This is an optimization exercise on Yosys and OpenROAD, whose aim is small area, not a production implementation.
RTL that was checked went through simulation tests only; none was proved equivalent to the original.
Not every run is shown, and edits may drop behaviour that the tests do not exercise.
Function not checked in runs 3 to 5 and 8 to 11: the RTL went through the layout flow alone.

==> flow/design.v <==
module debouncer (
    input wire i_clk,   
    input wire i_rst,   
    output wire o_rst
  );
  reg r_rst;
  reg rst_en;
  reg [15:0] r_debouncer_counter;
  assign o_rst = rst_en;
  always @( posedge i_clk ) begin
    r_rst <= i_rst; 
    if(r_rst == 0) begin
      rst_en <= 1;
      r_debouncer_counter <= 65535;
    end else if(rst_en) begin
      if ( r_debouncer_counter == 0) begin
        r_debouncer_counter <= 65535;
        rst_en <= 0;
      end else begin
        r_debouncer_counter <= r_debouncer_counter - 1;
      end
    end
  end
endmodule
module const_frequency_divider 
 #(parameter C_BITS = 8, C_N = 16, C_OFFSET = 0) (
    input wire i_clk,   
    input wire i_rst,
    output reg o_clk
  );
  reg [C_BITS-1:0] r_counter;
  always @(posedge i_clk) begin
    if (i_rst) begin
      r_counter <= (C_N >> 1) - 1;
      o_clk <= 0;
    end else begin
      if(r_counter == 1) begin
        r_counter <= (C_N / 2);
        o_clk <= ~o_clk;
      end else begin 
        r_counter <= r_counter - 1;
      end
    end
  end
endmodule
module var_frequency_divider #(parameter C_BITS = 8) (
    input wire i_clk,   
    input wire i_rst,
    input wire [C_BITS-1:0] i_N,
    output reg o_clk
  );
  reg [C_BITS-1:0] r_counter;
  reg [C_BITS-1:0] last_N;
  wire [C_BITS-2:0] r_div;
  assign r_div = (i_N >> 1);
  always @(posedge i_clk) begin
    last_N <= i_N;
    if((last_N != i_N) || i_rst) begin
      r_counter <= r_div - 1;
      o_clk <= 0;
    end else begin
      if(r_counter == 1) begin
        r_counter <= r_div;
        o_clk <= ~o_clk;
      end else begin 
        r_counter <= r_counter - 1;
      end
    end
    end
endmodule
module var_time_interval #(parameter C_BITS = 8) (
    input i_clk,   
    input i_rst,     
    input i_en,
    input [C_BITS-1:0] i_f,      
    output o_timer
  );
  reg r_state;
  reg[C_BITS-1:0] r_pwn_counter;
  reg[C_BITS-1:0] last_f;
  assign o_timer = r_state && i_en;
  always @(posedge i_clk) begin
      last_f <= i_f;
      if((last_f != i_f) || i_rst) begin
        r_pwn_counter <= i_f - 1;
        r_state <= 0;
      end else begin
        if(r_pwn_counter == 1) begin
          r_state <= ~r_state;
          r_pwn_counter <= r_state ? i_f - 1: 1;
        end else begin
          r_pwn_counter <= r_pwn_counter - 1;
        end
      end          
  end
endmodule
module var_pwm_module 
#(parameter C_RES = 8)(
		input i_clk,   
		input i_rst,   
		input i_en,
		input [C_RES-1:0] i_duty_cycle,
		output wire o_clk
	);
	wire [C_RES-1:0] w_duty_cycle;
	assign w_duty_cycle = i_duty_cycle == 0 ? 1 : i_duty_cycle;
	wire [C_RES-1:0] w_comp_duty_cycle;
	assign w_comp_duty_cycle = ~w_duty_cycle;
	reg r_state;
	reg[C_RES-1:0] r_pwn_counter;
	reg[C_RES-1:0] r_last_duty_cycle;
	assign o_clk = r_state && i_en;
	always @(posedge i_clk) begin    
		if (i_rst) begin
			r_state <= 0;
			r_pwn_counter <= 1;
			r_last_duty_cycle <= 1;
		end else begin
		r_last_duty_cycle <= w_duty_cycle;
		if(r_last_duty_cycle != w_duty_cycle) begin
			r_pwn_counter <= w_comp_duty_cycle - 1;
			r_state <= 0;
		end else begin
			if(r_pwn_counter == 1) begin
				r_state <= ~r_state;
				r_pwn_counter <= r_state ? w_comp_duty_cycle : w_duty_cycle;
			end else begin
				r_pwn_counter <= r_pwn_counter - 1;
			end
		end     
		end
	end
endmodule
module lcd_driver (
		input wire i_clk,				 
		input wire i_rst,				 
		input  wire [7:0] i_data_in,	 
		output reg [9:0] o_addr_out,	 
		output wire o_ready,			 
		input wire i_standby,			 
		output reg o_rst,					 
		output reg o_rw,					 
		output wire o_en,						 
		output reg[7:0] o_lcd_d	 
	);
localparam c_INIT        = 4'b0000;
localparam c_INIT_WRITE  = 4'b0001;
localparam c_STANDBY     = 4'b0010;
localparam c_WAIT        = 4'b0011;
localparam c_READ		 = 4'b0100;
reg [3:0] r_state;
reg [3:0] r_prog_counter;
localparam LINE_SET    = 8'b11000000;   
localparam FUNC_SET    = 8'b00111000;   
localparam CURSOR_SET  = 8'b00011100;   
localparam DISPLAY_SET = 8'b00001110;   
localparam ENTRY_SET   = 8'b00000110;   
localparam HOME_SET    = 8'b00000010;   
localparam CLEAR_SET   = 8'b00000001;   
localparam SIZE_BUFFER = 16;
localparam [(8*SIZE_BUFFER-1):0] r_buffer = "Hello world, uwu";
reg [7:0] r_curr_pos;
wire w_curr_line;
assign w_curr_line = r_curr_pos[6];
localparam C_CLK_FREQ = 50000;
localparam C_LCD_FREQ = C_CLK_FREQ;
localparam C_TIMER_LENGTH = 28;
localparam C_INT_37US = C_LCD_FREQ/5000;    
localparam C_INT_1MS52 = C_LCD_FREQ/200; 
localparam C_INT_5S = C_LCD_FREQ*5;
localparam C_INT_1S = C_LCD_FREQ*1;
localparam C_REFRESH_RATE = C_LCD_FREQ/25;
reg [C_TIMER_LENGTH-1:0] r_timer_freq;
wire w_timer_en, w_code_en;
wire r_toggle;
var_frequency_divider #(C_TIMER_LENGTH) m_fq (i_clk, i_rst, r_timer_freq, r_toggle);
var_time_interval     #(C_TIMER_LENGTH) m_ti (i_clk, i_rst, 1, r_timer_freq, w_code_en);
assign o_ready = (r_state == c_READ) ;
assign o_en = ~r_toggle;
always @(posedge i_clk) begin
	o_rw <= 0;
	if (i_rst) begin
		o_rst <= 0;
		o_lcd_d <= 8'b00000000;
		r_state <= c_INIT;
		r_prog_counter <= 4'b1111;
		r_timer_freq <= C_INT_1S;
		r_curr_pos <= 0;
	end else begin
		if(w_code_en) begin
			case (r_state)
			c_INIT : begin
				o_rst <= 0;
				o_addr_out <= 0;
				case (r_prog_counter)
					4'b1111: begin
						o_lcd_d <= CLEAR_SET;
						r_timer_freq <= C_INT_1MS52;
					end 4'b1110: begin
						o_lcd_d <= FUNC_SET;
						r_timer_freq <= C_INT_37US;
					end 4'b1101: begin
						o_lcd_d <= DISPLAY_SET;
						r_timer_freq <= C_INT_37US;
					end 4'b1100: begin
						o_lcd_d <= ENTRY_SET;
						r_timer_freq <= C_INT_37US;
					end default: begin
						o_lcd_d <= 0;
						r_timer_freq <= C_INT_37US;
					end
				endcase	
				if (r_prog_counter == 4'b1100) begin
					r_state <= c_INIT_WRITE;
					r_prog_counter <= 4'b1111;
				end else begin
					r_prog_counter <= r_prog_counter - 1;
				end
			end c_INIT_WRITE : begin
				o_rst <= 1;
				o_addr_out <= 0;
				o_lcd_d <= r_buffer[r_prog_counter*8+: 8];
				r_timer_freq <= C_INT_37US;
				r_curr_pos <= r_curr_pos + 1;
				if (r_prog_counter == 0) begin
					r_prog_counter <= 4'b1111;
					r_state <= c_WAIT;
				end else begin
					r_prog_counter <= r_prog_counter - 1;
				end
			end c_WAIT : begin
				r_curr_pos <= 8'b00000000;
				o_rst <= 0;
				o_addr_out <= 0;
		  		if(r_prog_counter ==  4'b1111) begin
		  			o_lcd_d <= 0;
		  			r_timer_freq <= C_INT_1S;
		  			r_prog_counter <= 4'b1110;
		  		end else begin
		  			r_prog_counter <= 4'b1111;
		  			o_lcd_d <= CLEAR_SET;
		  			r_timer_freq <= C_INT_1MS52;
		  			r_state <= i_standby ? c_STANDBY : c_READ;
		  		end
		  	end c_STANDBY: begin
		  		o_rst <= 0;
		  		o_lcd_d <= 0;
		  		r_timer_freq <= C_INT_5S;
		  		o_addr_out <= 0;
			end c_READ: begin
				case (r_prog_counter)
					4'b1111: begin
						o_rst <= 0;
						o_lcd_d <= 0;
						r_timer_freq <= C_INT_37US;
						o_addr_out <= {2'b00, r_curr_pos};
					end 4'b1110: begin
						o_rst <= 1;
						o_lcd_d <= i_data_in;
						r_timer_freq <= C_INT_37US;
					end 4'b1101: begin
						o_rst <= 0;
						if(r_curr_pos == 31) begin
							o_lcd_d <= HOME_SET;
							r_curr_pos <= 0;
							r_timer_freq <= C_REFRESH_RATE;
						end else if(r_curr_pos == 15) begin
							o_lcd_d <= LINE_SET;
							r_curr_pos <= r_curr_pos + 1;
							r_timer_freq <= C_INT_37US;
						end else begin
							o_lcd_d <= 0;
							r_curr_pos <= r_curr_pos + 1;
							r_timer_freq <= C_INT_37US;
						end
					end default: begin
						o_rst <= 0;
						o_lcd_d <= 0;
						r_timer_freq <= C_INT_37US;
					end
				endcase	
				if (r_prog_counter == 4'b1101) begin
					r_prog_counter <= 4'b1111;
				end else begin
					r_prog_counter <= r_prog_counter - 1;
				end
			end
			endcase 
		end
	end
end
endmodule
module weather_box (
	input clk,
	input rst_n,
	output[7:0]led,
	output [9:0] lcd_ram_addr,
	output lcd_ram_en,
	input  [7:0] lcd_ram_data,
	output LCD_RS,
	output LCD_RW,
	output LCD_EN,
	output[7:0] LCD_D
	);
wire rst;
wire w_half_sec_sq;
wire pwm_clk;
debouncer inst_rst_debouncer(clk, rst_n, rst);
const_frequency_divider #(32, 25000) inst_divider(clk, rst, w_half_sec_sq);
wire w_lcd_en, w_not_lcd_en;
wire [9:0] w_lcd_addr_out;
wire [7:0] w_lcd_data_in;
assign lcd_ram_addr = w_lcd_addr_out;
assign lcd_ram_en = w_lcd_en;
assign w_lcd_data_in = lcd_ram_data;
lcd_driver inst_lcd_driver
	(
		.i_clk      (clk),
		.i_rst      (rst),
		.i_data_in  ( w_lcd_data_in ),
		.o_addr_out ( w_lcd_addr_out ),
		.o_ready    ( w_lcd_en ),
		.i_standby  (1'b0),
		.o_rst      (LCD_RS),
		.o_rw       (LCD_RW),
		.o_en       (LCD_EN),
		.o_lcd_d    (LCD_D)
	);
reg[7:0] r_duty_cycle;
localparam [7:0] duty_cycle_low = 8'b00010000;
wire w_flashy;
reg r_flashy_last;
wire [7:0] led0, led1, led2, led3, led4, led5, led6, led7;
const_frequency_divider #(32, 10000) inst_divider_01(clk, rst, w_flashy);
assign led0 = r_duty_cycle % 8'b00100000;
var_pwm_module pwm_00(clk, rst, 1'b1, led0, led[0]);
assign led1 = (r_duty_cycle - 5) % 8'b00100000 ;
var_pwm_module pwm_01(clk, rst, 1'b1, led1, led[1]);
assign led2 = (r_duty_cycle - 10) % 8'b00100000 ;
var_pwm_module pwm_02(clk, rst, 1'b1, led2, led[2]);
assign led3 = (r_duty_cycle - 15) % 8'b00100000 ;
var_pwm_module pwm_03(clk, rst, 1'b1, led3, led[3]);
assign led4 = (r_duty_cycle - 20) % 8'b00100000 ;
var_pwm_module pwm_04(clk, rst, 1'b1, led4, led[4]);
assign led5 = (r_duty_cycle - 25) % 8'b00100000 ;
var_pwm_module pwm_05(clk, rst, 1'b1, led5, led[5]);
assign led[6] = 0;
var_pwm_module pwm_07(clk, rst, w_half_sec_sq, duty_cycle_low, led[7]);
always @(posedge clk) begin
	r_flashy_last <= w_flashy;
	if(rst) begin
		r_duty_cycle <= 8'b00100000;
	end else if(w_flashy && !r_flashy_last) begin
		if(r_duty_cycle == 0) begin
			r_duty_cycle <= 8'b00100000;
		end else begin
			r_duty_cycle <= r_duty_cycle - 1;
		end
	end
end
endmodule
==> flow/run.sh <==
#!/bin/bash
# synth_recipe.tcl (not shown) runs the flow's synth.tcl, then flattens the netlist and writes it again
# the make line also repeats each setting of config.mk as NAME=value (left out here)
make -C /OpenROAD-flow-scripts/flow DESIGN_CONFIG=/design/flow/config.mk WORK_HOME=/design/flow/orfs CLKGATE_MAP_FILE= SYNTH_SCRIPT=/design/flow/synth_recipe.tcl finish
==> flow/config.mk <==
export PLATFORM = sky130hd
export DESIGN_NAME = weather_box
export DESIGN_NICKNAME = weather_box
export VERILOG_FILES = /design/flow/design.v
export SDC_FILE = /design/flow/constraint.sdc
export NUM_CORES = 4
export LEC_CHECK = 0
export CAP_MARGIN = 20
export CORE_MARGIN = 2
export CORE_UTILIZATION = 40
export SLEW_MARGIN = 20
==> flow/constraint.sdc <==
create_clock -name core_clock -period 10.0 [get_ports {clk}]
set_input_delay 2.0000 -clock core_clock [delete_from_list [all_inputs] [get_ports {clk}]]
set_output_delay 2.0000 -clock core_clock [all_outputs]
set_load 0.01 [all_outputs]
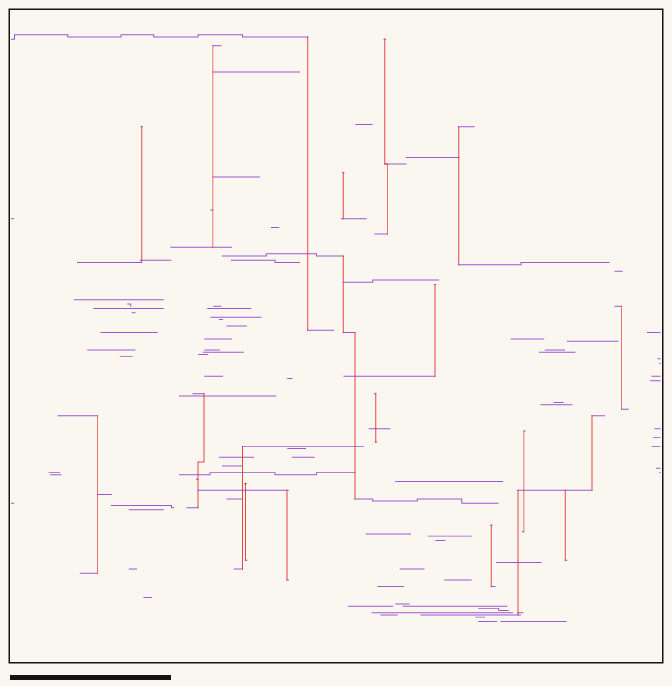
Fig. 1. Routed metal, one colour a layer (run 1).
Bar = 50 um. Two of the layers only.
| colour | layer | wire length |
|---|---|---|
| purple | metal 3 | 1,270 um |
| red | metal 4 | 775 um |

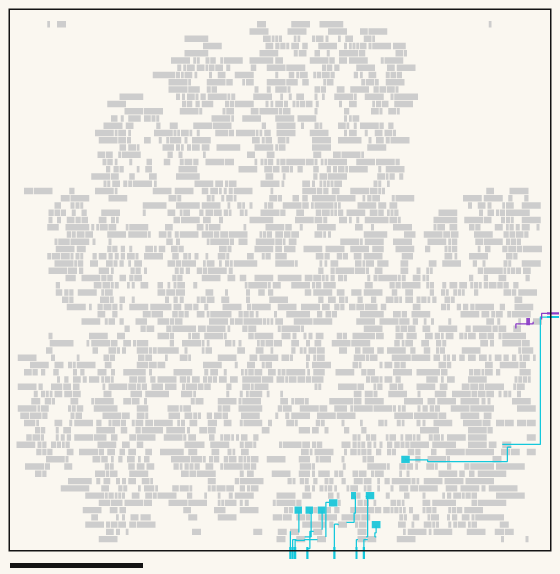
Fig. 2. Wires at chosen ports, followed through buffers (run 1).
Bar = 50 um.
| colour | port | bits | direction | edge | end cells | buffers | wire |
|---|---|---|---|---|---|---|---|
| purple | `LCD_EN` | 1 | output | right | 1 | 1 | 13.6 um |
| cyan | `lcd_ram_data` | 8 | input | 7 bottom, 1 right | 8 | 8 | 239 um |
quantity of I/O buffers inserted on ports: 35
num ports: 40

==> flow_summary.json, run 1 <==
{
  "grt_overflow": 0,
  "relSlewSlack_pct": 39.2,
  "synthToLayoutAreaGrowth_pct": 11.7,
  "setup_viol": 0,
  "clk_latency_ns": 0.54,
  "maxCapViolCount": 0,
  "synth.avg_cell_area_sq_um": 8.42,
  "gp_congestion": 0.836,
  "crit_buf_inv": 2,
  "synth_edf_count": 8,
  "tightestPinTransition_ns": 0.904,
  "final.setup_skew_ns": 0.0147,
  "fin_crit_sh_pct": 45.7,
  "grt_pass1_vias": 12200,
  "die_width_um": 203,
  "num_vias": 12800,
  "postCtsHoldBufs": 0,
  "start_util_pct": 40.7,
  "async_flop_share_pct": 0,
  "viasPerCell": 5.32,
  "cts_resized": 0,
  "reg2reg_depth": 8,
  "cts_tree": "done",
  "ys_seq_area_share_pct": 38.1,
  "first_pass_iters": 5,
  "cts_buffers": 36,
  "wl_per_cell_um": 14.8,
  "path_cells": "or3b_2, inv_1, clkdlybuf4s50_1",
  "rsz0062_at_grt": "false",
  "cp.depth": 3,
  "yosys_warnings": 9,
  "hold_class": "flip-flop to flip-flop",
  "multi_input_area_sq_mm": 0.00911,
  "nets": 1916,
  "synthDistinctLibCells": 80,
  "cts_setup_buffers": 0,
  "synth_ff_type": "dfxtp_1",
  "hold_violations": 0,
  "nFillCells": 3801,
  "grt_use_total_pct": 17.1,
  "antenna_found_initial": 1,
  "critPathKind": "flip-flop to output port",
  "cp.required_ns": 8.00,
  "dp.final_hpwl_mm": 24.0,
  "status": "complete, no violations",
  "crit_arrival_ns": 2.57,
  "wirelength_mm": 35.5,
  "clockBufferDepth": 3,
  "worst_path_dominant_cell_family": "flip-flops"
}
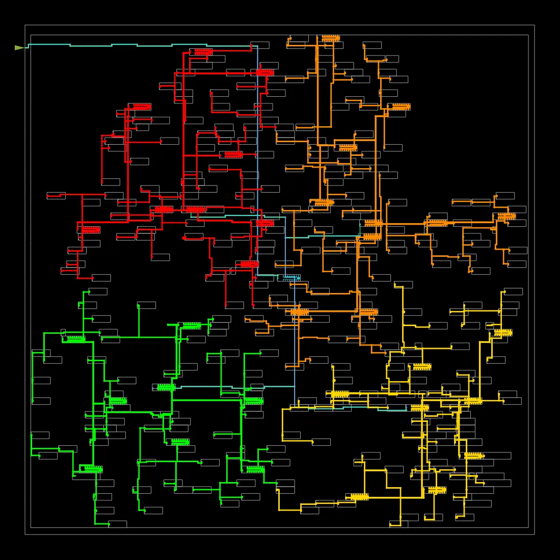
Fig. 3. The clock tree on the layout (run 1).
H-tree depth: 2
clk root buf: clkbuf_16
seq_cells: 296
clock sink count: 296

run 1: per-stage QoR:
stage	area (sq um)	util (%)	cells	setup WS, ns
global route	17600	45.5	2398	5.37
floorplan	15800	-	1876	6.80
finish	17600	45.5	2399	5.43
CTS	17600	45.4	2397	5.45
global placement	16400	42.3	2334	5.97
detailed placement	16400	42.3	2334	6.03
run 1: placed cells by master (no fill, tap or decap), types with 51 or more instances in the layout:
cell type | netlist | final
xnor2_1 | 151 | 151
nor2_1 | 231 | 231
ha_1 | 51 | 51
xor2_1 | 105 | 105
inv_1 | 53 | 52
o21ai_0 | 80 | 80
dfxtp_1 | 288 | 287
a21oi_1 | 87 | 87
nand2_1 | 157 | 157
nor3_1 | 78 | 78
run 1: path summary, 6_finish.rpt:
path,slack (ns),to,from
max reg2reg,6.10,pwm_04.r_pwn_counter[0],r_duty_cycle[3]
max,5.43,lcd_ram_en,inst_lcd_driver.r_state[2]
min,0.37,r_flashy_last,inst_divider_01.o_clk
min reg2reg,0.37,r_flashy_last,inst_divider_01.o_clk
run 1: cells by family (layout without fill, tap and decap cells):
group                      after synthesis  in the layout  synth area share, %
other                                    1              5               0.0238
DFF                                    296            296                 38.1
buffers and inverters                  161            165                 4.37
and+or+nand+nor                        751            751                 23.8
AOI/OAI and AO/OA                      338            338                 13.8
adders and majority gates               51             51                 4.05
muxes                                   14             14                0.929
xor gates and xnor gates               261            261                 14.9
run 1: synthesized netlist by cell type (all sizes together) (6+ instances only):
master  instances  area (sq um)
ha             51           638
and3           21           131
nand3          41           205
nor4b          14           144
nand4b          8          70.1
inv            53           199
a211oi         21           158
nor4           42           263
o22ai          33           231
nand4          11          68.8
o21a            9          67.6
xnor2         151          1320
mux2i           9          90.1
o211ai          6          45.0
nor2          231           867
xor2          105           920
nor3b           9          67.6
nand2         157           589
a21oi          88           444
nand2b         25           156
nor2b          14          87.6
and2           16           100
or3            33           211
a31oi          16           100
nand3b         16           120
edfxtp          8           240
o21ai          82           410
or4            22           173
o31ai          11          82.6
clkbuf         75           282
dfxtp         288          5770
o221ai          7          61.3
nor3           78           390
buf            30           198
run 1: layout make-up:
| class | count | area share, % |
|---|---|---|
| multi-input cells | 1419 | 51.7 |
| flip-flops and latches | 296 | 34.1 |
| clock buffers | 51 | 6.20 |
| well taps | 518 | 3.68 |
| repair buffers | 46 | 2.48 |
| inverters | 56 | 1.19 |
| clock inverters | 12 | 0.583 |
| diodes | 1 | 0.0142 |
run 1: per-layer routing:
layer | up-vias | track usage, % | wire [um]
met3 | 52 | 3.10 | 1270
met5 | - | 0 | 0
met4 | 0 | 4.95 | 774
met1 | 6025 | 22.7 | 17000
met2 | 195 | 28.4 | 16400
li1 | 6497 | - | -
run 1: registers in the layout, summed over array words and instances, names as in the netlist, 5 cells and up:
name	flops
inst_divider.r_counter	32
inst_divider_01.r_counter	32
inst_lcd_driver.m_fq.r_counter	28
inst_lcd_driver.m_ti.last_f	9
inst_lcd_driver.m_ti.r_pwn_counter	28
inst_lcd_driver.o_addr_out	8
inst_lcd_driver.o_lcd_d	8
inst_lcd_driver.r_curr_pos	8
inst_lcd_driver.r_timer_freq	9
inst_rst_debouncer.r_debouncer_counter	16
pwm_00.r_last_duty_cycle	5
pwm_00.r_pwn_counter	8
pwm_01.r_last_duty_cycle	5
pwm_01.r_pwn_counter	8
pwm_02.r_last_duty_cycle	5
pwm_02.r_pwn_counter	8
pwm_03.r_last_duty_cycle	5
pwm_03.r_pwn_counter	8
pwm_04.r_last_duty_cycle	5
pwm_04.r_pwn_counter	8
pwm_05.r_last_duty_cycle	5
pwm_05.r_pwn_counter	8
pwm_07.r_pwn_counter	8
r_duty_cycle	8
Fig. 4: run 1, clock network drawn from the DEF
Bar = 50 um.
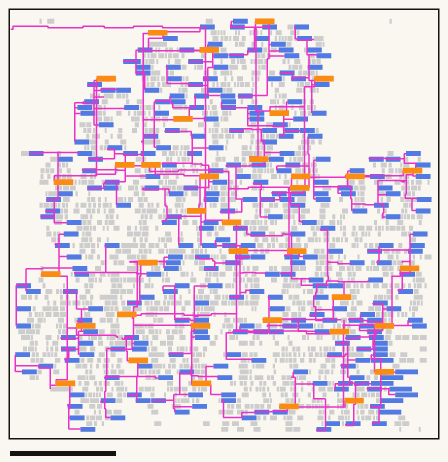

==> run 2: a larger rewrite; changed files in full <==
==> flow/design.v <==
module weather_box (
	input clk,
	input rst_n,
	output [7:0] led,
	output [9:0] lcd_ram_addr,
	output lcd_ram_en,
	input  [7:0] lcd_ram_data,
	output LCD_RS,
	output LCD_RW,
	output LCD_EN,
	output [7:0] LCD_D
	);
reg r_rst;
reg rst;
reg [15:0] r_t;
wire w_t_zero = (r_t == 16'd0);
wire w_step = w_t_zero & ~rst;      
reg r_mode;           
reg [4:0] r_s;        
reg [1:0] r_p;        
reg [7:0] r_data;     
reg r_en;             
localparam P_E = 2'd0;  
localparam P_B = 2'd1;  
localparam P_C = 2'd2;  
localparam P_A = 2'd3;  
wire w_last = (r_s == 5'd31);
reg [15:0] w_load;
always @(*) begin
	if (!r_mode) begin
		case (r_s)
			5'd21:   w_load = 16'd250;
			5'd20:   w_load = 16'd10;
			5'd1:    w_load = 16'd50000;
			5'd0:    w_load = 16'd250;
			default: w_load = 16'd9;
		endcase
	end else begin
		case (r_p)
			P_E:     w_load = 16'd10;
			P_A:     w_load = w_last ? 16'd10 : 16'd9;
			P_C:     w_load = w_last ? 16'd2000 : 16'd9;
			default: w_load = 16'd9;
		endcase
	end
end
reg [15:0] w_half1;
always @(*) begin
	if (!r_mode) begin
		case (r_s)
			5'd21, 5'd0: w_half1 = 16'd25001;
			5'd20:       w_half1 = 16'd126;
			default:     w_half1 = 16'd6;
		endcase
	end else begin
		case (r_p)
			P_E:     w_half1 = 16'd126;
			P_A:     w_half1 = w_last ? 16'd1001 : 16'd6;
			default: w_half1 = 16'd6;
		endcase
	end
end
always @(posedge clk) begin
	r_rst <= rst_n;
	if (!r_rst) begin
		rst <= 1'b1;
		r_t <= 16'hffff;
	end else if (w_t_zero) begin
		rst <= 1'b0;
		r_t <= rst ? 16'd49999 : w_load;
	end else begin
		r_t <= r_t - 16'd1;
	end
end
always @(posedge clk) begin
	if (rst)
		r_en <= 1'b1;
	else if (r_t == 16'd1)
		r_en <= 1'b1;
	else if (r_t == w_half1)
		r_en <= 1'b0;
end
always @(posedge clk) begin
	if (rst) begin
		r_mode <= 1'b0;
		r_s <= 5'd21;
		r_p <= P_E;
	end else if (w_step) begin
		if (!r_mode) begin
			if (r_s == 5'd0)
				r_mode <= 1'b1;
			else
				r_s <= r_s - 5'd1;
			r_p <= P_E;
		end else begin
			case (r_p)
				P_E: r_p <= P_B;
				P_A: begin r_p <= P_B; r_s <= r_s + 5'd1; end
				P_B: r_p <= P_C;
				default: r_p <= P_A;
			endcase
		end
	end
end
always @(posedge clk)
	if (w_step && r_mode && r_p == P_B)
		r_data <= lcd_ram_data;
reg [7:0] w_rom;
always @(*) begin
	case (r_s)
		5'd20: w_rom = 8'h01;
		5'd19: w_rom = 8'h38;
		5'd18: w_rom = 8'h0e;
		5'd17: w_rom = 8'h06;
		5'd16: w_rom = "H";
		5'd15: w_rom = "e";
		5'd14: w_rom = "l";
		5'd13: w_rom = "l";
		5'd12: w_rom = "o";
		5'd11: w_rom = " ";
		5'd10: w_rom = "w";
		5'd9:  w_rom = "o";
		5'd8:  w_rom = "r";
		5'd7:  w_rom = "l";
		5'd6:  w_rom = "d";
		5'd5:  w_rom = ",";
		5'd4:  w_rom = " ";
		5'd3:  w_rom = "u";
		5'd2:  w_rom = "w";
		5'd1:  w_rom = "u";
		default: w_rom = 8'h00;
	endcase
end
reg [7:0] w_d;
always @(*) begin
	if (!r_mode)
		w_d = w_rom;
	else begin
		case (r_p)
			P_E: w_d = 8'h01;
			P_B: w_d = 8'h00;
			P_C: w_d = r_data;
			default: w_d = w_last ? 8'h02 : (r_s == 5'd15) ? 8'hc0 : 8'h00;
		endcase
	end
end
assign LCD_D = w_d;
assign LCD_RS = r_mode ? (r_p == P_C) : (r_s != 5'd0 && r_s <= 5'd16);
assign LCD_RW = 1'b0;
assign LCD_EN = r_en;
assign lcd_ram_en = r_mode;
assign lcd_ram_addr = {5'b00000, r_s};
reg [11:0] r_c;       
reg [7:0] r_x;        
reg [2:0] r_y;        
reg r_half;           
reg [7:0] r_v;        
reg [7:0] r_w;        
reg r_first;          
wire w_tick = (r_c == 12'd0);
wire [5:0] w_duty = r_x[7:2];
wire w_restart = (r_c == 12'd2499) && (r_x[1:0] == 2'd3) && !w_duty[5];
always @(posedge clk) begin
	if (rst) begin
		r_c <= 12'd2499;
		r_x <= 8'd129;
		r_y <= 3'd0;
		r_half <= 1'b0;
		r_v <= 8'd254;
		r_w <= 8'd254;
		r_first <= 1'b1;
	end else begin
		r_c <= w_tick ? 12'd2499 : r_c - 12'd1;
		if (w_tick) begin
			r_x <= (r_x == 8'd0) ? 8'd131 : r_x - 8'd1;
			r_y <= (r_y == 3'd4) ? 3'd0 : r_y + 3'd1;
		end
		if (r_c == 12'd1 && r_y == 3'd4)
			r_half <= ~r_half;
		if (w_restart) begin
			r_v <= 8'd253;
			r_first <= 1'b0;
		end else
			r_v <= (r_v == 8'd0) ? 8'd254 : r_v - 8'd1;
		r_w <= (r_w == 8'd0) ? 8'd254 : r_w - 8'd1;
	end
end
wire w_low = (r_v[7:5] == 3'd0);
wire w_hit = r_first ? (r_v == 8'd253) : (r_v == 8'd55);
genvar i;
generate
	for (i = 0; i < 6; i = i + 1) begin : g_led
		wire [4:0] a = w_duty[4:0] - (5 * i);
		wire special = (i == 0) ? (w_duty == 6'd0 || w_duty == 6'd32)
		                        : (w_duty == 5 * i);
		assign led[i] = special ? ((i == 0) ? w_hit : (r_v == 8'd55))
		                        : (w_low && (r_v[4:0] < a));
	end
endgenerate
assign led[6] = 1'b0;
assign led[7] = r_half && (r_w[7:4] == 4'd0);
endmodule
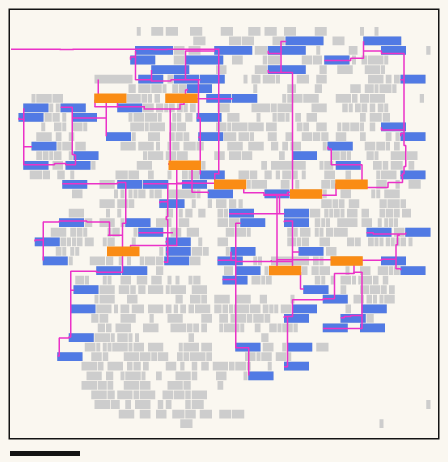
Fig. 5. Clock network drawn from the DEF (run 2).
Bar = 20 um.
[magenta] clock wires | length: 1,090 um
[orange] clock drivers | count: 9
[blue] flip-flops | count: 83
routed clock nets: 10
skew final: 0.00793 ns
Clock Latency Late Sink: 0.34 ns

==> flow_summary.json, run 2 <==
{
  "status": "complete, no violations",
  "cp.required_ns": 8.00,
  "tightestPinTransition_ns": 0.780,
  "synthTopCellsByArea": "dfxtp_1 (27%), ha_1 (16%), xnor2_1 (6.2%)",
  "synth-compound-area-share_pct": 13.3,
  "wirelength_mm": 12.2,
  "viasPerCell": 5.27,
  "dp.final_hpwl_mm": 9.06,
  "fin_crit_sh_pct": 50.5,
  "maxCapViolCount": 0,
  "cts_max_level": 3,
  "yosys_warnings": 1,
  "synth_xor_area_share_pct": 9.18,
  "hold_class": "flip-flop to flip-flop",
  "top_regs": "r_t: 16 flops, r_c: 12 flops",
  "synthDistinctLibCells": 76,
  "synthToLayoutAreaGrowth_pct": 13.6,
  "ys_seq_area_share_pct": 31.5,
  "nets": 752,
  "synth.avg_cell_area_sq_um": 8.57,
  "critPathKind": "flip-flop to output port",
  "nFillCells": 1285,
  "synth_edf_count": 8,
  "cts_tree": "done"
}
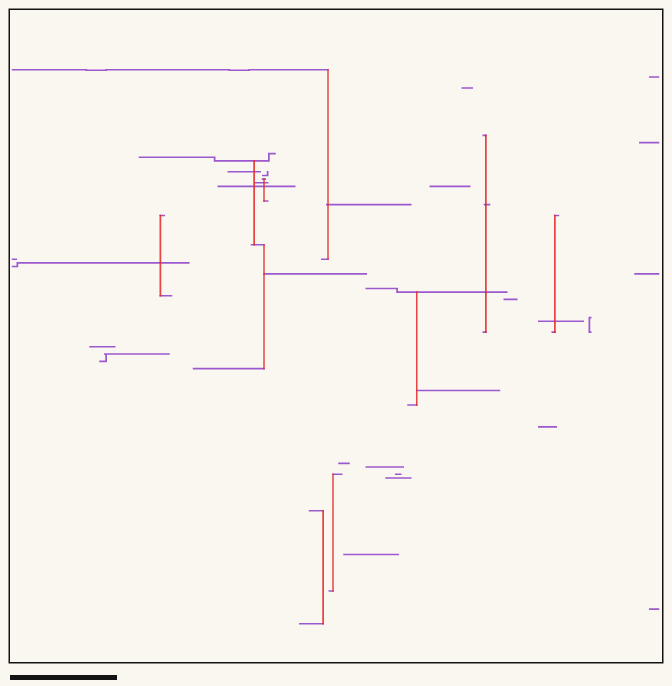
Fig. 6. Routed metal, one colour a layer (run 2).
Bar = 20 um. Two of the layers only.
| colour | layer | wire length |
|---|---|---|
| red | metal 4 | 216 um |
| purple | metal 3 | 336 um |

run 2: final cells by class:
class,instances,area (sq um),area share (%)
clock buffers,10,229,3.64
clock inverters,6,88.8,1.41
inverters,37,146,2.33
multi-input cells,506,3530,56.1
flip-flops and latches,83,1740,27.7
well taps,176,220,3.50
repair buffers,34,335,5.33
run 2: metal layers:
| metal | vias up | global-route usage [%] | routed length, um |
|---|---|---|---|
| li1 | 2299 | - | - |
| met1 | 2098 | 23.1 | 5910 |
| met2 | 72 | 27.9 | 5690 |
| met3 | 22 | 4.49 | 335 |
| met4 | 0 | 5.10 | 215 |
| met5 | - | 0 | 0 |
run 2: worst paths after layout:
check / cells past startpoint / to / slack (ns) / start
worst max-delay path: 11 / led[1] / 4.95 / r_x[2]
worst max register to register: 14 / w_rom[0] / 6.59 / r_s[0]
worst min register to register: 1 / r_c[0] / 0.46 / r_c[0]
worst min-delay path: 1 / r_c[0] / 0.46 / r_c[0]
run 2: cells by family after synthesis:
logic type               count (synthesis)
XOR/XNOR                                58
adder cells (fa/ha/maj)                 71
AND/OR/NAND/NOR                        251
flip-flops                              83
multiplexers                             5
AO/OA/AOI/OAI                          114
other                                    1
buffers and inverters                   63
run 2: worst max-delay path, delay by kind of cell (launching register included):
kind                     cells  cell delay [ns]
buffers and inverters        3             0.79
adder cells (fa/ha/maj)      2             0.60
flip-flops                   1             0.54
AO/OA/AOI/OAI                3             0.39
XOR/XNOR                     1             0.24
AND/OR/NAND/NOR              2             0.16
run 2: through the flow:
step / instance area, sq um / hold WS, ns / worst slack [ns] / cells
CTS: 6280 / 0.459 / 4.95 / 852
global route: 6290 / 0.474 / 4.69 / 852
detailed placement: 5970 / 0.447 / 5.31 / 836
floorplan: 5560 / 0.396 / 5.88 / 652
finish: 6290 / 0.457 / 4.95 / 852
global placement: 5970 / 0.435 / 5.37 / 836
Fig. 7: run 2, the clock tree on the layout
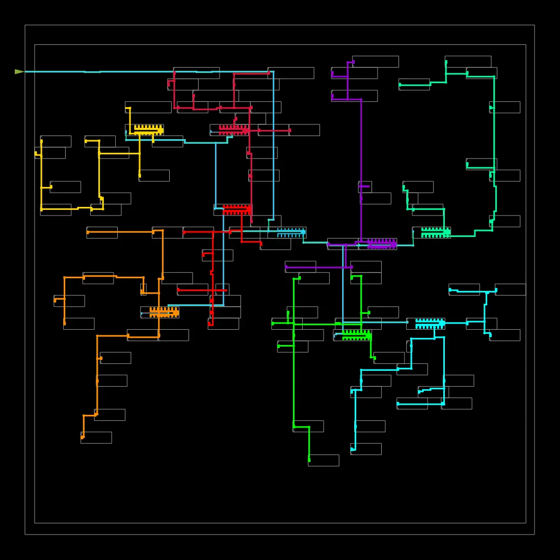

==> run 3: a larger rewrite; changed files in full <==
==> flow/design.v <==
module weather_box (
	input clk,
	input rst_n,
	output [7:0] led,
	output [9:0] lcd_ram_addr,
	output lcd_ram_en,
	input  [7:0] lcd_ram_data,
	output LCD_RS,
	output LCD_RW,
	output LCD_EN,
	output [7:0] LCD_D
	);
reg r_rst;
reg rst;
reg [15:0] r_t;
wire w_t_low0 = (r_t[14:0] == 15'd0);
wire w_t_zero = w_t_low0 & ~r_t[15];    
wire w_t_one  = w_t_low0 &  r_t[15];    
wire w_t_fb = r_t[15] ^ r_t[13] ^ r_t[12] ^ r_t[10] ^ w_t_low0;
wire w_step = w_t_zero & ~rst;          
reg r_mode;           
reg [4:0] r_s;        
reg [1:0] r_p;        
reg [7:0] r_data;     
reg r_en;             
localparam P_E = 2'd0;  
localparam P_B = 2'd1;  
localparam P_C = 2'd2;  
localparam P_A = 2'd3;  
wire w_last = (r_s == 5'd31);
reg [15:0] w_load;
always @(*) begin
	if (!r_mode) begin
		case (r_s)
			5'd10:   w_load = 16'h79d6;
			5'd11:   w_load = 16'h2f40;
			5'd30:   w_load = 16'h4ae3;
			5'd31:   w_load = 16'h79d6;
			default: w_load = 16'h5e80;
		endcase
	end else begin
		case (r_p)
			P_E:     w_load = 16'h2f40;
			P_A:     w_load = w_last ? 16'h2f40 : 16'h5e80;
			P_C:     w_load = w_last ? 16'hd30e : 16'h5e80;
			default: w_load = 16'h5e80;
		endcase
	end
end
wire w_n_long = !r_mode && (r_s == 5'd10 || r_s == 5'd31);
wire w_n_250  = (!r_mode && r_s == 5'd11) || (r_mode && r_p == P_E);
wire w_n_2000 = r_mode && r_p == P_A && w_last;
wire w_half_hit = w_n_long ? (r_t[0] & r_t[1] & ~r_t[2] & r_t[3] & ~r_t[4] & ~r_t[5] & r_t[6] & r_t[7] & ~r_t[8] & r_t[9] & ~r_t[10] & r_t[11] & r_t[12] & r_t[13] & r_t[14] & r_t[15]) :
                  w_n_250  ? (r_t[0] & ~r_t[1] & ~r_t[3] & r_t[5] & ~r_t[7] & r_t[10]) :
                  w_n_2000 ? (r_t[0] & ~r_t[1] & r_t[2] & ~r_t[4] & ~r_t[7] & ~r_t[9] & r_t[12] & ~r_t[13] & ~r_t[14]) :
                             (r_t[10] & ~r_t[11]);
always @(posedge clk) begin
	r_rst <= rst_n;
	if (!r_rst) begin
		rst <= 1'b1;
		r_t <= 16'h0001;
	end else if (w_t_zero) begin
		rst <= 1'b0;
		r_t <= rst ? 16'h95c6 : w_load;
	end else begin
		r_t <= {r_t[14:0], w_t_fb};
	end
end
always @(posedge clk) begin
	if (rst)
		r_en <= 1'b1;
	else if (w_t_one)
		r_en <= 1'b1;
	else if (w_half_hit)
		r_en <= 1'b0;
end
always @(posedge clk) begin
	if (rst) begin
		r_mode <= 1'b0;
		r_s <= 5'd10;
		r_p <= P_E;
	end else if (w_step) begin
		if (!r_mode) begin
			if (r_s == 5'd31)
				r_mode <= 1'b1;
			r_s <= r_s + 5'd1;
			r_p <= P_E;
		end else begin
			case (r_p)
				P_E: r_p <= P_B;
				P_A: begin r_p <= P_B; r_s <= r_s + 5'd1; end
				P_B: r_p <= P_C;
				default: r_p <= P_A;
			endcase
		end
	end
end
always @(posedge clk)
	if (w_step && r_mode && r_p == P_B)
		r_data <= lcd_ram_data;
reg [7:0] w_rom;
always @(*) begin
	case (r_s)
		5'd11: w_rom = 8'h01;
		5'd12: w_rom = 8'h38;
		5'd13: w_rom = 8'h0e;
		5'd14: w_rom = 8'h06;
		5'd15: w_rom = "H";
		5'd16: w_rom = "e";
		5'd17: w_rom = "l";
		5'd18: w_rom = "l";
		5'd19: w_rom = "o";
		5'd20: w_rom = " ";
		5'd21: w_rom = "w";
		5'd22: w_rom = "o";
		5'd23: w_rom = "r";
		5'd24: w_rom = "l";
		5'd25: w_rom = "d";
		5'd26: w_rom = ",";
		5'd27: w_rom = " ";
		5'd28: w_rom = "u";
		5'd29: w_rom = "w";
		5'd30: w_rom = "u";
		default: w_rom = 8'h00;
	endcase
end
reg [7:0] w_d;
always @(*) begin
	if (!r_mode)
		w_d = w_rom;
	else begin
		case (r_p)
			P_E: w_d = 8'h01;
			P_B: w_d = 8'h00;
			P_C: w_d = r_data;
			default: w_d = w_last ? 8'h02 : (r_s == 5'd15) ? 8'hc0 : 8'h00;
		endcase
	end
end
assign LCD_D = w_d;
assign LCD_RS = r_mode ? (r_p == P_C) : (r_s >= 5'd15 && r_s <= 5'd30);
assign LCD_RW = 1'b0;
assign LCD_EN = r_en;
assign lcd_ram_en = r_mode;
assign lcd_ram_addr = {5'b00000, r_s};
reg [11:0] r_c;       
reg [7:0] r_x;        
reg [2:0] r_y;        
reg r_half;           
reg [7:0] r_v;        
reg [7:0] r_w;        
reg r_first;          
wire w_c_low0 = (r_c[10:0] == 11'd0);
wire w_tick = w_c_low0 & ~r_c[11];
wire w_c_one = w_c_low0 & r_c[11];
wire w_c_fb = r_c[11] ^ r_c[5] ^ r_c[3] ^ r_c[0] ^ w_c_low0;
wire [5:0] w_duty = r_x[7:2];
wire w_x_zero = (r_x == 8'd0);
wire w_restart = w_tick && (r_x[1:0] == 2'd0) && !w_x_zero;
always @(posedge clk) begin
	if (rst) begin
		r_x <= 8'd129;
		r_y <= 3'd0;
		r_half <= 1'b0;
		r_first <= 1'b1;
	end else begin
		if (w_tick) begin
			r_x <= w_x_zero ? 8'd131 : r_x - 8'd1;
			r_y <= (r_y == 3'd4) ? 3'd0 : r_y + 3'd1;
		end
		if (w_c_one && r_y == 3'd4)
			r_half <= ~r_half;
		if (w_restart)
			r_first <= 1'b0;
	end
	r_c <= (rst || w_tick) ? 12'hed1 : {r_c[10:0], w_c_fb};
	r_v <= (rst || w_restart || r_v == 8'd0) ? 8'd254 : r_v - 8'd1;
	r_w <= (rst || r_w == 8'd0) ? 8'd254 : r_w - 8'd1;
end
wire w_low = (r_v[7:5] == 3'd0);
wire w_hit = r_first ? (r_v == 8'd253) : (r_v == 8'd55);
wire w_hit55 = (r_v == 8'd55);
wire [4:0] w_d5 = w_duty[4:0];
wire signed [6:0] w_sd = $signed({2'b00, r_v[4:0]}) - $signed({2'b00, w_d5});
genvar i;
generate
	for (i = 0; i < 6; i = i + 1) begin : g_led
		wire b = (w_d5 < 5 * i);
		wire normal = b ? (w_sd < 32 - 5 * i) : (w_sd < -5 * i);
		wire special = (i == 0) ? (w_d5 == 5'd0) : (w_duty == 5 * i);
		assign led[i] = (w_low && normal) || (special && ((i == 0) ? w_hit : w_hit55));
	end
endgenerate
assign led[6] = 1'b0;
assign led[7] = r_half && (r_w[7:4] == 4'd0);
endmodule
==> flow/config.mk <==
export PLATFORM = sky130hd
export DESIGN_NAME = weather_box
export DESIGN_NICKNAME = weather_box
export VERILOG_FILES = /design/flow/design.v
export SDC_FILE = /design/flow/constraint.sdc
export NUM_CORES = 4
export LEC_CHECK = 0
export CAP_MARGIN = 20
export CORE_MARGIN = 2
export CORE_UTILIZATION = 40
export CTS_BUF_LIST = sky130_fd_sc_hd__clkbuf_8
export SLEW_MARGIN = 20
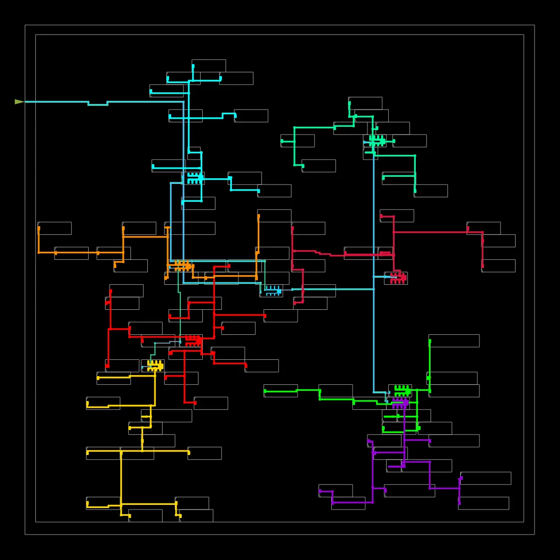
Fig. 8. The clock tree on the layout (run 3).
clk root buf: clkbuf_8
seq_cells: 83
clock sink count: 83
CTS buffer count: 9
H-tree depth: 3

==> flow_summary.json, run 3 <==
{
  "grt_max_degree": 27,
  "first_pass_iters": 4,
  "synthToLayoutAreaGrowth_pct": 13.2,
  "ys_seq_area_share_pct": 38.1,
  "antenna-diode-count": 0,
  "synthTopCellsByArea": "dfxtp_1 (33%), ha_1 (7.7%), edfxtp_1 (5.3%)",
  "yosys.area.top_type": "dfxtp_1",
  "slew_violations": 0,
  "largest_reg_flops": 16,
  "start_util_pct": 40.5,
  "top_regs": "r_t: 16 flops, r_c: 12 flops",
  "synthDistinctLibCells": 65,
  "largest-register": "r_t",
  "rows": 39,
  "grt_pass1_vias": 3481,
  "ff_latch_area_sq_mm": 0.00174,
  "cts_tree": "done",
  "cp.required_ns": 8.00,
  "ys_ff_latch": 83,
  "ant_nets": 0,
  "synth_edf_count": 8,
  "drc_errors": 0,
  "viasPerCell": 5.32,
  "antenna_found_initial": 0,
  "nFillCells": 1079,
  "maxCapViolCount": 0,
  "nets": 600,
  "hold_class": "flip-flop to flip-flop",
  "synth.avg_cell_area_sq_um": 8.46,
  "clk_latency_ns": 0.36,
  "fin_crit_sh_pct": 53.5,
  "final_common_cell": "dfxtp_1",
  "wl_met2_mm": 4.33,
  "m1WireLength_mm": 4.78,
  "highest_layer": "met4",
  "tightestPinTransition_ns": 0.851,
  "io-pin-count": 40,
  "final.setup_skew_ns": 0.0128,
  "status": "complete, no violations",
  "critPathKind": "flip-flop to output port",
  "yosys_warnings": 1,
  "pre_cts_ws_ns": 5.01,
  "grt_use_total_pct": 15.9,
  "synth_top_area_share_pct": 32.8,
  "dp.final_hpwl_mm": 7.01,
  "multi_input_area_sq_mm": 0.00256,
  "crit_fanout": 11,
  "wl_met3_um": 356,
  "worst_setup_path_start_kind": "flip-flop",
  "setup_slack_ns": 4.65,
  "wirelength_mm": 9.64
}
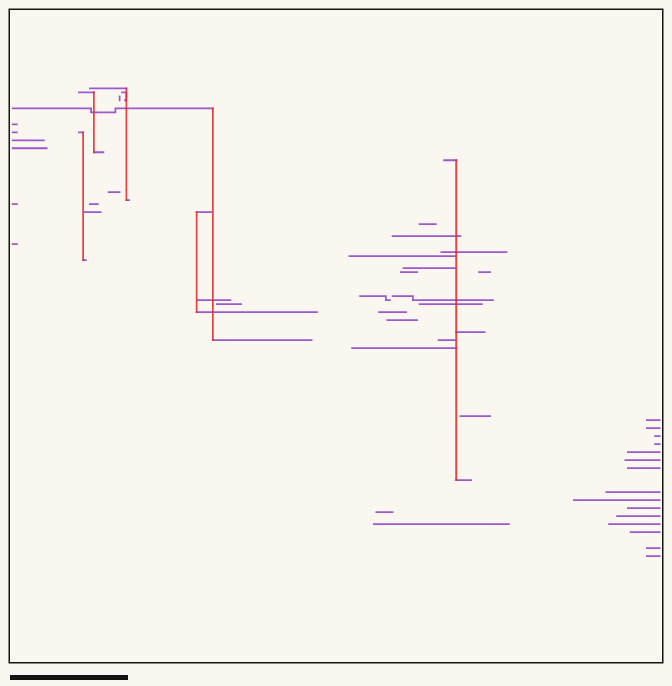
Fig. 9. Routed metal, one colour a layer (run 3).
Bar = 20 um. Two of the layers only.
| colour | layer | wire length |
|---|---|---|
| red | metal 4 | 162 um |
| purple | metal 3 | 357 um |

[run 3: cell count changes after synthesis, moves of 6 or more]
cell / previous run / this run
ha_1: 71 / 28
nand2_1: 65 / 49
o21ai_0: 33 / 26
nor2b_1: 7 / 18
nand4b_1: 8 / 1
nor2_1: 60 / 40
xor2_1: 19 / 12
nor4_1: 10 / 4
xnor2_1: 39 / 14
or3_1: 6 / 13
o21a_1: 2 / 10
[run 3: kinds of logic after synthesis]
group / synth area share [%]
compound gates: 14.6
xor+xnor: 4.98
fa+ha+maj: 8.98
buf+inv: 6.35
flops: 38.1
mux: 1.64
other cells: 0.0820
simple gates: 25.3
[run 3: final timing paths]
kind                            startpoint  slack [ns]  endpoint  cells after the start
worst max-delay path                r_x[2]        4.65    led[4]                     11
worst min register to register      r_c[8]        0.44    r_c[9]                      1
worst max register to register      r_p[0]        6.85  w_rom[0]                      8
worst min-delay path                r_c[8]        0.44    r_c[9]                      1
[run 3: layout make-up]
class,count,share of cell area (%)
clock buffer,9,2.39
timing repair buffer,34,6.48
sequential,83,33.7
tap,143,3.46
multi-input combinational,399,49.5
clock inverter,7,1.98
inverter,34,2.52
[run 3: critical path: stages (launching register included)]
cell	delay [ns]
dfxtp_1	0.51
ha_1	0.23
inv_1	0.05
fa_1	0.39
nand2_1	0.08
nand2_1	0.05
a21oi_1	0.17
xor2_1	0.31
o21ai_0	0.16
maj3_1	0.34
o22ai_1	0.15
clkdlybuf4s50_1	0.56
[run 3: through the flow]
stage / instances / cell area [sq um] / hold slack (ns) / util [%]
detailed placement: 693 / 4950 / 0.427 / 43.9
finish: 709 / 5170 / 0.445 / 45.9
global placement: 693 / 4950 / 0.424 / 43.9
CTS: 709 / 5170 / 0.450 / 45.9
global route: 709 / 5170 / 0.469 / 45.9
floorplan: 546 / 4590 / 0.416 / -
[run 3: routing by layer]
| metal | track usage, % | vias to the layer above |
|---|---|---|
| li1 | - | 1900 |
| met1 | 21.3 | 1775 |
| met2 | 25.6 | 85 |
| met3 | 2.73 | 14 |
| met4 | 6.17 | 0 |
| met5 | 0 | - |
Fig. 10: run 3, clock network drawn from the DEF
Bar = 20 um.
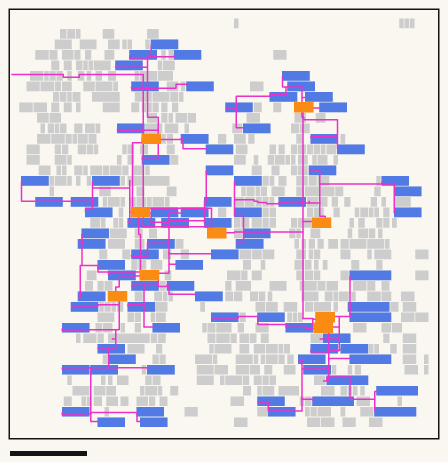

--- run 4 (diff from run 3) ---
--- a/flow/design.v
+++ b/flow/design.v
@@ -95,35 +95,27 @@
 		end
 	end
 end
-always @(posedge clk)
-	if (w_step && r_mode && r_p == P_B)
-		r_data <= lcd_ram_data;
-reg [7:0] w_rom;
-always @(*) begin
-	case (r_s)
-		5'd11: w_rom = 8'h01;
-		5'd12: w_rom = 8'h38;
-		5'd13: w_rom = 8'h0e;
-		5'd14: w_rom = 8'h06;
-		5'd15: w_rom = "H";
-		5'd16: w_rom = "e";
-		5'd17: w_rom = "l";
-		5'd18: w_rom = "l";
-		5'd19: w_rom = "o";
-		5'd20: w_rom = " ";
-		5'd21: w_rom = "w";
-		5'd22: w_rom = "o";
-		5'd23: w_rom = "r";
-		5'd24: w_rom = "l";
-		5'd25: w_rom = "d";
-		5'd26: w_rom = ",";
-		5'd27: w_rom = " ";
-		5'd28: w_rom = "u";
-		5'd29: w_rom = "w";
-		5'd30: w_rom = "u";
-		default: w_rom = 8'h00;
-	endcase
-end
+wire [7:0] w_rom =
+	({8{r_s == 5'd11}} & 8'h01) |
+	({8{r_s == 5'd12}} & 8'h38) |
+	({8{r_s == 5'd13}} & 8'h0e) |
+	({8{r_s == 5'd14}} & 8'h06) |
+	({8{r_s == 5'd15}} & 8'h48) |
+	({8{r_s == 5'd16}} & 8'h65) |
+	({8{r_s == 5'd17}} & 8'h6c) |
+	({8{r_s == 5'd18}} & 8'h6c) |
+	({8{r_s == 5'd19}} & 8'h6f) |
+	({8{r_s == 5'd20}} & 8'h20) |
+	({8{r_s == 5'd21}} & 8'h77) |
+	({8{r_s == 5'd22}} & 8'h6f) |
+	({8{r_s == 5'd23}} & 8'h72) |
+	({8{r_s == 5'd24}} & 8'h6c) |
+	({8{r_s == 5'd25}} & 8'h64) |
+	({8{r_s == 5'd26}} & 8'h2c) |
+	({8{r_s == 5'd27}} & 8'h20) |
+	({8{r_s == 5'd28}} & 8'h75) |
+	({8{r_s == 5'd29}} & 8'h77) |
+	({8{r_s == 5'd30}} & 8'h75);
 reg [7:0] w_d;
 always @(*) begin
 	if (!r_mode)
@@ -137,6 +129,9 @@
 		endcase
 	end
 end
+always @(posedge clk)
+	if (w_step && r_mode && r_p == P_B)
+		r_data <= lcd_ram_data;
 assign LCD_D = w_d;
 assign LCD_RS = r_mode ? (r_p == P_C) : (r_s >= 5'd15 && r_s <= 5'd30);
 assign LCD_RW = 1'b0;
@@ -178,17 +173,23 @@
 	r_w <= (rst || r_w == 8'd0) ? 8'd254 : r_w - 8'd1;
 end
 wire w_low = (r_v[7:5] == 3'd0);
-wire w_hit = r_first ? (r_v == 8'd253) : (r_v == 8'd55);
+wire w_v_zero = (r_v == 8'd0);
 wire w_hit55 = (r_v == 8'd55);
+wire w_hit0 = r_first ? (r_v == 8'd253) : w_hit55;
 wire [4:0] w_d5 = w_duty[4:0];
-wire signed [6:0] w_sd = $signed({2'b00, r_v[4:0]}) - $signed({2'b00, w_d5});
+wire [4:0] w_vd = r_v[4:0] - w_d5;
+reg [5:0] r_on;
 genvar i;
 generate
 	for (i = 0; i < 6; i = i + 1) begin : g_led
-		wire b = (w_d5 < 5 * i);
-		wire normal = b ? (w_sd < 32 - 5 * i) : (w_sd < -5 * i);
+		wire set = w_low && (w_vd == ((32 - 5 * i) % 32));
+		always @(posedge clk)
+			if (rst || w_v_zero)
+				r_on[i] <= 1'b0;
+			else if (set)
+				r_on[i] <= 1'b1;
 		wire special = (i == 0) ? (w_d5 == 5'd0) : (w_duty == 5 * i);
-		assign led[i] = (w_low && normal) || (special && ((i == 0) ? w_hit : w_hit55));
+		assign led[i] = r_on[i] || (special && ((i == 0) ? w_hit0 : w_hit55));
 	end
 endgenerate
 assign led[6] = 1'b0;
--- a/flow/config.mk
+++ b/flow/config.mk
@@ -9,4 +9,5 @@
 export CORE_MARGIN = 2
 export CORE_UTILIZATION = 40
 export CTS_BUF_LIST = sky130_fd_sc_hd__clkbuf_8
+export CTS_CLUSTER_SIZE = 20
 export SLEW_MARGIN = 20
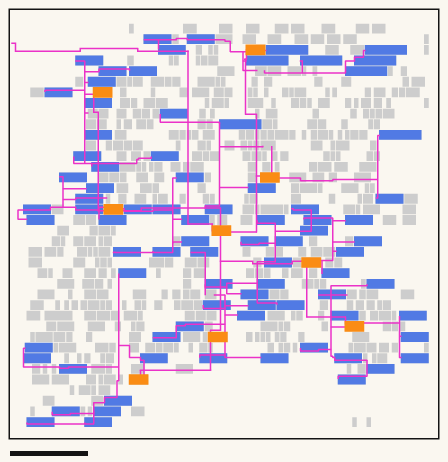
Fig. 11. Clock network drawn from the DEF (run 4).
Bar = 20 um.
[blue] flip-flops | count: 82
[orange] clock drivers | count: 9
[magenta] clock wires | length: 1,160 um
routed clock nets: 10

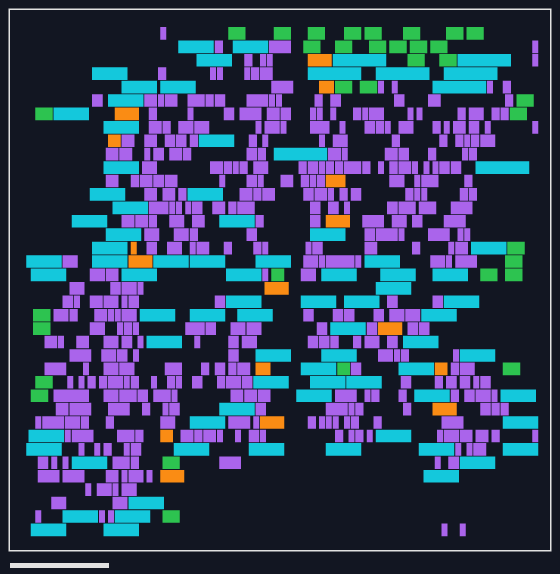
Fig. 12. Placed cells, one colour a class (run 4).
Bar = 20 um.
| colour | class | cells |
|---|---|---|
| cyan | flops | 82 |
| green | other buffers and delay cells | 34 |
| orange | clock drivers and dummy loads | 16 |
| purple | combinational and other logic | 409 |

==> flow_summary.json, run 4 <==
{
  "yosys.area.top_type": "dfxtp_1",
  "timing.rr.start": "r_t[2]",
  "setup_slack_ns": 4.87,
  "r2r_slack_ns": 6.94,
  "grt_max_degree": 39,
  "dpl_cell_area_sq_mm": 0.00480,
  "start_util_pct": 41.0,
  "worst_path_dominant_cell_family": "simple AND/OR/NAND/NOR gates",
  "reg2reg_depth": 4,
  "synth_top_area_share_pct": 33.3,
  "grt_pass1_vias": 3524,
  "wirelength_mm": 10.1,
  "largest_reg_flops": 16,
  "maxCapViolCount": 0,
  "cp_slowest_cell": "or4b_2",
  "tightestPinTransition_ns": 0.809,
  "nFillCells": 1086,
  "nets": 570,
  "viasPerCell": 5.62,
  "io-pin-count": 40,
  "crit_end": "led[3]",
  "clock_sinks": 82,
  "final.setup_skew_ns": 0.0119,
  "status": "complete, no violations",
  "drc_errors": 0,
  "ant_nets": 0,
  "grt_use_total_pct": 17.7,
  "post-route-util_pct": 45.9,
  "yosys_warnings": 1,
  "critPathKind": "flip-flop to output port",
  "rows": 38,
  "synthToLayoutAreaGrowth_pct": 12.0,
  "ys_ff_latch": 82,
  "synth.avg_cell_area_sq_um": 8.51,
  "timing.hold.ws_ns": 0.449,
  "r2r_end": "r_data[7]",
  "synthTopCellsByArea": "dfxtp_1 (33%), ha_1 (6.5%), edfxtp_1 (5.4%)",
  "top_regs": "r_t: 16 flops, r_c: 12 flops",
  "antenna_found_initial": 0,
  "dp.final_hpwl_mm": 7.20,
  "finalInstanceArea_sq_mm": 0.00498,
  "startpoint": "r_v[1]",
  "path_cells": "ha_1, or4b_2, nor3_1, nor4b_1, a31o_2, clkdlybuf4s50_1",
  "critPathMaxStageDelay_ns": 0.60,
  "clk_latency_ns": 0.37
}
run 4: cell count changes after synthesis, sizes merged, moves of 6 or more:
cell    change
a21oi      -11
clkbuf      +7
mux2i       -6
nor4        +8
nand2       -6
nor2b       -7
run 4: logic make-up after synthesis:
group           count (synthesis)  synth area share [%]
simple gates                  196                  23.3
compound gates                127                  19.4
buf+inv                        68                  6.58
flops                          82                  38.7
fa+ha+maj                      24                  6.92
mux                             1                 0.253
xor+xnor                       24                  4.72
other cells                     1                0.0843
run 4: worst min-delay path by stage:
stage,endpoint,cells past startpoint,slack (ns),start
floorplan,r_c[9],1,0.42,r_c[8]
CTS,r_c[10],1,0.46,r_c[9]
global route,r_c[10],1,0.48,r_c[9]
global placement,r_c[7],1,0.42,r_c[6]
detailed placement,r_c[10],1,0.43,r_c[9]
finish,r_c[10],1,0.45,r_c[9]
run 4: worst reg2reg max path, stage by stage, from the launching register on:
cell	delay, ns
dfxtp_1	0.33
or4_1	0.56
or4_1	0.73
nor3_1	0.60
and3_1	0.51
run 4: metrics by stage:
stage               instances
CTS                       681
global route              681
detailed placement        665
global placement          665
floorplan                 529
finish                    681
run 4: cell type report:
cell class / count / area [sq um] / share of cell area, %
Clock inverter: 7 / 55.1 / 1.11
Tap cell: 140 / 175 / 3.52
Sequential cell: 82 / 1720 / 34.6
Inverter: 30 / 113 / 2.26
Timing Repair Buffer: 34 / 335 / 6.73
Clock buffer: 9 / 124 / 2.49
Multi-Input combinational cell: 379 / 2460 / 49.3
run 4: routing by layer:
metal / vias up / routed length [um] / GRT usage (%)
li1: 1906 / - / -
met1: 1810 / 4830 / 23.8
met2: 96 / 4620 / 27.3
met3: 17 / 447 / 3.62
met4: 0 / 193 / 8.05
met5: - / 0 / 0
Fig. 13: run 4, routed metal, one colour a layer
Bar = 20 um. Two of the layers only.
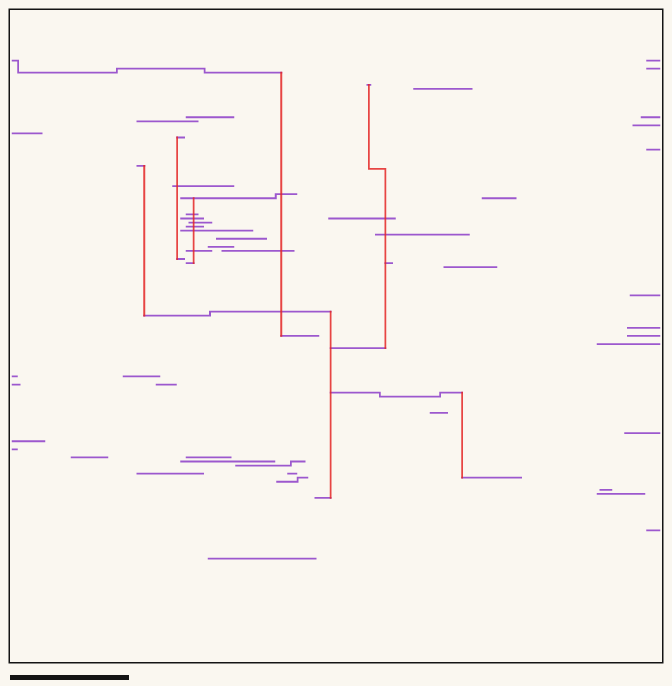

--- run 5 (diff from run 4) ---
--- a/flow/config.mk
+++ b/flow/config.mk
@@ -8,6 +8,6 @@
 export CAP_MARGIN = 20
 export CORE_MARGIN = 2
 export CORE_UTILIZATION = 40
-export CTS_BUF_LIST = sky130_fd_sc_hd__clkbuf_8
-export CTS_CLUSTER_SIZE = 20
+export CTS_BUF_LIST = sky130_fd_sc_hd__clkbuf_16
+export CTS_CLUSTER_SIZE = 40
 export SLEW_MARGIN = 20
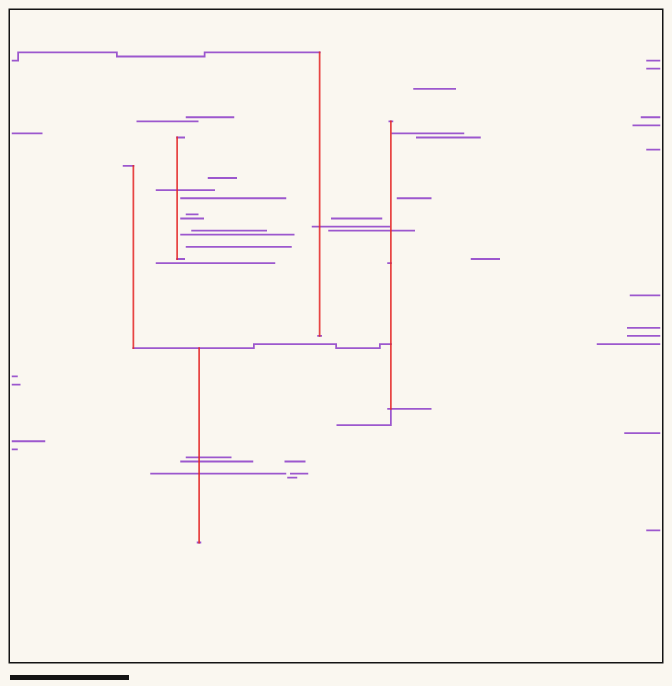
Fig. 14. Routed metal, one colour a layer (run 5).
Bar = 20 um. Two of the layers only.
| colour | layer | wire length |
|---|---|---|
| red | metal 4 | 180 um |
| purple | metal 3 | 430 um |
routed via count: 3,812
wire per inst: 14.9 um
final WL: 10.1 mm
gr usage total: 17.8%

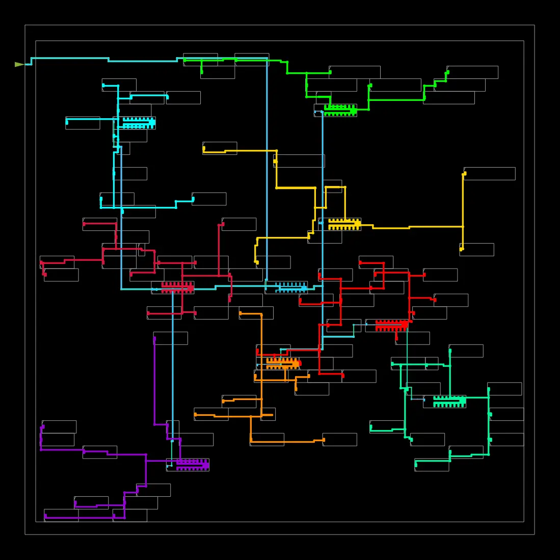
Fig. 15. The clock tree on the layout (run 5).
seq_cells: 82
clock sink count: 82

==> flow_summary.json, run 5 <==
{
  "grt_max_degree": 39,
  "io-pin-count": 40,
  "clk_latency_ns": 0.35,
  "hold-path-cell-count": 1,
  "synthTopCellsByArea": "dfxtp_1 (33%), ha_1 (6.5%), edfxtp_1 (5.4%)",
  "ant_nets": 0,
  "start_util_pct": 41.0,
  "cp_slowest_cell": "or4b_2",
  "nets": 570,
  "reg2reg_depth": 4,
  "dp.final_hpwl_mm": 7.20,
  "synthToLayoutAreaGrowth_pct": 14.2,
  "nFillCells": 1071,
  "final.setup_skew_ns": 0.00815,
  "placed_cells": 665,
  "yosys.area.top_type": "dfxtp_1",
  "rows": 38,
  "top_regs": "r_t: 16 flops, r_c: 12 flops",
  "ys_ff_latch": 82,
  "timing.rr.start": "r_t[2]",
  "tightestPinTransition_ns": 0.837,
  "finalInstanceArea_sq_mm": 0.00508,
  "yosys_warnings": 1,
  "timing.hold.ws_ns": 0.439,
  "dpl_cell_area_sq_mm": 0.00480,
  "critPathMaxStageDelay_ns": 0.60,
  "worstHoldEndpoint": "r_c[11]",
  "maxCapViolCount": 0,
  "largest_reg_flops": 16,
  "synth.avg_cell_area_sq_um": 8.51,
  "status": "complete, no violations",
  "antenna_found_initial": 0,
  "r2r_slack_ns": 6.96,
  "setup_slack_ns": 4.90,
  "viasPerCell": 5.60,
  "synth_top_area_share_pct": 33.3,
  "post-route-util_pct": 46.9
}
[run 5: cell count changes in the layout (fill, tap and decap cells not counted)]
cell	change
clkbuf_16	+9
clkbuf_8	-9
[run 5: worst max-delay path by stage]
stage,slack (ns),start,depth (start not counted),to
after global routing,4.70,r_v[1],6,led[3]
after detailed placement,5.26,r_v[1],6,led[3]
after global placement,5.26,r_v[1],6,led[3]
after CTS,4.86,r_v[1],6,led[3]
after floorplan,5.99,r_v[1],5,led[3]
final,4.90,r_v[1],6,led[3]
[run 5: cell type report]
type / count / area [sq um] / area share (%)
Clock inverter: 7 / 55.1 / 1.08
Sequential cell: 82 / 1720 / 33.9
Inverter: 30 / 113 / 2.22
Tap cell: 140 / 175 / 3.45
Clock buffer: 9 / 225 / 4.43
Timing Repair Buffer: 34 / 335 / 6.60
Multi-Input combinational cell: 379 / 2460 / 48.4
[run 5: cells by family (layout without fill, tap and decap cells)]
logic type / count (synthesis) / count (layout) / synth area share [%]
AND/OR/NAND/NOR: 196 / 196 / 23.3
AO/OA/AOI/OAI: 127 / 127 / 19.4
flip-flops: 82 / 82 / 38.7
buffers and inverters: 68 / 80 / 6.58
adder cells (fa/ha/maj): 24 / 24 / 6.92
XOR/XNOR: 24 / 24 / 4.72
other: 1 / 7 / 0.0843
multiplexers: 1 / 1 / 0.253
[run 5: per-layer routing]
metal | part of all wire, % | track usage [%] | vias up
met5 | 0 | 0 | -
met4 | 1.8 | 7.69 | 0
met3 | 4.2 | 3.62 | 12
met2 | 46 | 27.7 | 85
met1 | 48 | 23.9 | 1804
li1 | - | - | 1911
[run 5: critical path, delay by kind of cell (launching register included)]
kind,cells,cell delay (ns)
AND/OR/NAND/NOR,3,1.40
flip-flops,1,0.44
AO/OA/AOI/OAI,1,0.21
buffers and inverters,1,0.53
adder cells (fa/ha/maj),1,0.18
Fig. 16: run 5, placed cells, one colour a class
Bar = 20 um.
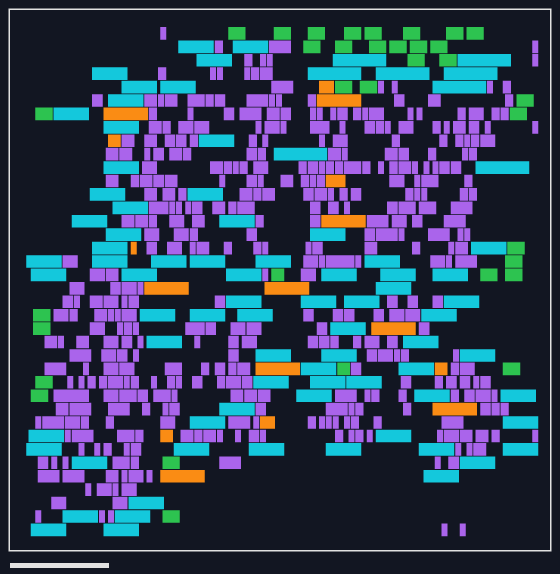

--- run 6 (diff from run 5) ---
--- a/flow/design.v
+++ b/flow/design.v
@@ -14,10 +14,8 @@
 reg rst;
 reg [15:0] r_t;
 wire w_t_low0 = (r_t[14:0] == 15'd0);
-wire w_t_zero = w_t_low0 & ~r_t[15];    
-wire w_t_one  = w_t_low0 &  r_t[15];    
+wire w_t_zero = w_t_low0 & ~r_t[15];
 wire w_t_fb = r_t[15] ^ r_t[13] ^ r_t[12] ^ r_t[10] ^ w_t_low0;
-wire w_step = w_t_zero & ~rst;          
 reg r_mode;           
 reg [4:0] r_s;        
 reg [1:0] r_p;        
@@ -28,40 +26,25 @@
 localparam P_C = 2'd2;  
 localparam P_A = 2'd3;  
 wire w_last = (r_s == 5'd31);
-reg [15:0] w_load;
-always @(*) begin
-	if (!r_mode) begin
-		case (r_s)
-			5'd10:   w_load = 16'h79d6;
-			5'd11:   w_load = 16'h2f40;
-			5'd30:   w_load = 16'h4ae3;
-			5'd31:   w_load = 16'h79d6;
-			default: w_load = 16'h5e80;
-		endcase
-	end else begin
-		case (r_p)
-			P_E:     w_load = 16'h2f40;
-			P_A:     w_load = w_last ? 16'h2f40 : 16'h5e80;
-			P_C:     w_load = w_last ? 16'hd30e : 16'h5e80;
-			default: w_load = 16'h5e80;
-		endcase
-	end
-end
-wire w_n_long = !r_mode && (r_s == 5'd10 || r_s == 5'd31);
+wire w_n_long = !r_mode && (r_s == 5'd10 || r_s == 5'd31);          
 wire w_n_250  = (!r_mode && r_s == 5'd11) || (r_mode && r_p == P_E);
 wire w_n_2000 = r_mode && r_p == P_A && w_last;
-wire w_half_hit = w_n_long ? (r_t[0] & r_t[1] & ~r_t[2] & r_t[3] & ~r_t[4] & ~r_t[5] & r_t[6] & r_t[7] & ~r_t[8] & r_t[9] & ~r_t[10] & r_t[11] & r_t[12] & r_t[13] & r_t[14] & r_t[15]) :
-                  w_n_250  ? (r_t[0] & ~r_t[1] & ~r_t[3] & r_t[5] & ~r_t[7] & r_t[10]) :
-                  w_n_2000 ? (r_t[0] & ~r_t[1] & r_t[2] & ~r_t[4] & ~r_t[7] & ~r_t[9] & r_t[12] & ~r_t[13] & ~r_t[14]) :
-                             (r_t[10] & ~r_t[11]);
+wire w_chg = !r_mode ? (r_s == 5'd10 || r_s == 5'd11 || r_s == 5'd30 || r_s == 5'd31)
+                     : (r_p == P_E || ((r_p == P_A || r_p == P_C) && w_last));
+wire w_end  = w_n_long ? (~r_t[0] & r_t[1] & r_t[2] & r_t[3] & ~r_t[4] & ~r_t[5] & ~r_t[6] & ~r_t[7] & r_t[8] & ~r_t[9] & ~r_t[10] & ~r_t[11] & r_t[12] & r_t[13] & ~r_t[14]) : w_n_250 ? (~r_t[0] & ~r_t[5] & ~r_t[7] & ~r_t[8] & ~r_t[9] & r_t[14]) : w_n_2000 ? (r_t[0] & ~r_t[3] & ~r_t[4] & ~r_t[5] & ~r_t[8] & r_t[9] & r_t[10] & ~r_t[14] & r_t[15]) : r_t[10];
+wire w_pre  = w_n_long ? (r_t[0] & r_t[1] & r_t[2] & ~r_t[3] & ~r_t[4] & ~r_t[5] & ~r_t[6] & r_t[7] & ~r_t[8] & ~r_t[9] & ~r_t[10] & r_t[11] & r_t[12] & ~r_t[13] & r_t[14] & r_t[15]) : w_n_250 ? (r_t[0] & r_t[1] & ~r_t[2] & ~r_t[4] & ~r_t[7] & ~r_t[8] & r_t[13]) : w_n_2000 ? (~r_t[0] & ~r_t[2] & ~r_t[3] & ~r_t[4] & r_t[8] & ~r_t[11] & ~r_t[13] & r_t[14] & ~r_t[15]) : r_t[9];
+wire w_fall = w_n_long ? (r_t[0] & ~r_t[1] & ~r_t[2] & r_t[3] & r_t[4] & ~r_t[5] & r_t[6] & ~r_t[7] & ~r_t[8] & ~r_t[9] & ~r_t[10] & ~r_t[11] & r_t[12] & ~r_t[13] & r_t[14] & ~r_t[15]) : w_n_250 ? (~r_t[2] & r_t[3] & ~r_t[5] & r_t[6] & ~r_t[13] & r_t[15]) : w_n_2000 ? (~r_t[1] & ~r_t[4] & r_t[5] & ~r_t[11] & r_t[12] & ~r_t[13] & r_t[14] & ~r_t[15]) : r_t[4];
+wire w_step = w_end & ~rst;
 always @(posedge clk) begin
 	r_rst <= rst_n;
 	if (!r_rst) begin
 		rst <= 1'b1;
 		r_t <= 16'h0001;
-	end else if (w_t_zero) begin
+	end else if (rst && w_t_zero) begin
 		rst <= 1'b0;
-		r_t <= rst ? 16'h95c6 : w_load;
+		r_t <= 16'h0002;
+	end else if (w_step) begin
+		r_t <= w_chg ? 16'h0001 : 16'h0002;
 	end else begin
 		r_t <= {r_t[14:0], w_t_fb};
 	end
@@ -69,9 +52,9 @@
 always @(posedge clk) begin
 	if (rst)
 		r_en <= 1'b1;
-	else if (w_t_one)
+	else if (w_pre)
 		r_en <= 1'b1;
-	else if (w_half_hit)
+	else if (w_fall)
 		r_en <= 1'b0;
 end
 always @(posedge clk) begin
--- a/flow/config.mk
+++ b/flow/config.mk
@@ -8,6 +8,5 @@
 export CAP_MARGIN = 20
 export CORE_MARGIN = 2
 export CORE_UTILIZATION = 40
-export CTS_BUF_LIST = sky130_fd_sc_hd__clkbuf_16
-export CTS_CLUSTER_SIZE = 40
+export CTS_BUF_LIST = sky130_fd_sc_hd__clkbuf_8
 export SLEW_MARGIN = 20
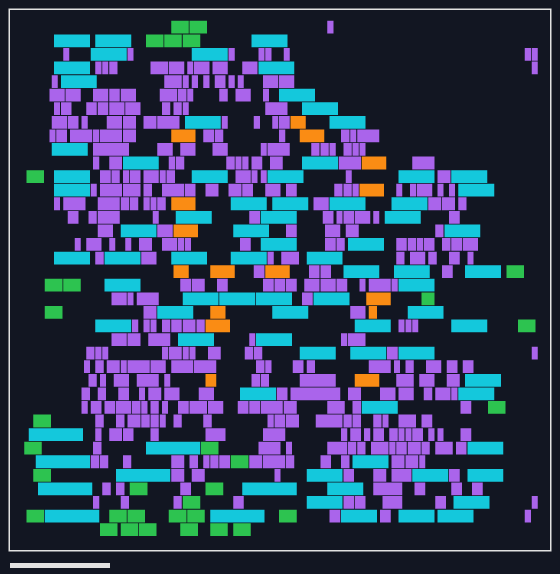
Fig. 17. Placed cells, one colour a class (run 6).
Bar = 20 um.
| colour | class | cells |
|---|---|---|
| purple | combinational and other logic | 385 |
| green | other buffers and delay cells | 33 |
| cyan | flops | 82 |
| orange | clock drivers and dummy loads | 16 |

==> flow_summary.json, run 6 <==
{
  "clk_latency_ns": 0.35,
  "timing.rr.start": "r_s[0]",
  "top_regs": "r_t: 16 flops, r_c: 12 flops",
  "timing.hold.ws_ns": 0.443,
  "tightestPinTransition_ns": 0.820,
  "grt_util_met2_pct": 25.4,
  "largest_reg_flops": 16,
  "start_util_pct": 40.6,
  "grt_max_degree": 29,
  "ff_latch_area_sq_mm": 0.00172,
  "dpl_cell_area_sq_mm": 0.00472,
  "multi_input_area_sq_mm": 0.00240,
  "synthToLayoutAreaGrowth_pct": 13.1,
  "met3_usage_pct": 3.38,
  "cp.depth": 6,
  "rows": 38,
  "yosys.area.top_type": "dfxtp_1",
  "synthTopCellsByArea": "dfxtp_1 (34%), ha_1 (6.6%), edfxtp_1 (5.5%)",
  "placed_cells": 640,
  "viasPerCell": 5.24,
  "r2r_slack_ns": 6.97,
  "reg2reg_depth": 8,
  "nFillCells": 1050,
  "clock_sinks": 82,
  "finalInstanceArea_sq_mm": 0.00491,
  "io-pin-count": 40,
  "ys_ff_latch": 82,
  "status": "complete, no violations",
  "maxCapViolCount": 0,
  "synth_top_area_share_pct": 34.1,
  "wl_per_cell_um": 13.7,
  "setup_slack_ns": 5.00
}
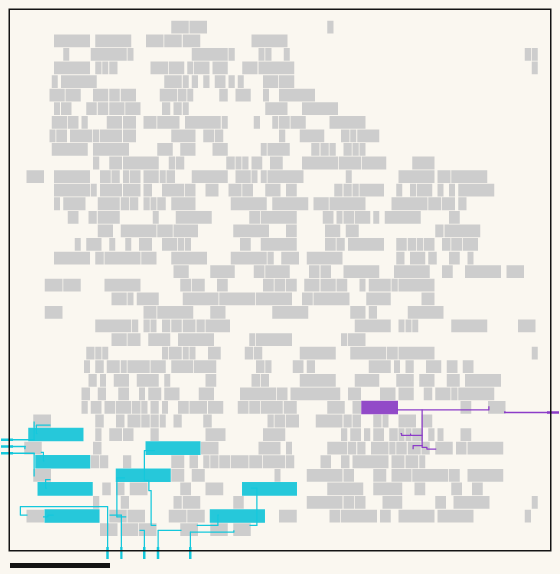
Fig. 18. Wires at chosen ports, followed through buffers (run 6).
Bar = 20 um.
| colour | port | bits | direction | edge | end cells | buffers | wire |
|---|---|---|---|---|---|---|---|
| cyan | `lcd_ram_data` | 8 | input | 5 bottom, 3 left | 8 | 8 | 142 um |
| purple | `LCD_EN` | 1 | output | right | 1 | 1 | 45.9 um |
quantity of I/O buffers inserted on ports: 32

run 6: cell types whose count changed in the layout (fill, tap and decap cells not counted), sizes merged, moves of 5 or more:
| cell | delta |
|---|---|
| and3 | +5 |
| and2 | +14 |
| nand3 | -5 |
| inv | -7 |
| o21ai | -6 |
| o21a | -8 |
run 6: final cells by class:
class | count | area share, %
Sequential cell | 82 | 35.1
Inverter | 25 | 1.91
Timing Repair Buffer | 33 | 6.68
Tap cell | 140 | 3.57
Multi-Input combinational cell | 360 | 48.9
Clock buffer | 11 | 3.09
Clock inverter | 5 | 0.765
run 6: how the worst min path moves through the flow:
stage	cells after the start	slack [ns]	startpoint	end
floorplan	1	0.38	r_rst	rst
global placement	1	0.41	r_rst	rst
detailed placement	1	0.40	r_rst	rst
CTS	1	0.43	r_rst	rst
global route	1	0.45	r_rst	rst
finish	1	0.44	r_rst	rst
run 6: cell families after synthesis:
| family | after synthesis | share of synthesized area, % |
|---|---|---|
| and+or+nand+nor | 200 | 25.4 |
| buffers and inverters | 57 | 5.62 |
| adders and majority gates | 24 | 7.09 |
| AOI/OAI and AO/OA | 98 | 15.9 |
| DFF | 82 | 39.7 |
| xor gates and xnor gates | 29 | 5.85 |
| muxes | 2 | 0.461 |
| other | 1 | 0.0864 |
run 6: routing by layer:
metal / part of all wire, % / vias up
li1: - / 1763
met1: 50 / 1611
met2: 45 / 55
met3: 3.3 / 9
met4: 1.2 / 0
met5: 0 / -
run 6: metrics by stage:
step / utilization, %
floorplan: -
global placement: 44.1
detailed placement: 44.1
CTS: 45.8
global route: 45.9
finish: 45.9
Fig. 19: run 6, routing congestion map
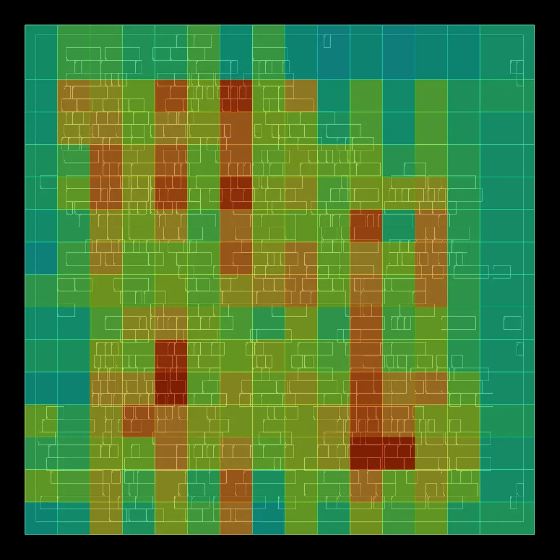

--- run 7 (diff from run 6) ---
==> flow/flow/run.sh (new file) <==
#!/bin/bash
# Layout: the standard flow (standard.sh), with two changes to how the
# layout is built: port buffers use the smallest buffer, and clock tree
# synthesis uses clkbuf_8/16 without dummy loads.
set -euo pipefail
cat >> config.mk <<'CFG'
export BUFFER_PORTS_ARGS = -buffer_cell sky130_fd_sc_hd__buf_1
export CTS_ARGS = -sink_clustering_enable -repair_clock_nets -dont_use_dummy_load -buf_list {sky130_fd_sc_hd__clkbuf_8 sky130_fd_sc_hd__clkbuf_16}
CFG
bash standard.sh > standard.log 2>&1
==> flow/standard.sh (new file) <==
#!/bin/bash
# synth_recipe.tcl (not shown) runs the flow's synth.tcl, then flattens the netlist and writes it again
# the make line also repeats each setting of config.mk as NAME=value (left out here)
make -C /OpenROAD-flow-scripts/flow DESIGN_CONFIG=/design/flow/config.mk WORK_HOME=/design/flow/orfs CLKGATE_MAP_FILE= SYNTH_SCRIPT=/design/flow/synth_recipe.tcl "${@:-finish}"
--- a/flow/config.mk
+++ b/flow/config.mk
@@ -8,5 +8,6 @@
 export CAP_MARGIN = 20
 export CORE_MARGIN = 2
 export CORE_UTILIZATION = 40
-export CTS_BUF_LIST = sky130_fd_sc_hd__clkbuf_8
 export SLEW_MARGIN = 20
+export BUFFER_PORTS_ARGS = -buffer_cell sky130_fd_sc_hd__buf_1
+export CTS_ARGS = -sink_clustering_enable -repair_clock_nets -dont_use_dummy_load -buf_list {sky130_fd_sc_hd__clkbuf_8 sky130_fd_sc_hd__clkbuf_16}
removed: flow/run.sh
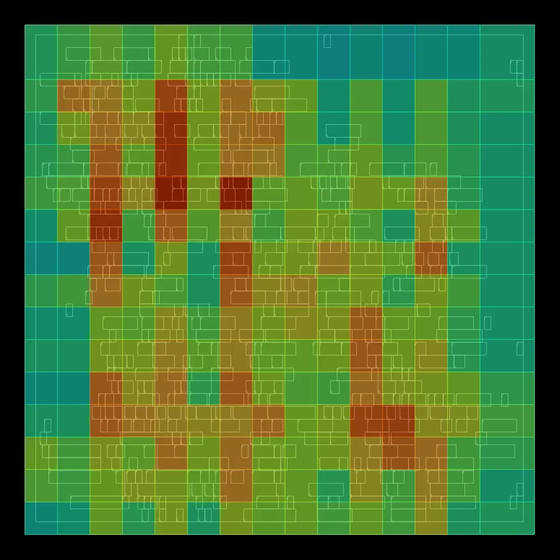
Fig. 20. Routing congestion map (run 7).
met1 GRT Util: 22.6%
gr usage total: 16.7%
met2 Usage GRT: 26.0%
met3 usage: 3.86%
wire per inst: 14.0 um

==> flow_summary.json, run 7 <==
{
  "status": "complete, no violations",
  "die_width_um": 108,
  "critPathMaxStageDelay_ns": 0.61,
  "worst_setup_path_start_kind": "flip-flop",
  "portBuffers": 32,
  "drc_errors": 0,
  "cts_resized": 0,
  "synthDistinctLibCells": 67,
  "critPathKind": "flip-flop to output port",
  "slew_violations": 0,
  "ys_ff_latch": 82,
  "most-common-layout-cells": "dfxtp_1 (74), nand2_1 (40), nor2_1 (38), buf_1 (32), inv_1 (25)",
  "final_common_cell": "dfxtp_1",
  "largest_reg_flops": 16,
  "start_util_pct": 40.6,
  "grt_max_degree": 29,
  "ys_seq_area_share_pct": 39.7,
  "cp.required_ns": 8.00,
  "synthTopCellsByArea": "dfxtp_1 (34%), ha_1 (6.6%), edfxtp_1 (5.5%)",
  "synth.avg_cell_area_sq_um": 8.80,
  "dpl_cell_area_sq_mm": 0.00452,
  "first_pass_iters": 6,
  "min_period_ns": 4.61,
  "syn_inst": 493,
  "grt_overflow": 0,
  "viasPerCell": 5.32,
  "grt_pass1_wl_mm": 15.5,
  "ant_nets": 0,
  "cts_root_buf": "clkbuf_8",
  "cts_setup_buffers": 0,
  "grt_pass1_vias": 3228,
  "drive_gt1_share_pct": 4.31,
  "crit_fanout": 5,
  "async_flop_share_pct": 0,
  "synth_ff_type": "dfxtp_1",
  "top_regs": "r_t: 16 flops, r_c: 12 flops",
  "yosys.area.top_type": "dfxtp_1",
  "synth_top_area_share_pct": 34.1,
  "synthToLayoutAreaGrowth_pct": 7.06,
  "io-pin-count": 40,
  "clk_latency_ns": 0.35,
  "clock_sinks": 82,
  "final.setup_skew_ns": 0.0193,
  "wirelength_mm": 9.10,
  "relSlewSlack_pct": 45.9,
  "clockBufferDepth": 2,
  "die_h_um": 108,
  "path_cells": "ha_1, or4b_2, nor3_1, nand2_1, o41ai_1, buf_1",
  "tightestPinTransition_ns": 0.810,
  "die_area_sq_mm": 0.0117,
  "maxCapViolCount": 0,
  "finalInstanceArea_sq_mm": 0.00465,
  "setup_tns_ns": 0,
  "nets": 546
}
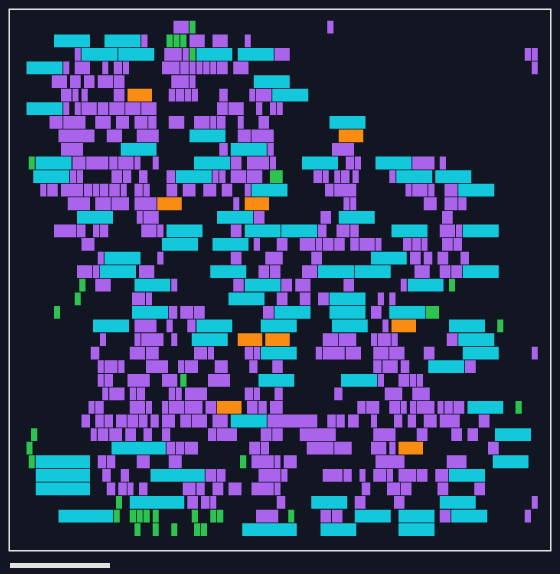
Fig. 21. Placed cells, one colour a class (run 7).
Bar = 20 um.
| colour | class | cells |
|---|---|---|
| cyan | flops | 82 |
| green | other buffers and delay cells | 34 |
| orange | clock drivers | 9 |
| purple | combinational and other logic | 385 |
fin util: 43.4%
num rows: 38
CORE AREA: 0.0107 sq mm

==> run 7: cell types whose count changed in the layout (fill, tap and decap cells not counted), sizes merged <==
cell           delta
clkbuf            -2
clkdlybuf4s50    -32
inv               -1
clkinv            -4
buf              +33
==> run 7: area by class of cell <==
type | instances | area, sq um
fillers | 1075 | 6050
multi-input cells | 360 | 2400
flip-flops and latches | 82 | 1720
well taps | 140 | 175
repair buffers | 34 | 135
clock buffers | 9 | 124
inverters | 25 | 93.8
==> run 7: routing by layer <==
layer | global-route usage [%] | vias up | part of all wire [%]
li1 | - | 1756 | -
met4 | 6.04 | 0 | 1.4
met3 | 3.86 | 11 | 3.8
met2 | 26.0 | 58 | 45
met5 | 0 | - | 0
met1 | 22.6 | 1634 | 49
==> run 7: through the flow <==
step	util [%]	instances	hold WS, ns	setup WS [ns]
after global routing	43.4	650	0.472	5.14
after global placement	42.3	641	0.420	5.81
after CTS	43.4	650	0.439	5.34
after detailed placement	42.3	641	0.406	5.74
final	43.4	650	0.439	5.39
after floorplan	-	499	0.376	5.94
==> run 7: final timing paths <==
kind | start | to | slack, ns | depth (start not counted)
max reg2reg | r_s[0] | r_data[6] | 7.01 | 8
max | r_v[1] | led[5] | 5.39 | 6
min reg2reg | r_c[9] | r_c[10] | 0.44 | 1
min | r_c[9] | r_c[10] | 0.44 | 1
==> run 7: cells by family (layout without fill, tap and decap cells) <==
family                   count (synthesis)  in the layout  share of synthesized area (%)
multiplexers                             2              2                          0.461
other                                    1              7                         0.0864
XOR/XNOR                                29             29                           5.85
AO/OA/AOI/OAI                           98             98                           15.9
adder cells (fa/ha/maj)                 24             24                           7.09
buffers and inverters                   57             68                           5.62
AND/OR/NAND/NOR                        200            200                           25.4
flip-flops                              82             82                           39.7
Fig. 22: run 7, clock network drawn from the DEF
Bar = 20 um.
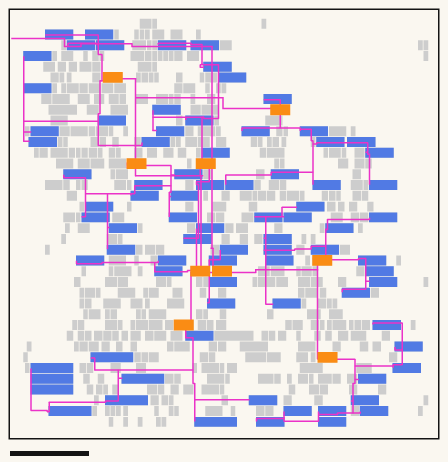

--- run 8 (diff from run 7) ---
--- a/flow/design.v
+++ b/flow/design.v
@@ -127,6 +127,7 @@
 reg r_half;           
 reg [7:0] r_v;        
 reg [7:0] r_w;        
+reg r_win;            
 reg r_first;          
 wire w_c_low0 = (r_c[10:0] == 11'd0);
 wire w_tick = w_c_low0 & ~r_c[11];
@@ -153,10 +154,12 @@
 	end
 	r_c <= (rst || w_tick) ? 12'hed1 : {r_c[10:0], w_c_fb};
 	r_v <= (rst || w_restart || r_v == 8'd0) ? 8'd254 : r_v - 8'd1;
-	r_w <= (rst || r_w == 8'd0) ? 8'd254 : r_w - 8'd1;
+	r_w <= rst ? 8'h02 : {r_w[6:0], r_w[7] ^ r_w[5] ^ r_w[4] ^ r_w[3]};
+	r_win <= !rst && (r_w == 8'h17 || (r_win && r_w[7:1] != 7'd0));
 end
 wire w_low = (r_v[7:5] == 3'd0);
-wire w_v_zero = (r_v == 8'd0);
+wire w_v5_zero = (r_v[4:0] == 5'd0);
+wire w_v_zero = w_low && w_v5_zero;
 wire w_hit55 = (r_v == 8'd55);
 wire w_hit0 = r_first ? (r_v == 8'd253) : w_hit55;
 wire [4:0] w_d5 = w_duty[4:0];
@@ -167,14 +170,11 @@
 	for (i = 0; i < 6; i = i + 1) begin : g_led
 		wire set = w_low && (w_vd == ((32 - 5 * i) % 32));
 		always @(posedge clk)
-			if (rst || w_v_zero)
-				r_on[i] <= 1'b0;
-			else if (set)
-				r_on[i] <= 1'b1;
+			r_on[i] <= !rst && w_low && !w_v5_zero && (set || r_on[i]);
 		wire special = (i == 0) ? (w_d5 == 5'd0) : (w_duty == 5 * i);
 		assign led[i] = r_on[i] || (special && ((i == 0) ? w_hit0 : w_hit55));
 	end
 endgenerate
 assign led[6] = 1'b0;
-assign led[7] = r_half && (r_w[7:4] == 4'd0);
+assign led[7] = r_half && r_win;
 endmodule
==> flow/flow/run.sh (replaced) <==
#!/bin/bash
# Layout: the standard flow (standard.sh) with two changes to how the
# layout is built: port buffers use the smallest buffer (buf_1), and clock
# tree synthesis uses its own buffer list and clustering, without dummy loads.
set -euo pipefail
cat >> config.mk <<'CFG'
export BUFFER_PORTS_ARGS = -buffer_cell sky130_fd_sc_hd__buf_1
export CTS_ARGS = -sink_clustering_enable -repair_clock_nets -dont_use_dummy_load -sink_clustering_size 40 -sink_clustering_max_diameter 400 -buf_list {sky130_fd_sc_hd__clkbuf_16}
CFG
bash standard.sh > standard.log 2>&1
--- a/flow/config.mk
+++ b/flow/config.mk
@@ -10,4 +10,4 @@
 export CORE_UTILIZATION = 40
 export SLEW_MARGIN = 20
 export BUFFER_PORTS_ARGS = -buffer_cell sky130_fd_sc_hd__buf_1
-export CTS_ARGS = -sink_clustering_enable -repair_clock_nets -dont_use_dummy_load -buf_list {sky130_fd_sc_hd__clkbuf_8 sky130_fd_sc_hd__clkbuf_16}
+export CTS_ARGS = -sink_clustering_enable -repair_clock_nets -dont_use_dummy_load -sink_clustering_size 40 -sink_clustering_max_diameter 400 -buf_list {sky130_fd_sc_hd__clkbuf_16}
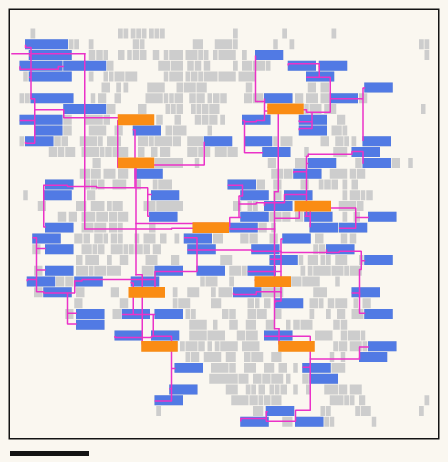
Fig. 23. Clock network drawn from the DEF (run 8).
Bar = 20 um.
[magenta] clock wires | length: 987 um
[blue] flip-flops | count: 83
[orange] clock drivers | count: 9
routed clock nets: 10
flops lie: widely spread

==> flow_summary.json, run 8 <==
{
  "synth_top_area_share_pct": 34.8,
  "multi_input_area_sq_mm": 0.00234,
  "worst_setup_path_start_kind": "flip-flop",
  "start_util_pct": 41.5,
  "post-route-util_pct": 45.2,
  "cts_resized": 0,
  "ff_latch_area_sq_mm": 0.00174,
  "clockBufferDepth": 2,
  "synth_ff_type": "dfxtp_1",
  "drc_errors": 0,
  "grt_overflow": 0,
  "cp.required_ns": 8.00,
  "die_width_um": 108,
  "largest_reg_flops": 16,
  "drive_gt1_share_pct": 4.35,
  "top_regs": "r_t: 16 flops, r_c: 12 flops",
  "ys_ff_latch": 83,
  "crit_fanout": 8,
  "synthDistinctLibCells": 67,
  "synth.avg_cell_area_sq_um": 8.89,
  "most-common-layout-cells": "dfxtp_1 (75), nor2_1 (42), nand2_1 (36), buf_1 (32), inv_1 (24)",
  "relSlewSlack_pct": 43.6,
  "viasPerCell": 5.37,
  "nets": 541,
  "nFillCells": 1002,
  "status": "complete, no violations",
  "critPathKind": "flip-flop to output port",
  "ys_seq_area_share_pct": 40.3,
  "grt_pass1_wl_mm": 14.7,
  "cts_setup_buffers": 0,
  "wirelength_mm": 8.72,
  "setup_tns_ns": 0,
  "portBuffers": 32,
  "ant_nets": 0,
  "die_h_um": 108,
  "timing.hold.ws_ns": 0.436,
  "setup_slack_ns": 5.52
}
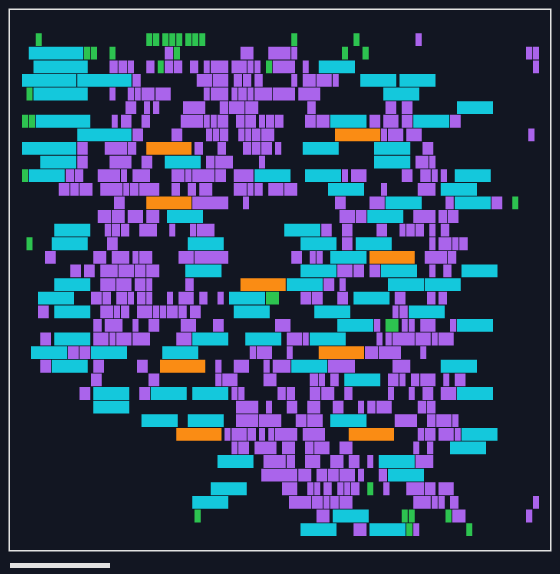
Fig. 24. Placed cells, one colour a class (run 8).
Bar = 20 um.
| colour | class | cells |
|---|---|---|
| cyan | flops | 83 |
| orange | clock drivers | 9 |
| green | other buffers and delay cells | 34 |
| purple | combinational and other logic | 380 |
fraction of area in registers: 37.0%
CORE AREA: 0.0104 sq mm

[run 8: cell types whose count changed after synthesis, sizes merged, moves of 4 or more]
cell / delta
nor2b: +4
a41oi: -4
a31oi: -4
nand2: -4
and3: -4
clkbuf: -5
a21o: -4
nor2: +4
nand4: +4
[run 8: critical path: cells and delay by family, from the launching register on]
family	cells	cell delay [ns]
flip-flops	1	0.38
buffers and inverters	2	0.29
adder cells (fa/ha/maj)	1	0.29
AO/OA/AOI/OAI	6	1.18
[run 8: worst paths after layout]
check / start / to / slack [ns] / cells past startpoint
setup / recovery: r_s[1] / LCD_D[3] / 5.52 / 9
hold / removal: r_rst / rst / 0.44 / 1
hold reg to reg: r_rst / rst / 0.44 / 1
setup reg to reg: r_s[0] / r_t[15] / 6.85 / 10
[run 8: final cells by class]
| type | instances | share of cell area, % |
|---|---|---|
| clock buffer | 9 | 4.78 |
| inverter | 25 | 1.99 |
| multi-input combinational | 355 | 49.8 |
| sequential | 83 | 37.0 |
| tap | 136 | 3.61 |
| timing repair buffer | 34 | 2.87 |
[run 8: kinds of logic after synthesis]
family,after synthesis,share of synthesized area [%]
and+or+nand+nor,198,25.1
AOI/OAI and AO/OA,100,16.3
DFF,83,40.3
buffers and inverters,54,5.91
xor gates and xnor gates,26,5.27
adders and majority gates,23,6.84
other,1,0.0868
muxes,1,0.232
[run 8: routing by layer]
layer,track usage (%),share of wire (%)
met5,0,0
met4,7.33,2.1
met3,2.78,3.1
met2,24.5,45
met1,21.1,49
[run 8: through the flow]
| step | instances | area [sq um] |
|---|---|---|
| 2_1_floorplan | 492 | 4340 |
| 3_3_place_gp | 633 | 4490 |
| 3_5_place_dp | 633 | 4490 |
| 4_1_cts | 642 | 4710 |
| 5_1_grt | 642 | 4710 |
| 6_report | 642 | 4710 |
--- run 9 (diff from run 8) ---
==> flow/flow/run.sh (replaced) <==
#!/bin/bash
# Layout: the standard flow (standard.sh) with two changes to how the
# layout is built: port buffers use the smallest buffer (buf_1), and clock
# tree synthesis uses its own buffer list and clustering, without dummy loads.
set -euo pipefail
cat >> config.mk <<'CFG'
export BUFFER_PORTS_ARGS = -buffer_cell sky130_fd_sc_hd__buf_1
export CTS_ARGS = -repair_clock_nets -dont_use_dummy_load -buf_list {sky130_fd_sc_hd__clkbuf_16}
CFG
bash standard.sh > standard.log 2>&1
--- a/flow/config.mk
+++ b/flow/config.mk
@@ -10,4 +10,4 @@
 export CORE_UTILIZATION = 40
 export SLEW_MARGIN = 20
 export BUFFER_PORTS_ARGS = -buffer_cell sky130_fd_sc_hd__buf_1
-export CTS_ARGS = -sink_clustering_enable -repair_clock_nets -dont_use_dummy_load -sink_clustering_size 40 -sink_clustering_max_diameter 400 -buf_list {sky130_fd_sc_hd__clkbuf_16}
+export CTS_ARGS = -repair_clock_nets -dont_use_dummy_load -buf_list {sky130_fd_sc_hd__clkbuf_16}
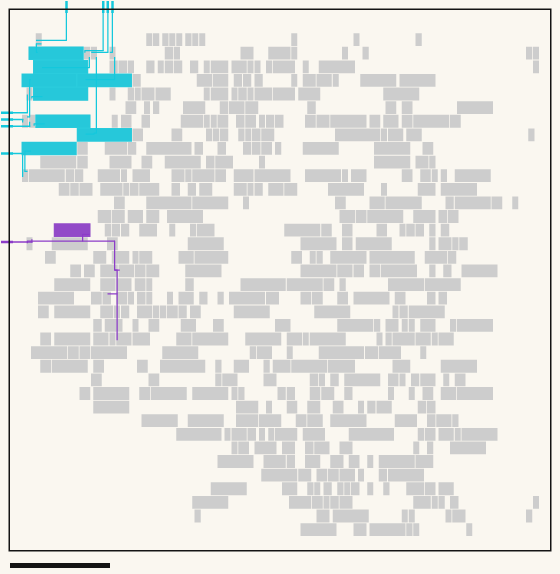
Fig. 25. Wires at chosen ports, followed through buffers (run 9).
Bar = 20 um.
| colour | port | bits | direction | edge | end cells | buffers | wire |
|---|---|---|---|---|---|---|---|
| cyan | `lcd_ram_data` | 8 | input | 4 left, 4 top | 8 | 8 | 124 um |
| purple | `LCD_EN` | 1 | output | left | 1 | 1 | 47.9 um |

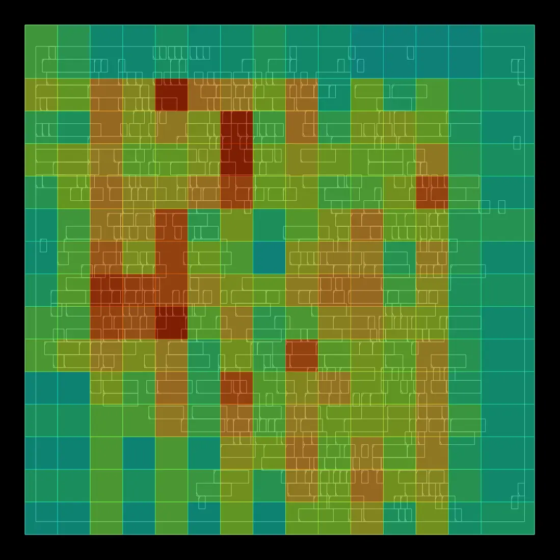
Fig. 26. Routing congestion map (run 9).
gr usage total: 15.7%
wire per inst: 13.6 um

==> flow_summary.json, run 9 <==
{
  "setup_tns_ns": 0,
  "ant_nets": 0,
  "placed_cells": 633,
  "die_h_um": 108,
  "post-route-util_pct": 45.2,
  "cp_slowest_cell": "a2111oi_0",
  "ys_seq_area_share_pct": 40.3,
  "wirelength_mm": 8.72,
  "nFillCells": 1002,
  "synth_top_area_share_pct": 34.8,
  "largest_reg_flops": 16,
  "drive_gt1_share_pct": 4.35,
  "die_width_um": 108,
  "grt_pass1_wl_mm": 14.7,
  "crit_buf_inv": 2,
  "instances_no_fill": 642,
  "clockBufferDepth": 2,
  "synthDistinctLibCells": 67,
  "coreArea_sq_mm": 0.0104,
  "final_common_cell": "dfxtp_1",
  "relSlewSlack_pct": 43.6,
  "cts_setup_buffers": 0,
  "critPathKind": "flip-flop to output port",
  "synth.avg_cell_area_sq_um": 8.89,
  "top_regs": "r_t: 16 flops, r_c: 12 flops",
  "drc_errors": 0,
  "worst_path_dominant_cell_family": "compound AO/OA/AOI/OAI gates",
  "nets": 541,
  "most-common-layout-cells": "dfxtp_1 (75), nor2_1 (42), nand2_1 (36), buf_1 (32), inv_1 (24)",
  "ys_ff_latch": 83,
  "start_util_pct": 41.5,
  "viasPerCell": 5.37,
  "crit_fanout": 8,
  "status": "complete, no violations"
}
-- run 9: cell counts after synthesis --
Identical to the previous run, type by type.
-- run 9: final cells by class --
type / instances / area, sq um / share of cell area, %
Sequential cell: 83 / 1740 / 37.0
Multi-Input combinational cell: 355 / 2340 / 49.8
Timing Repair Buffer: 34 / 135 / 2.87
Clock buffer: 9 / 225 / 4.78
Inverter: 25 / 93.8 / 1.99
Tap cell: 136 / 170 / 3.61
-- run 9: logic make-up (layout without fill, tap and decap cells) --
group	Yosys count	after routing	share of synthesized area (%)
fa+ha+maj	23	23	6.84
flops	83	83	40.3
simple gates	198	198	25.1
xor+xnor	26	26	5.27
other cells	1	7	0.0868
compound gates	100	100	16.3
buf+inv	54	68	5.91
mux	1	1	0.232
-- run 9: metal layers --
metal	vias to the layer above	track usage (%)	wire, um
met5	-	0	0
met4	0	7.33	181
met3	16	2.78	274
met2	79	24.5	3950
met1	1598	21.1	4320
li1	1752	-	-
-- run 9: per-stage QoR --
step           setup slack (ns)  hold slack (ns)  instance area, sq um
5_1_grt                    5.26            0.456                  4710
2_1_floorplan              6.14            0.385                  4340
3_5_place_dp               5.89            0.428                  4490
4_1_cts                    5.50            0.446                  4710
3_3_place_gp               5.98            0.421                  4490
6_report                   5.52            0.436                  4710
-- run 9: final timing paths --
check,from,endpoint,slack [ns],depth (start not counted)
setup / recovery,r_s[1],LCD_D[3],5.52,9
setup reg to reg,r_s[0],r_t[15],6.85,10
hold / removal,r_rst,rst,0.44,1
hold reg to reg,r_rst,rst,0.44,1
Fig. 27: run 9, routed metal, one colour a layer
Bar = 20 um. Two of the layers only.
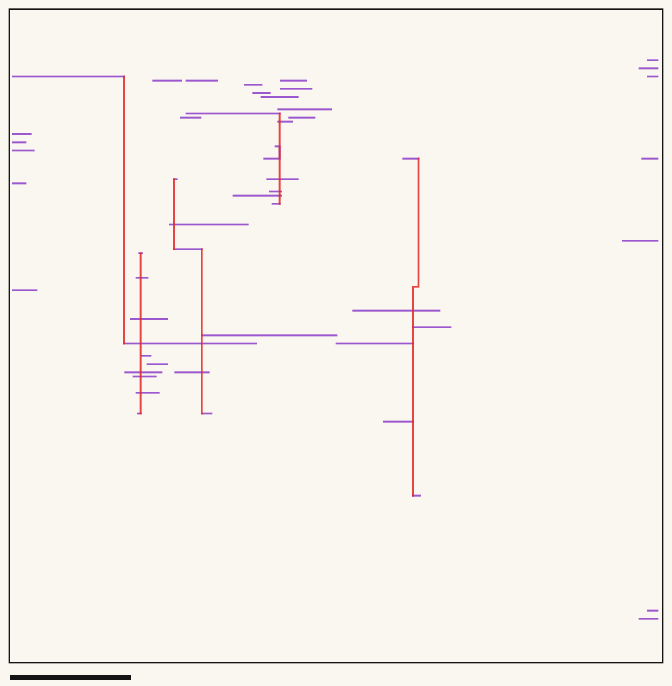

--- run 10 (diff from run 9) ---
--- a/flow/flow/run.sh
+++ b/flow/flow/run.sh
@@ -5,6 +5,6 @@
 set -euo pipefail
 cat >> config.mk <<'CFG'
 export BUFFER_PORTS_ARGS = -buffer_cell sky130_fd_sc_hd__buf_1
-export CTS_ARGS = -repair_clock_nets -dont_use_dummy_load -buf_list {sky130_fd_sc_hd__clkbuf_16}
+export CTS_ARGS = -sink_clustering_enable -repair_clock_nets -dont_use_dummy_load -sink_clustering_size 25 -sink_clustering_max_diameter 400 -buf_list {sky130_fd_sc_hd__clkbuf_8}
 CFG
 bash standard.sh > standard.log 2>&1
--- a/flow/config.mk
+++ b/flow/config.mk
@@ -10,4 +10,4 @@
 export CORE_UTILIZATION = 40
 export SLEW_MARGIN = 20
 export BUFFER_PORTS_ARGS = -buffer_cell sky130_fd_sc_hd__buf_1
-export CTS_ARGS = -repair_clock_nets -dont_use_dummy_load -buf_list {sky130_fd_sc_hd__clkbuf_16}
+export CTS_ARGS = -sink_clustering_enable -repair_clock_nets -dont_use_dummy_load -sink_clustering_size 25 -sink_clustering_max_diameter 400 -buf_list {sky130_fd_sc_hd__clkbuf_8}
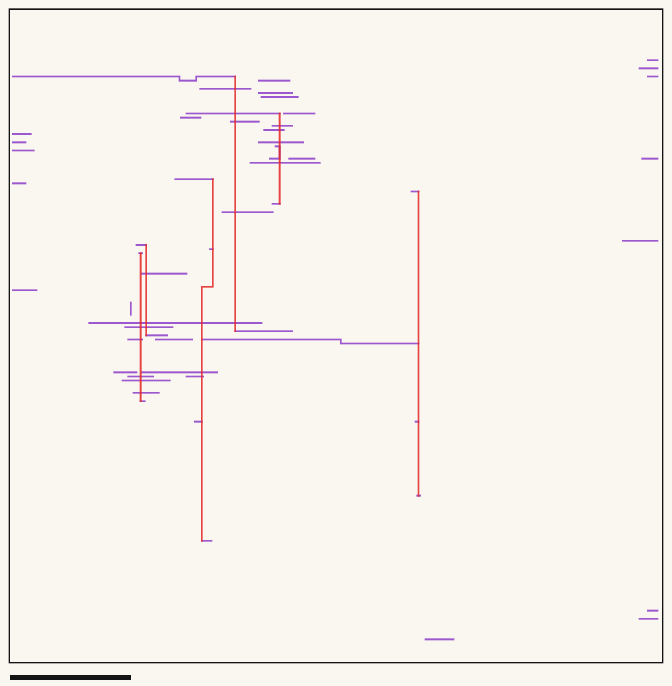
Fig. 28. Routed metal, one colour a layer (run 10).
Bar = 20 um. Two of the layers only.
| colour | layer | wire length |
|---|---|---|
| purple | metal 3 | 324 um |
| red | metal 4 | 209 um |

==> flow_summary.json, run 10 <==
{
  "status": "complete, no violations",
  "timing.rr.start": "r_s[0]",
  "ys_seq_area_share_pct": 40.3,
  "pre_cts_ws_ns": 5.89,
  "die_width_um": 108,
  "grt_pass1_wl_mm": 14.8,
  "largest-register": "r_t",
  "clock_sinks": 83,
  "cts_root_buf": "clkbuf_8",
  "relSlewSlack_pct": 42.5,
  "r2r_end": "r_t[13]",
  "die_h_um": 108,
  "top_regs": "r_t: 16 flops, r_c: 12 flops",
  "timing.hold.ws_ns": 0.433,
  "nets": 541,
  "wl_per_cell_um": 13.5,
  "clk_pin_slew_ns": 0.08,
  "ant_nets": 0,
  "ff_latch_area_sq_mm": 0.00174,
  "finalInstanceArea_sq_mm": 0.00461,
  "viasPerCell": 5.35,
  "final_common_cell": "dfxtp_1",
  "reg2reg_depth": 10,
  "synth.avg_cell_area_sq_um": 8.89,
  "r2r_slack_ns": 6.85,
  "largest_reg_flops": 16,
  "ys_ff_latch": 83,
  "rows": 37,
  "cts_setup_buffers": 0,
  "drc_errors": 0,
  "critPathKind": "flip-flop to output port",
  "clockBufferDepth": 2,
  "crit_fanout": 8,
  "nFillCells": 1018,
  "start_util_pct": 41.5,
  "multi_input_area_sq_mm": 0.00234,
  "setup_tns_ns": 0,
  "startpoint": "r_s[1]",
  "grt_use_total_pct": 15.7,
  "instances_no_fill": 642,
  "hold-path-cell-count": 1,
  "wirelength_mm": 8.69,
  "dp.final_hpwl_mm": 6.30,
  "crit_end": "LCD_D[3]",
  "most-common-layout-cells": "dfxtp_1 (75), nor2_1 (42), nand2_1 (36), buf_1 (32), inv_1 (24)",
  "dpl_cell_area_sq_mm": 0.00449,
  "synth_top_area_share_pct": 34.8,
  "setup_slack_ns": 5.49,
  "holdCritStartpoint": "r_rst",
  "drive_gt1_share_pct": 4.35,
  "synthDistinctLibCells": 67
}
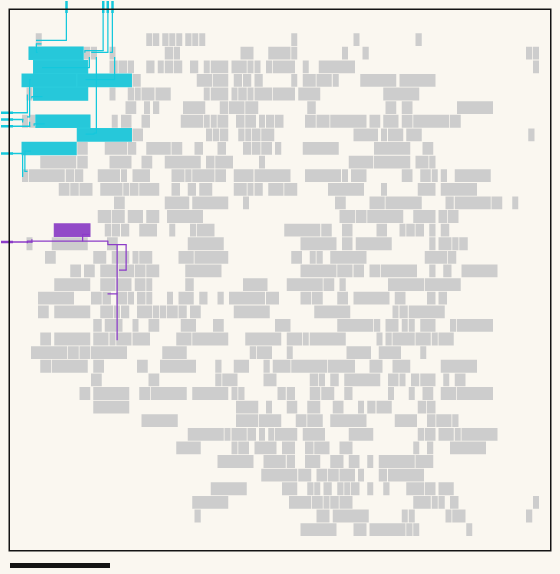
Fig. 29. Wires at chosen ports, followed through buffers (run 10).
Bar = 20 um.
| colour | port | bits | direction | edge | end cells | buffers | wire |
|---|---|---|---|---|---|---|---|
| cyan | `lcd_ram_data` | 8 | input | 4 left, 4 top | 8 | 8 | 124 um |
| purple | `LCD_EN` | 1 | output | left | 1 | 1 | 55.3 um |

run 10: critical path: stages, from the launching register on:
cell and delay (ns):
dfxtp_1 0.39, inv_1 0.13, ha_1 0.29, o21ba_2 0.23, o21ai_0 0.14, a21oi_1 0.09, a41o_1 0.22, a2111oi_0 0.44
a21oi_1 0.07, buf_1 0.17
run 10: final cells by class:
class	count	share of cell area [%]
Multi-Input combinational cell	355	50.9
Sequential cell	83	37.8
Tap cell	136	3.69
Timing Repair Buffer	34	2.93
Clock buffer	9	2.69
Inverter	25	2.04
run 10: how the worst min path moves through the flow:
stage	end	slack [ns]
after floorplan	rst	0.39
after global placement	r_c[9]	0.42
after detailed placement	r_c[9]	0.43
after CTS	rst	0.44
after global routing	rst	0.45
final	rst	0.43
run 10: metrics by stage:
stage,util [%]
6_report,44.3
5_1_grt,44.3
4_1_cts,44.3
3_5_place_dp,43.1
3_3_place_gp,43.1
2_1_floorplan,-
run 10: metal layers:
layer  vias up  global-route usage (%)  share of wire [%]
li1       1748                       -                  -
met2        84                    24.5                 45
met5         -                       0                  0
met1      1585                    21.3                 49
met3        17                    2.42                3.7
met4         0                    7.60                2.4
run 10: cell families after synthesis:
kind of cell             synth area share (%)
AND/OR/NAND/NOR                          25.1
AO/OA/AOI/OAI                            16.3
flip-flops                               40.3
buffers and inverters                    5.91
XOR/XNOR                                 5.27
adder cells (fa/ha/maj)                  6.84
other                                  0.0868
multiplexers                            0.232
Fig. 30: run 10, the clock tree on the layout
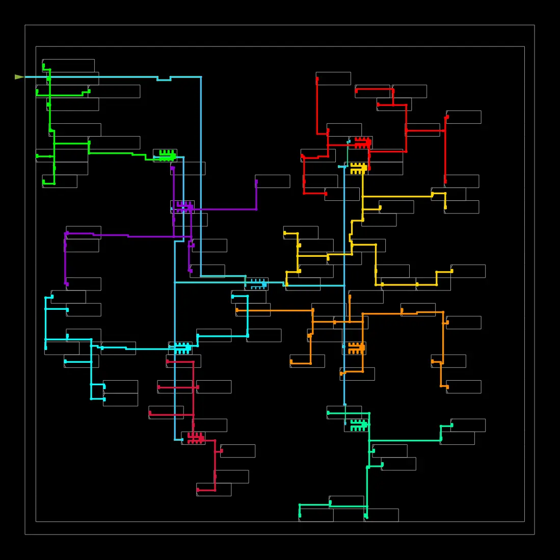

--- run 11 (diff from run 10) ---
==> flow/flow/run.sh (replaced) <==
#!/bin/bash
# Layout: the standard flow (standard.sh) with two changes to how the
# layout is built: port buffers use the smallest buffer (buf_1), and clock
# tree synthesis uses its own buffer list and clustering, without dummy loads.
set -euo pipefail
cat >> config.mk <<'CFG'
export BUFFER_PORTS_ARGS = -buffer_cell sky130_fd_sc_hd__buf_1
export CTS_ARGS = -sink_clustering_enable -sink_clustering_size 80 -sink_clustering_max_diameter 1000 -sink_clustering_levels 1 -repair_clock_nets -dont_use_dummy_load -buf_list {sky130_fd_sc_hd__clkbuf_16}
CFG
bash standard.sh > standard.log 2>&1
--- a/flow/config.mk
+++ b/flow/config.mk
@@ -10,4 +10,4 @@
 export CORE_UTILIZATION = 40
 export SLEW_MARGIN = 20
 export BUFFER_PORTS_ARGS = -buffer_cell sky130_fd_sc_hd__buf_1
-export CTS_ARGS = -sink_clustering_enable -repair_clock_nets -dont_use_dummy_load -sink_clustering_size 25 -sink_clustering_max_diameter 400 -buf_list {sky130_fd_sc_hd__clkbuf_8}
+export CTS_ARGS = -sink_clustering_enable -sink_clustering_size 80 -sink_clustering_max_diameter 1000 -sink_clustering_levels 1 -repair_clock_nets -dont_use_dummy_load -buf_list {sky130_fd_sc_hd__clkbuf_16}
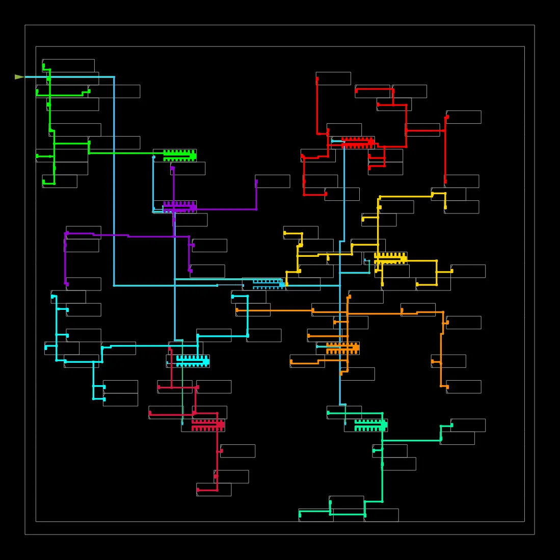
Fig. 31. The clock tree on the layout (run 11).
clock sink count: 83
clk root buf: clkbuf_16

==> flow_summary.json, run 11 <==
{
  "start_util_pct": 41.5,
  "cts_setup_buffers": 0,
  "die_width_um": 108,
  "die_h_um": 108,
  "drc_errors": 0,
  "nets": 541,
  "largest-register": "r_t",
  "setup_tns_ns": 0,
  "synth_top_area_share_pct": 34.8,
  "ys_seq_area_share_pct": 40.3,
  "synth_fa_ha_area_share_pct": 6.84,
  "most-common-layout-cells": "dfxtp_1 (75), nor2_1 (42), nand2_1 (36), buf_1 (32), inv_1 (24)",
  "viasPerCell": 5.37,
  "grt_use_total_pct": 15.7,
  "muxShareOfSynthArea_pct": 0.232,
  "synthSimpleGateAreaFrac_pct": 25.1,
  "instances_no_fill": 642,
  "setup_slack_ns": 5.52,
  "ys_ff_latch": 83,
  "top_regs": "r_t: 16 flops, r_c: 12 flops",
  "crit_fanout": 8,
  "clockBufferDepth": 2,
  "synth-compound-area-share_pct": 16.3,
  "critPathKind": "flip-flop to output port",
  "relSlewSlack_pct": 43.6,
  "synth.avg_cell_area_sq_um": 8.89,
  "largest_reg_flops": 16,
  "clk_pin_slew_ns": 0.06,
  "io-pin-count": 40,
  "synth_ff_type": "dfxtp_1",
  "portBuffers": 32,
  "synth_xor_area_share_pct": 5.27,
  "wirelength_mm": 8.72,
  "pre_cts_ws_ns": 5.89,
  "yosys_warnings": 1,
  "synthDistinctLibCells": 67,
  "synth_top_family_by_area": "simple AND/OR/NAND/NOR gates",
  "drive_gt1_share_pct": 4.35,
  "grt_pass1_wl_mm": 14.7,
  "grt_pass1_vias": 3163,
  "wl_per_cell_um": 13.6,
  "ant_nets": 0,
  "dp.final_hpwl_mm": 6.30,
  "hold_violations": 0,
  "cts_max_level": 3,
  "yosysMostFrequentCell": "dfxtp_1",
  "final_common_cell": "dfxtp_1",
  "rows": 37,
  "status": "complete, no violations"
}
run 11: cells by family after synthesis:
kind of cell	Yosys count
muxes	1
other	1
adders and majority gates	23
and+or+nand+nor	198
xor gates and xnor gates	26
buffers and inverters	54
AOI/OAI and AO/OA	100
DFF	83
run 11: final cells by class:
type / instances / area (sq um)
repair buffers: 34 / 135
clock buffers: 9 / 225
well taps: 136 / 170
multi-input cells: 355 / 2340
flip-flops and latches: 83 / 1740
fillers: 1002 / 5710
inverters: 25 / 93.8
run 11: critical path: stages (launching register included):
cell and delay [ns]:
dfxtp_1 0.38, inv_1 0.13, ha_1 0.29, o21ba_2 0.23, o21ai_0 0.14, a21oi_1 0.09
a41o_1 0.22, a2111oi_0 0.43, a21oi_1 0.07, buf_1 0.16
run 11: worst paths after layout:
| check | start | endpoint | slack [ns] | cells after the start |
|---|---|---|---|---|
| max | r_s[1] | LCD_D[3] | 5.52 | 9 |
| min | r_rst | rst | 0.44 | 1 |
| max reg2reg | r_s[0] | r_t[15] | 6.85 | 10 |
| min reg2reg | r_rst | rst | 0.44 | 1 |
run 11: metrics by stage:
stage / cell area (sq um) / utilization [%] / hold WS (ns)
after floorplan: 4340 / - / 0.385
after global placement: 4490 / 43.1 / 0.421
after detailed placement: 4490 / 43.1 / 0.428
after CTS: 4710 / 45.2 / 0.446
after global routing: 4710 / 45.2 / 0.456
final: 4710 / 45.2 / 0.436
run 11: layer usage:
layer  vias to the layer above  share of wire, %  track usage [%]
met3                        16               3.1             2.78
met4                         0               2.1             7.33
met2                        79                45             24.5
met5                         -                 0                0
met1                      1598                49             21.1
li1                       1752                 -                -

## Gallery

Routing congestion map.
(a)
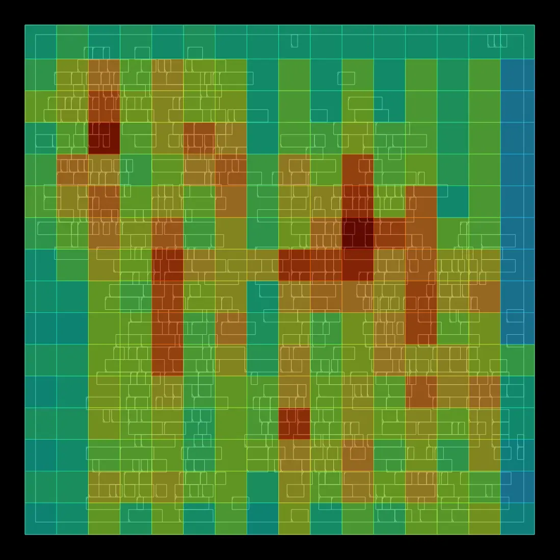
(b)
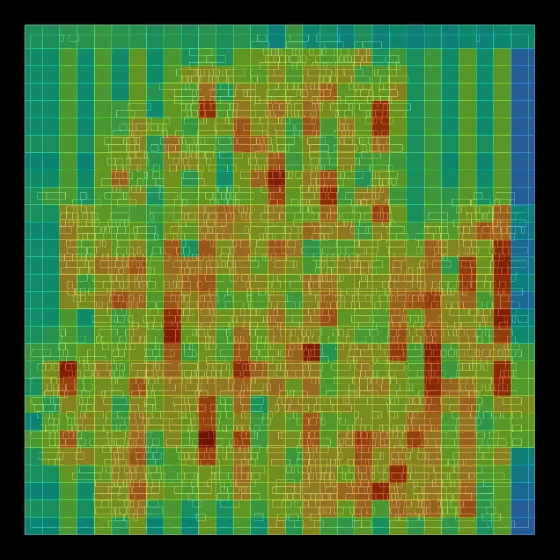
(c)
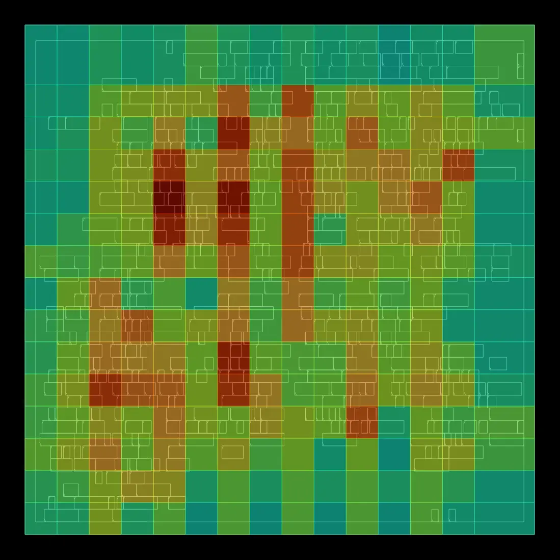
(d)
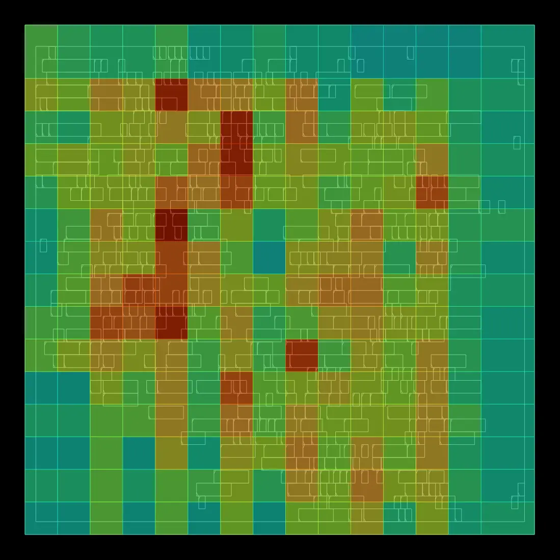
(e)
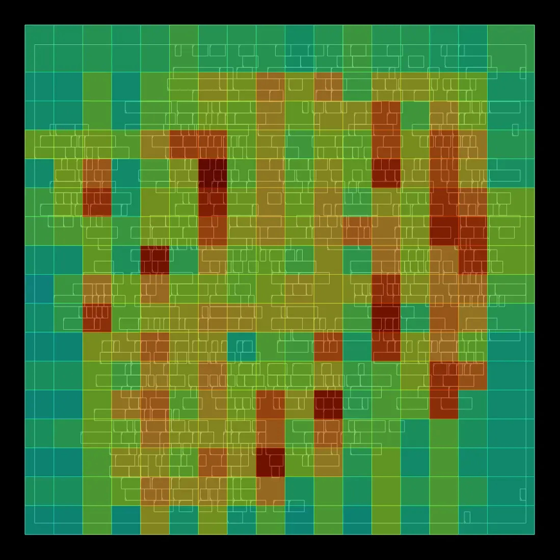
| from | picture |
|---|---|
| run 10 | (d) |
| run 3 | (a) |
| run 2 | (e) |
| run 4 | (c) |
| run 1 | (b) |

[port drivers added, routing unchanged]
How much do the figures lean on ideal ports? The routed layouts below were timed once more, with nothing changed but the port constraints. Step 1: set_driving_cell puts a clkbuf_16 on clk and a buf_2 on each other input, an assumption about the parent block. Step 2 moves the port delays by t, midway between the first and last clock arrival at a register: inputs arrive t later, outputs are due t later. That takes back most of the time a late clock gives input paths. Slacks: ideal / step 1 / step 2; pairs: ideal / step 1.
run	t (ns)	slack for setup (ns)	hold WS [ns]	worst setup path at the end	latest minus earliest clock arrival (ns)
run 1	0.582	5.433 / 5.381 / 5.963	0.366 / 0.366 / 0.366	register to output	0.017 / 0.018
run 2	0.368	4.950 / 4.914 / 5.282	0.457 / 0.457 / 0.457	register to output	0.008 / 0.008
run 3	0.387	4.649 / 4.616 / 5.003	0.445 / 0.445 / 0.445	register to output	0.013 / 0.013
run 4	0.403	4.869 / 4.835 / 5.238	0.449 / 0.449 / 0.449	register to output	0.012 / 0.012
run 5	0.380	4.902 / 4.864 / 5.244	0.439 / 0.439 / 0.439	register to output	0.008 / 0.008
run 6	0.377	5.001 / 4.967 / 5.344	0.443 / 0.443 / 0.443	register to output	0.013 / 0.014
run 7	0.382	5.388 / 5.351 / 5.733	0.439 / 0.439 / 0.439	register to output	0.020 / 0.019
run 8	0.363	5.525 / 5.487 / 5.850	0.436 / 0.436 / 0.436	register to output	0.016 / 0.016
run 9	0.363	5.525 / 5.487 / 5.850	0.436 / 0.436 / 0.436	register to output	0.016 / 0.016
run 10	0.373	5.486 / 5.452 / 5.825	0.433 / 0.433 / 0.433	register to output	0.024 / 0.025
run 11	0.363	5.525 / 5.487 / 5.850	0.436 / 0.436 / 0.436	register to output	0.016 / 0.016
After both steps every run listed still meets setup and hold.
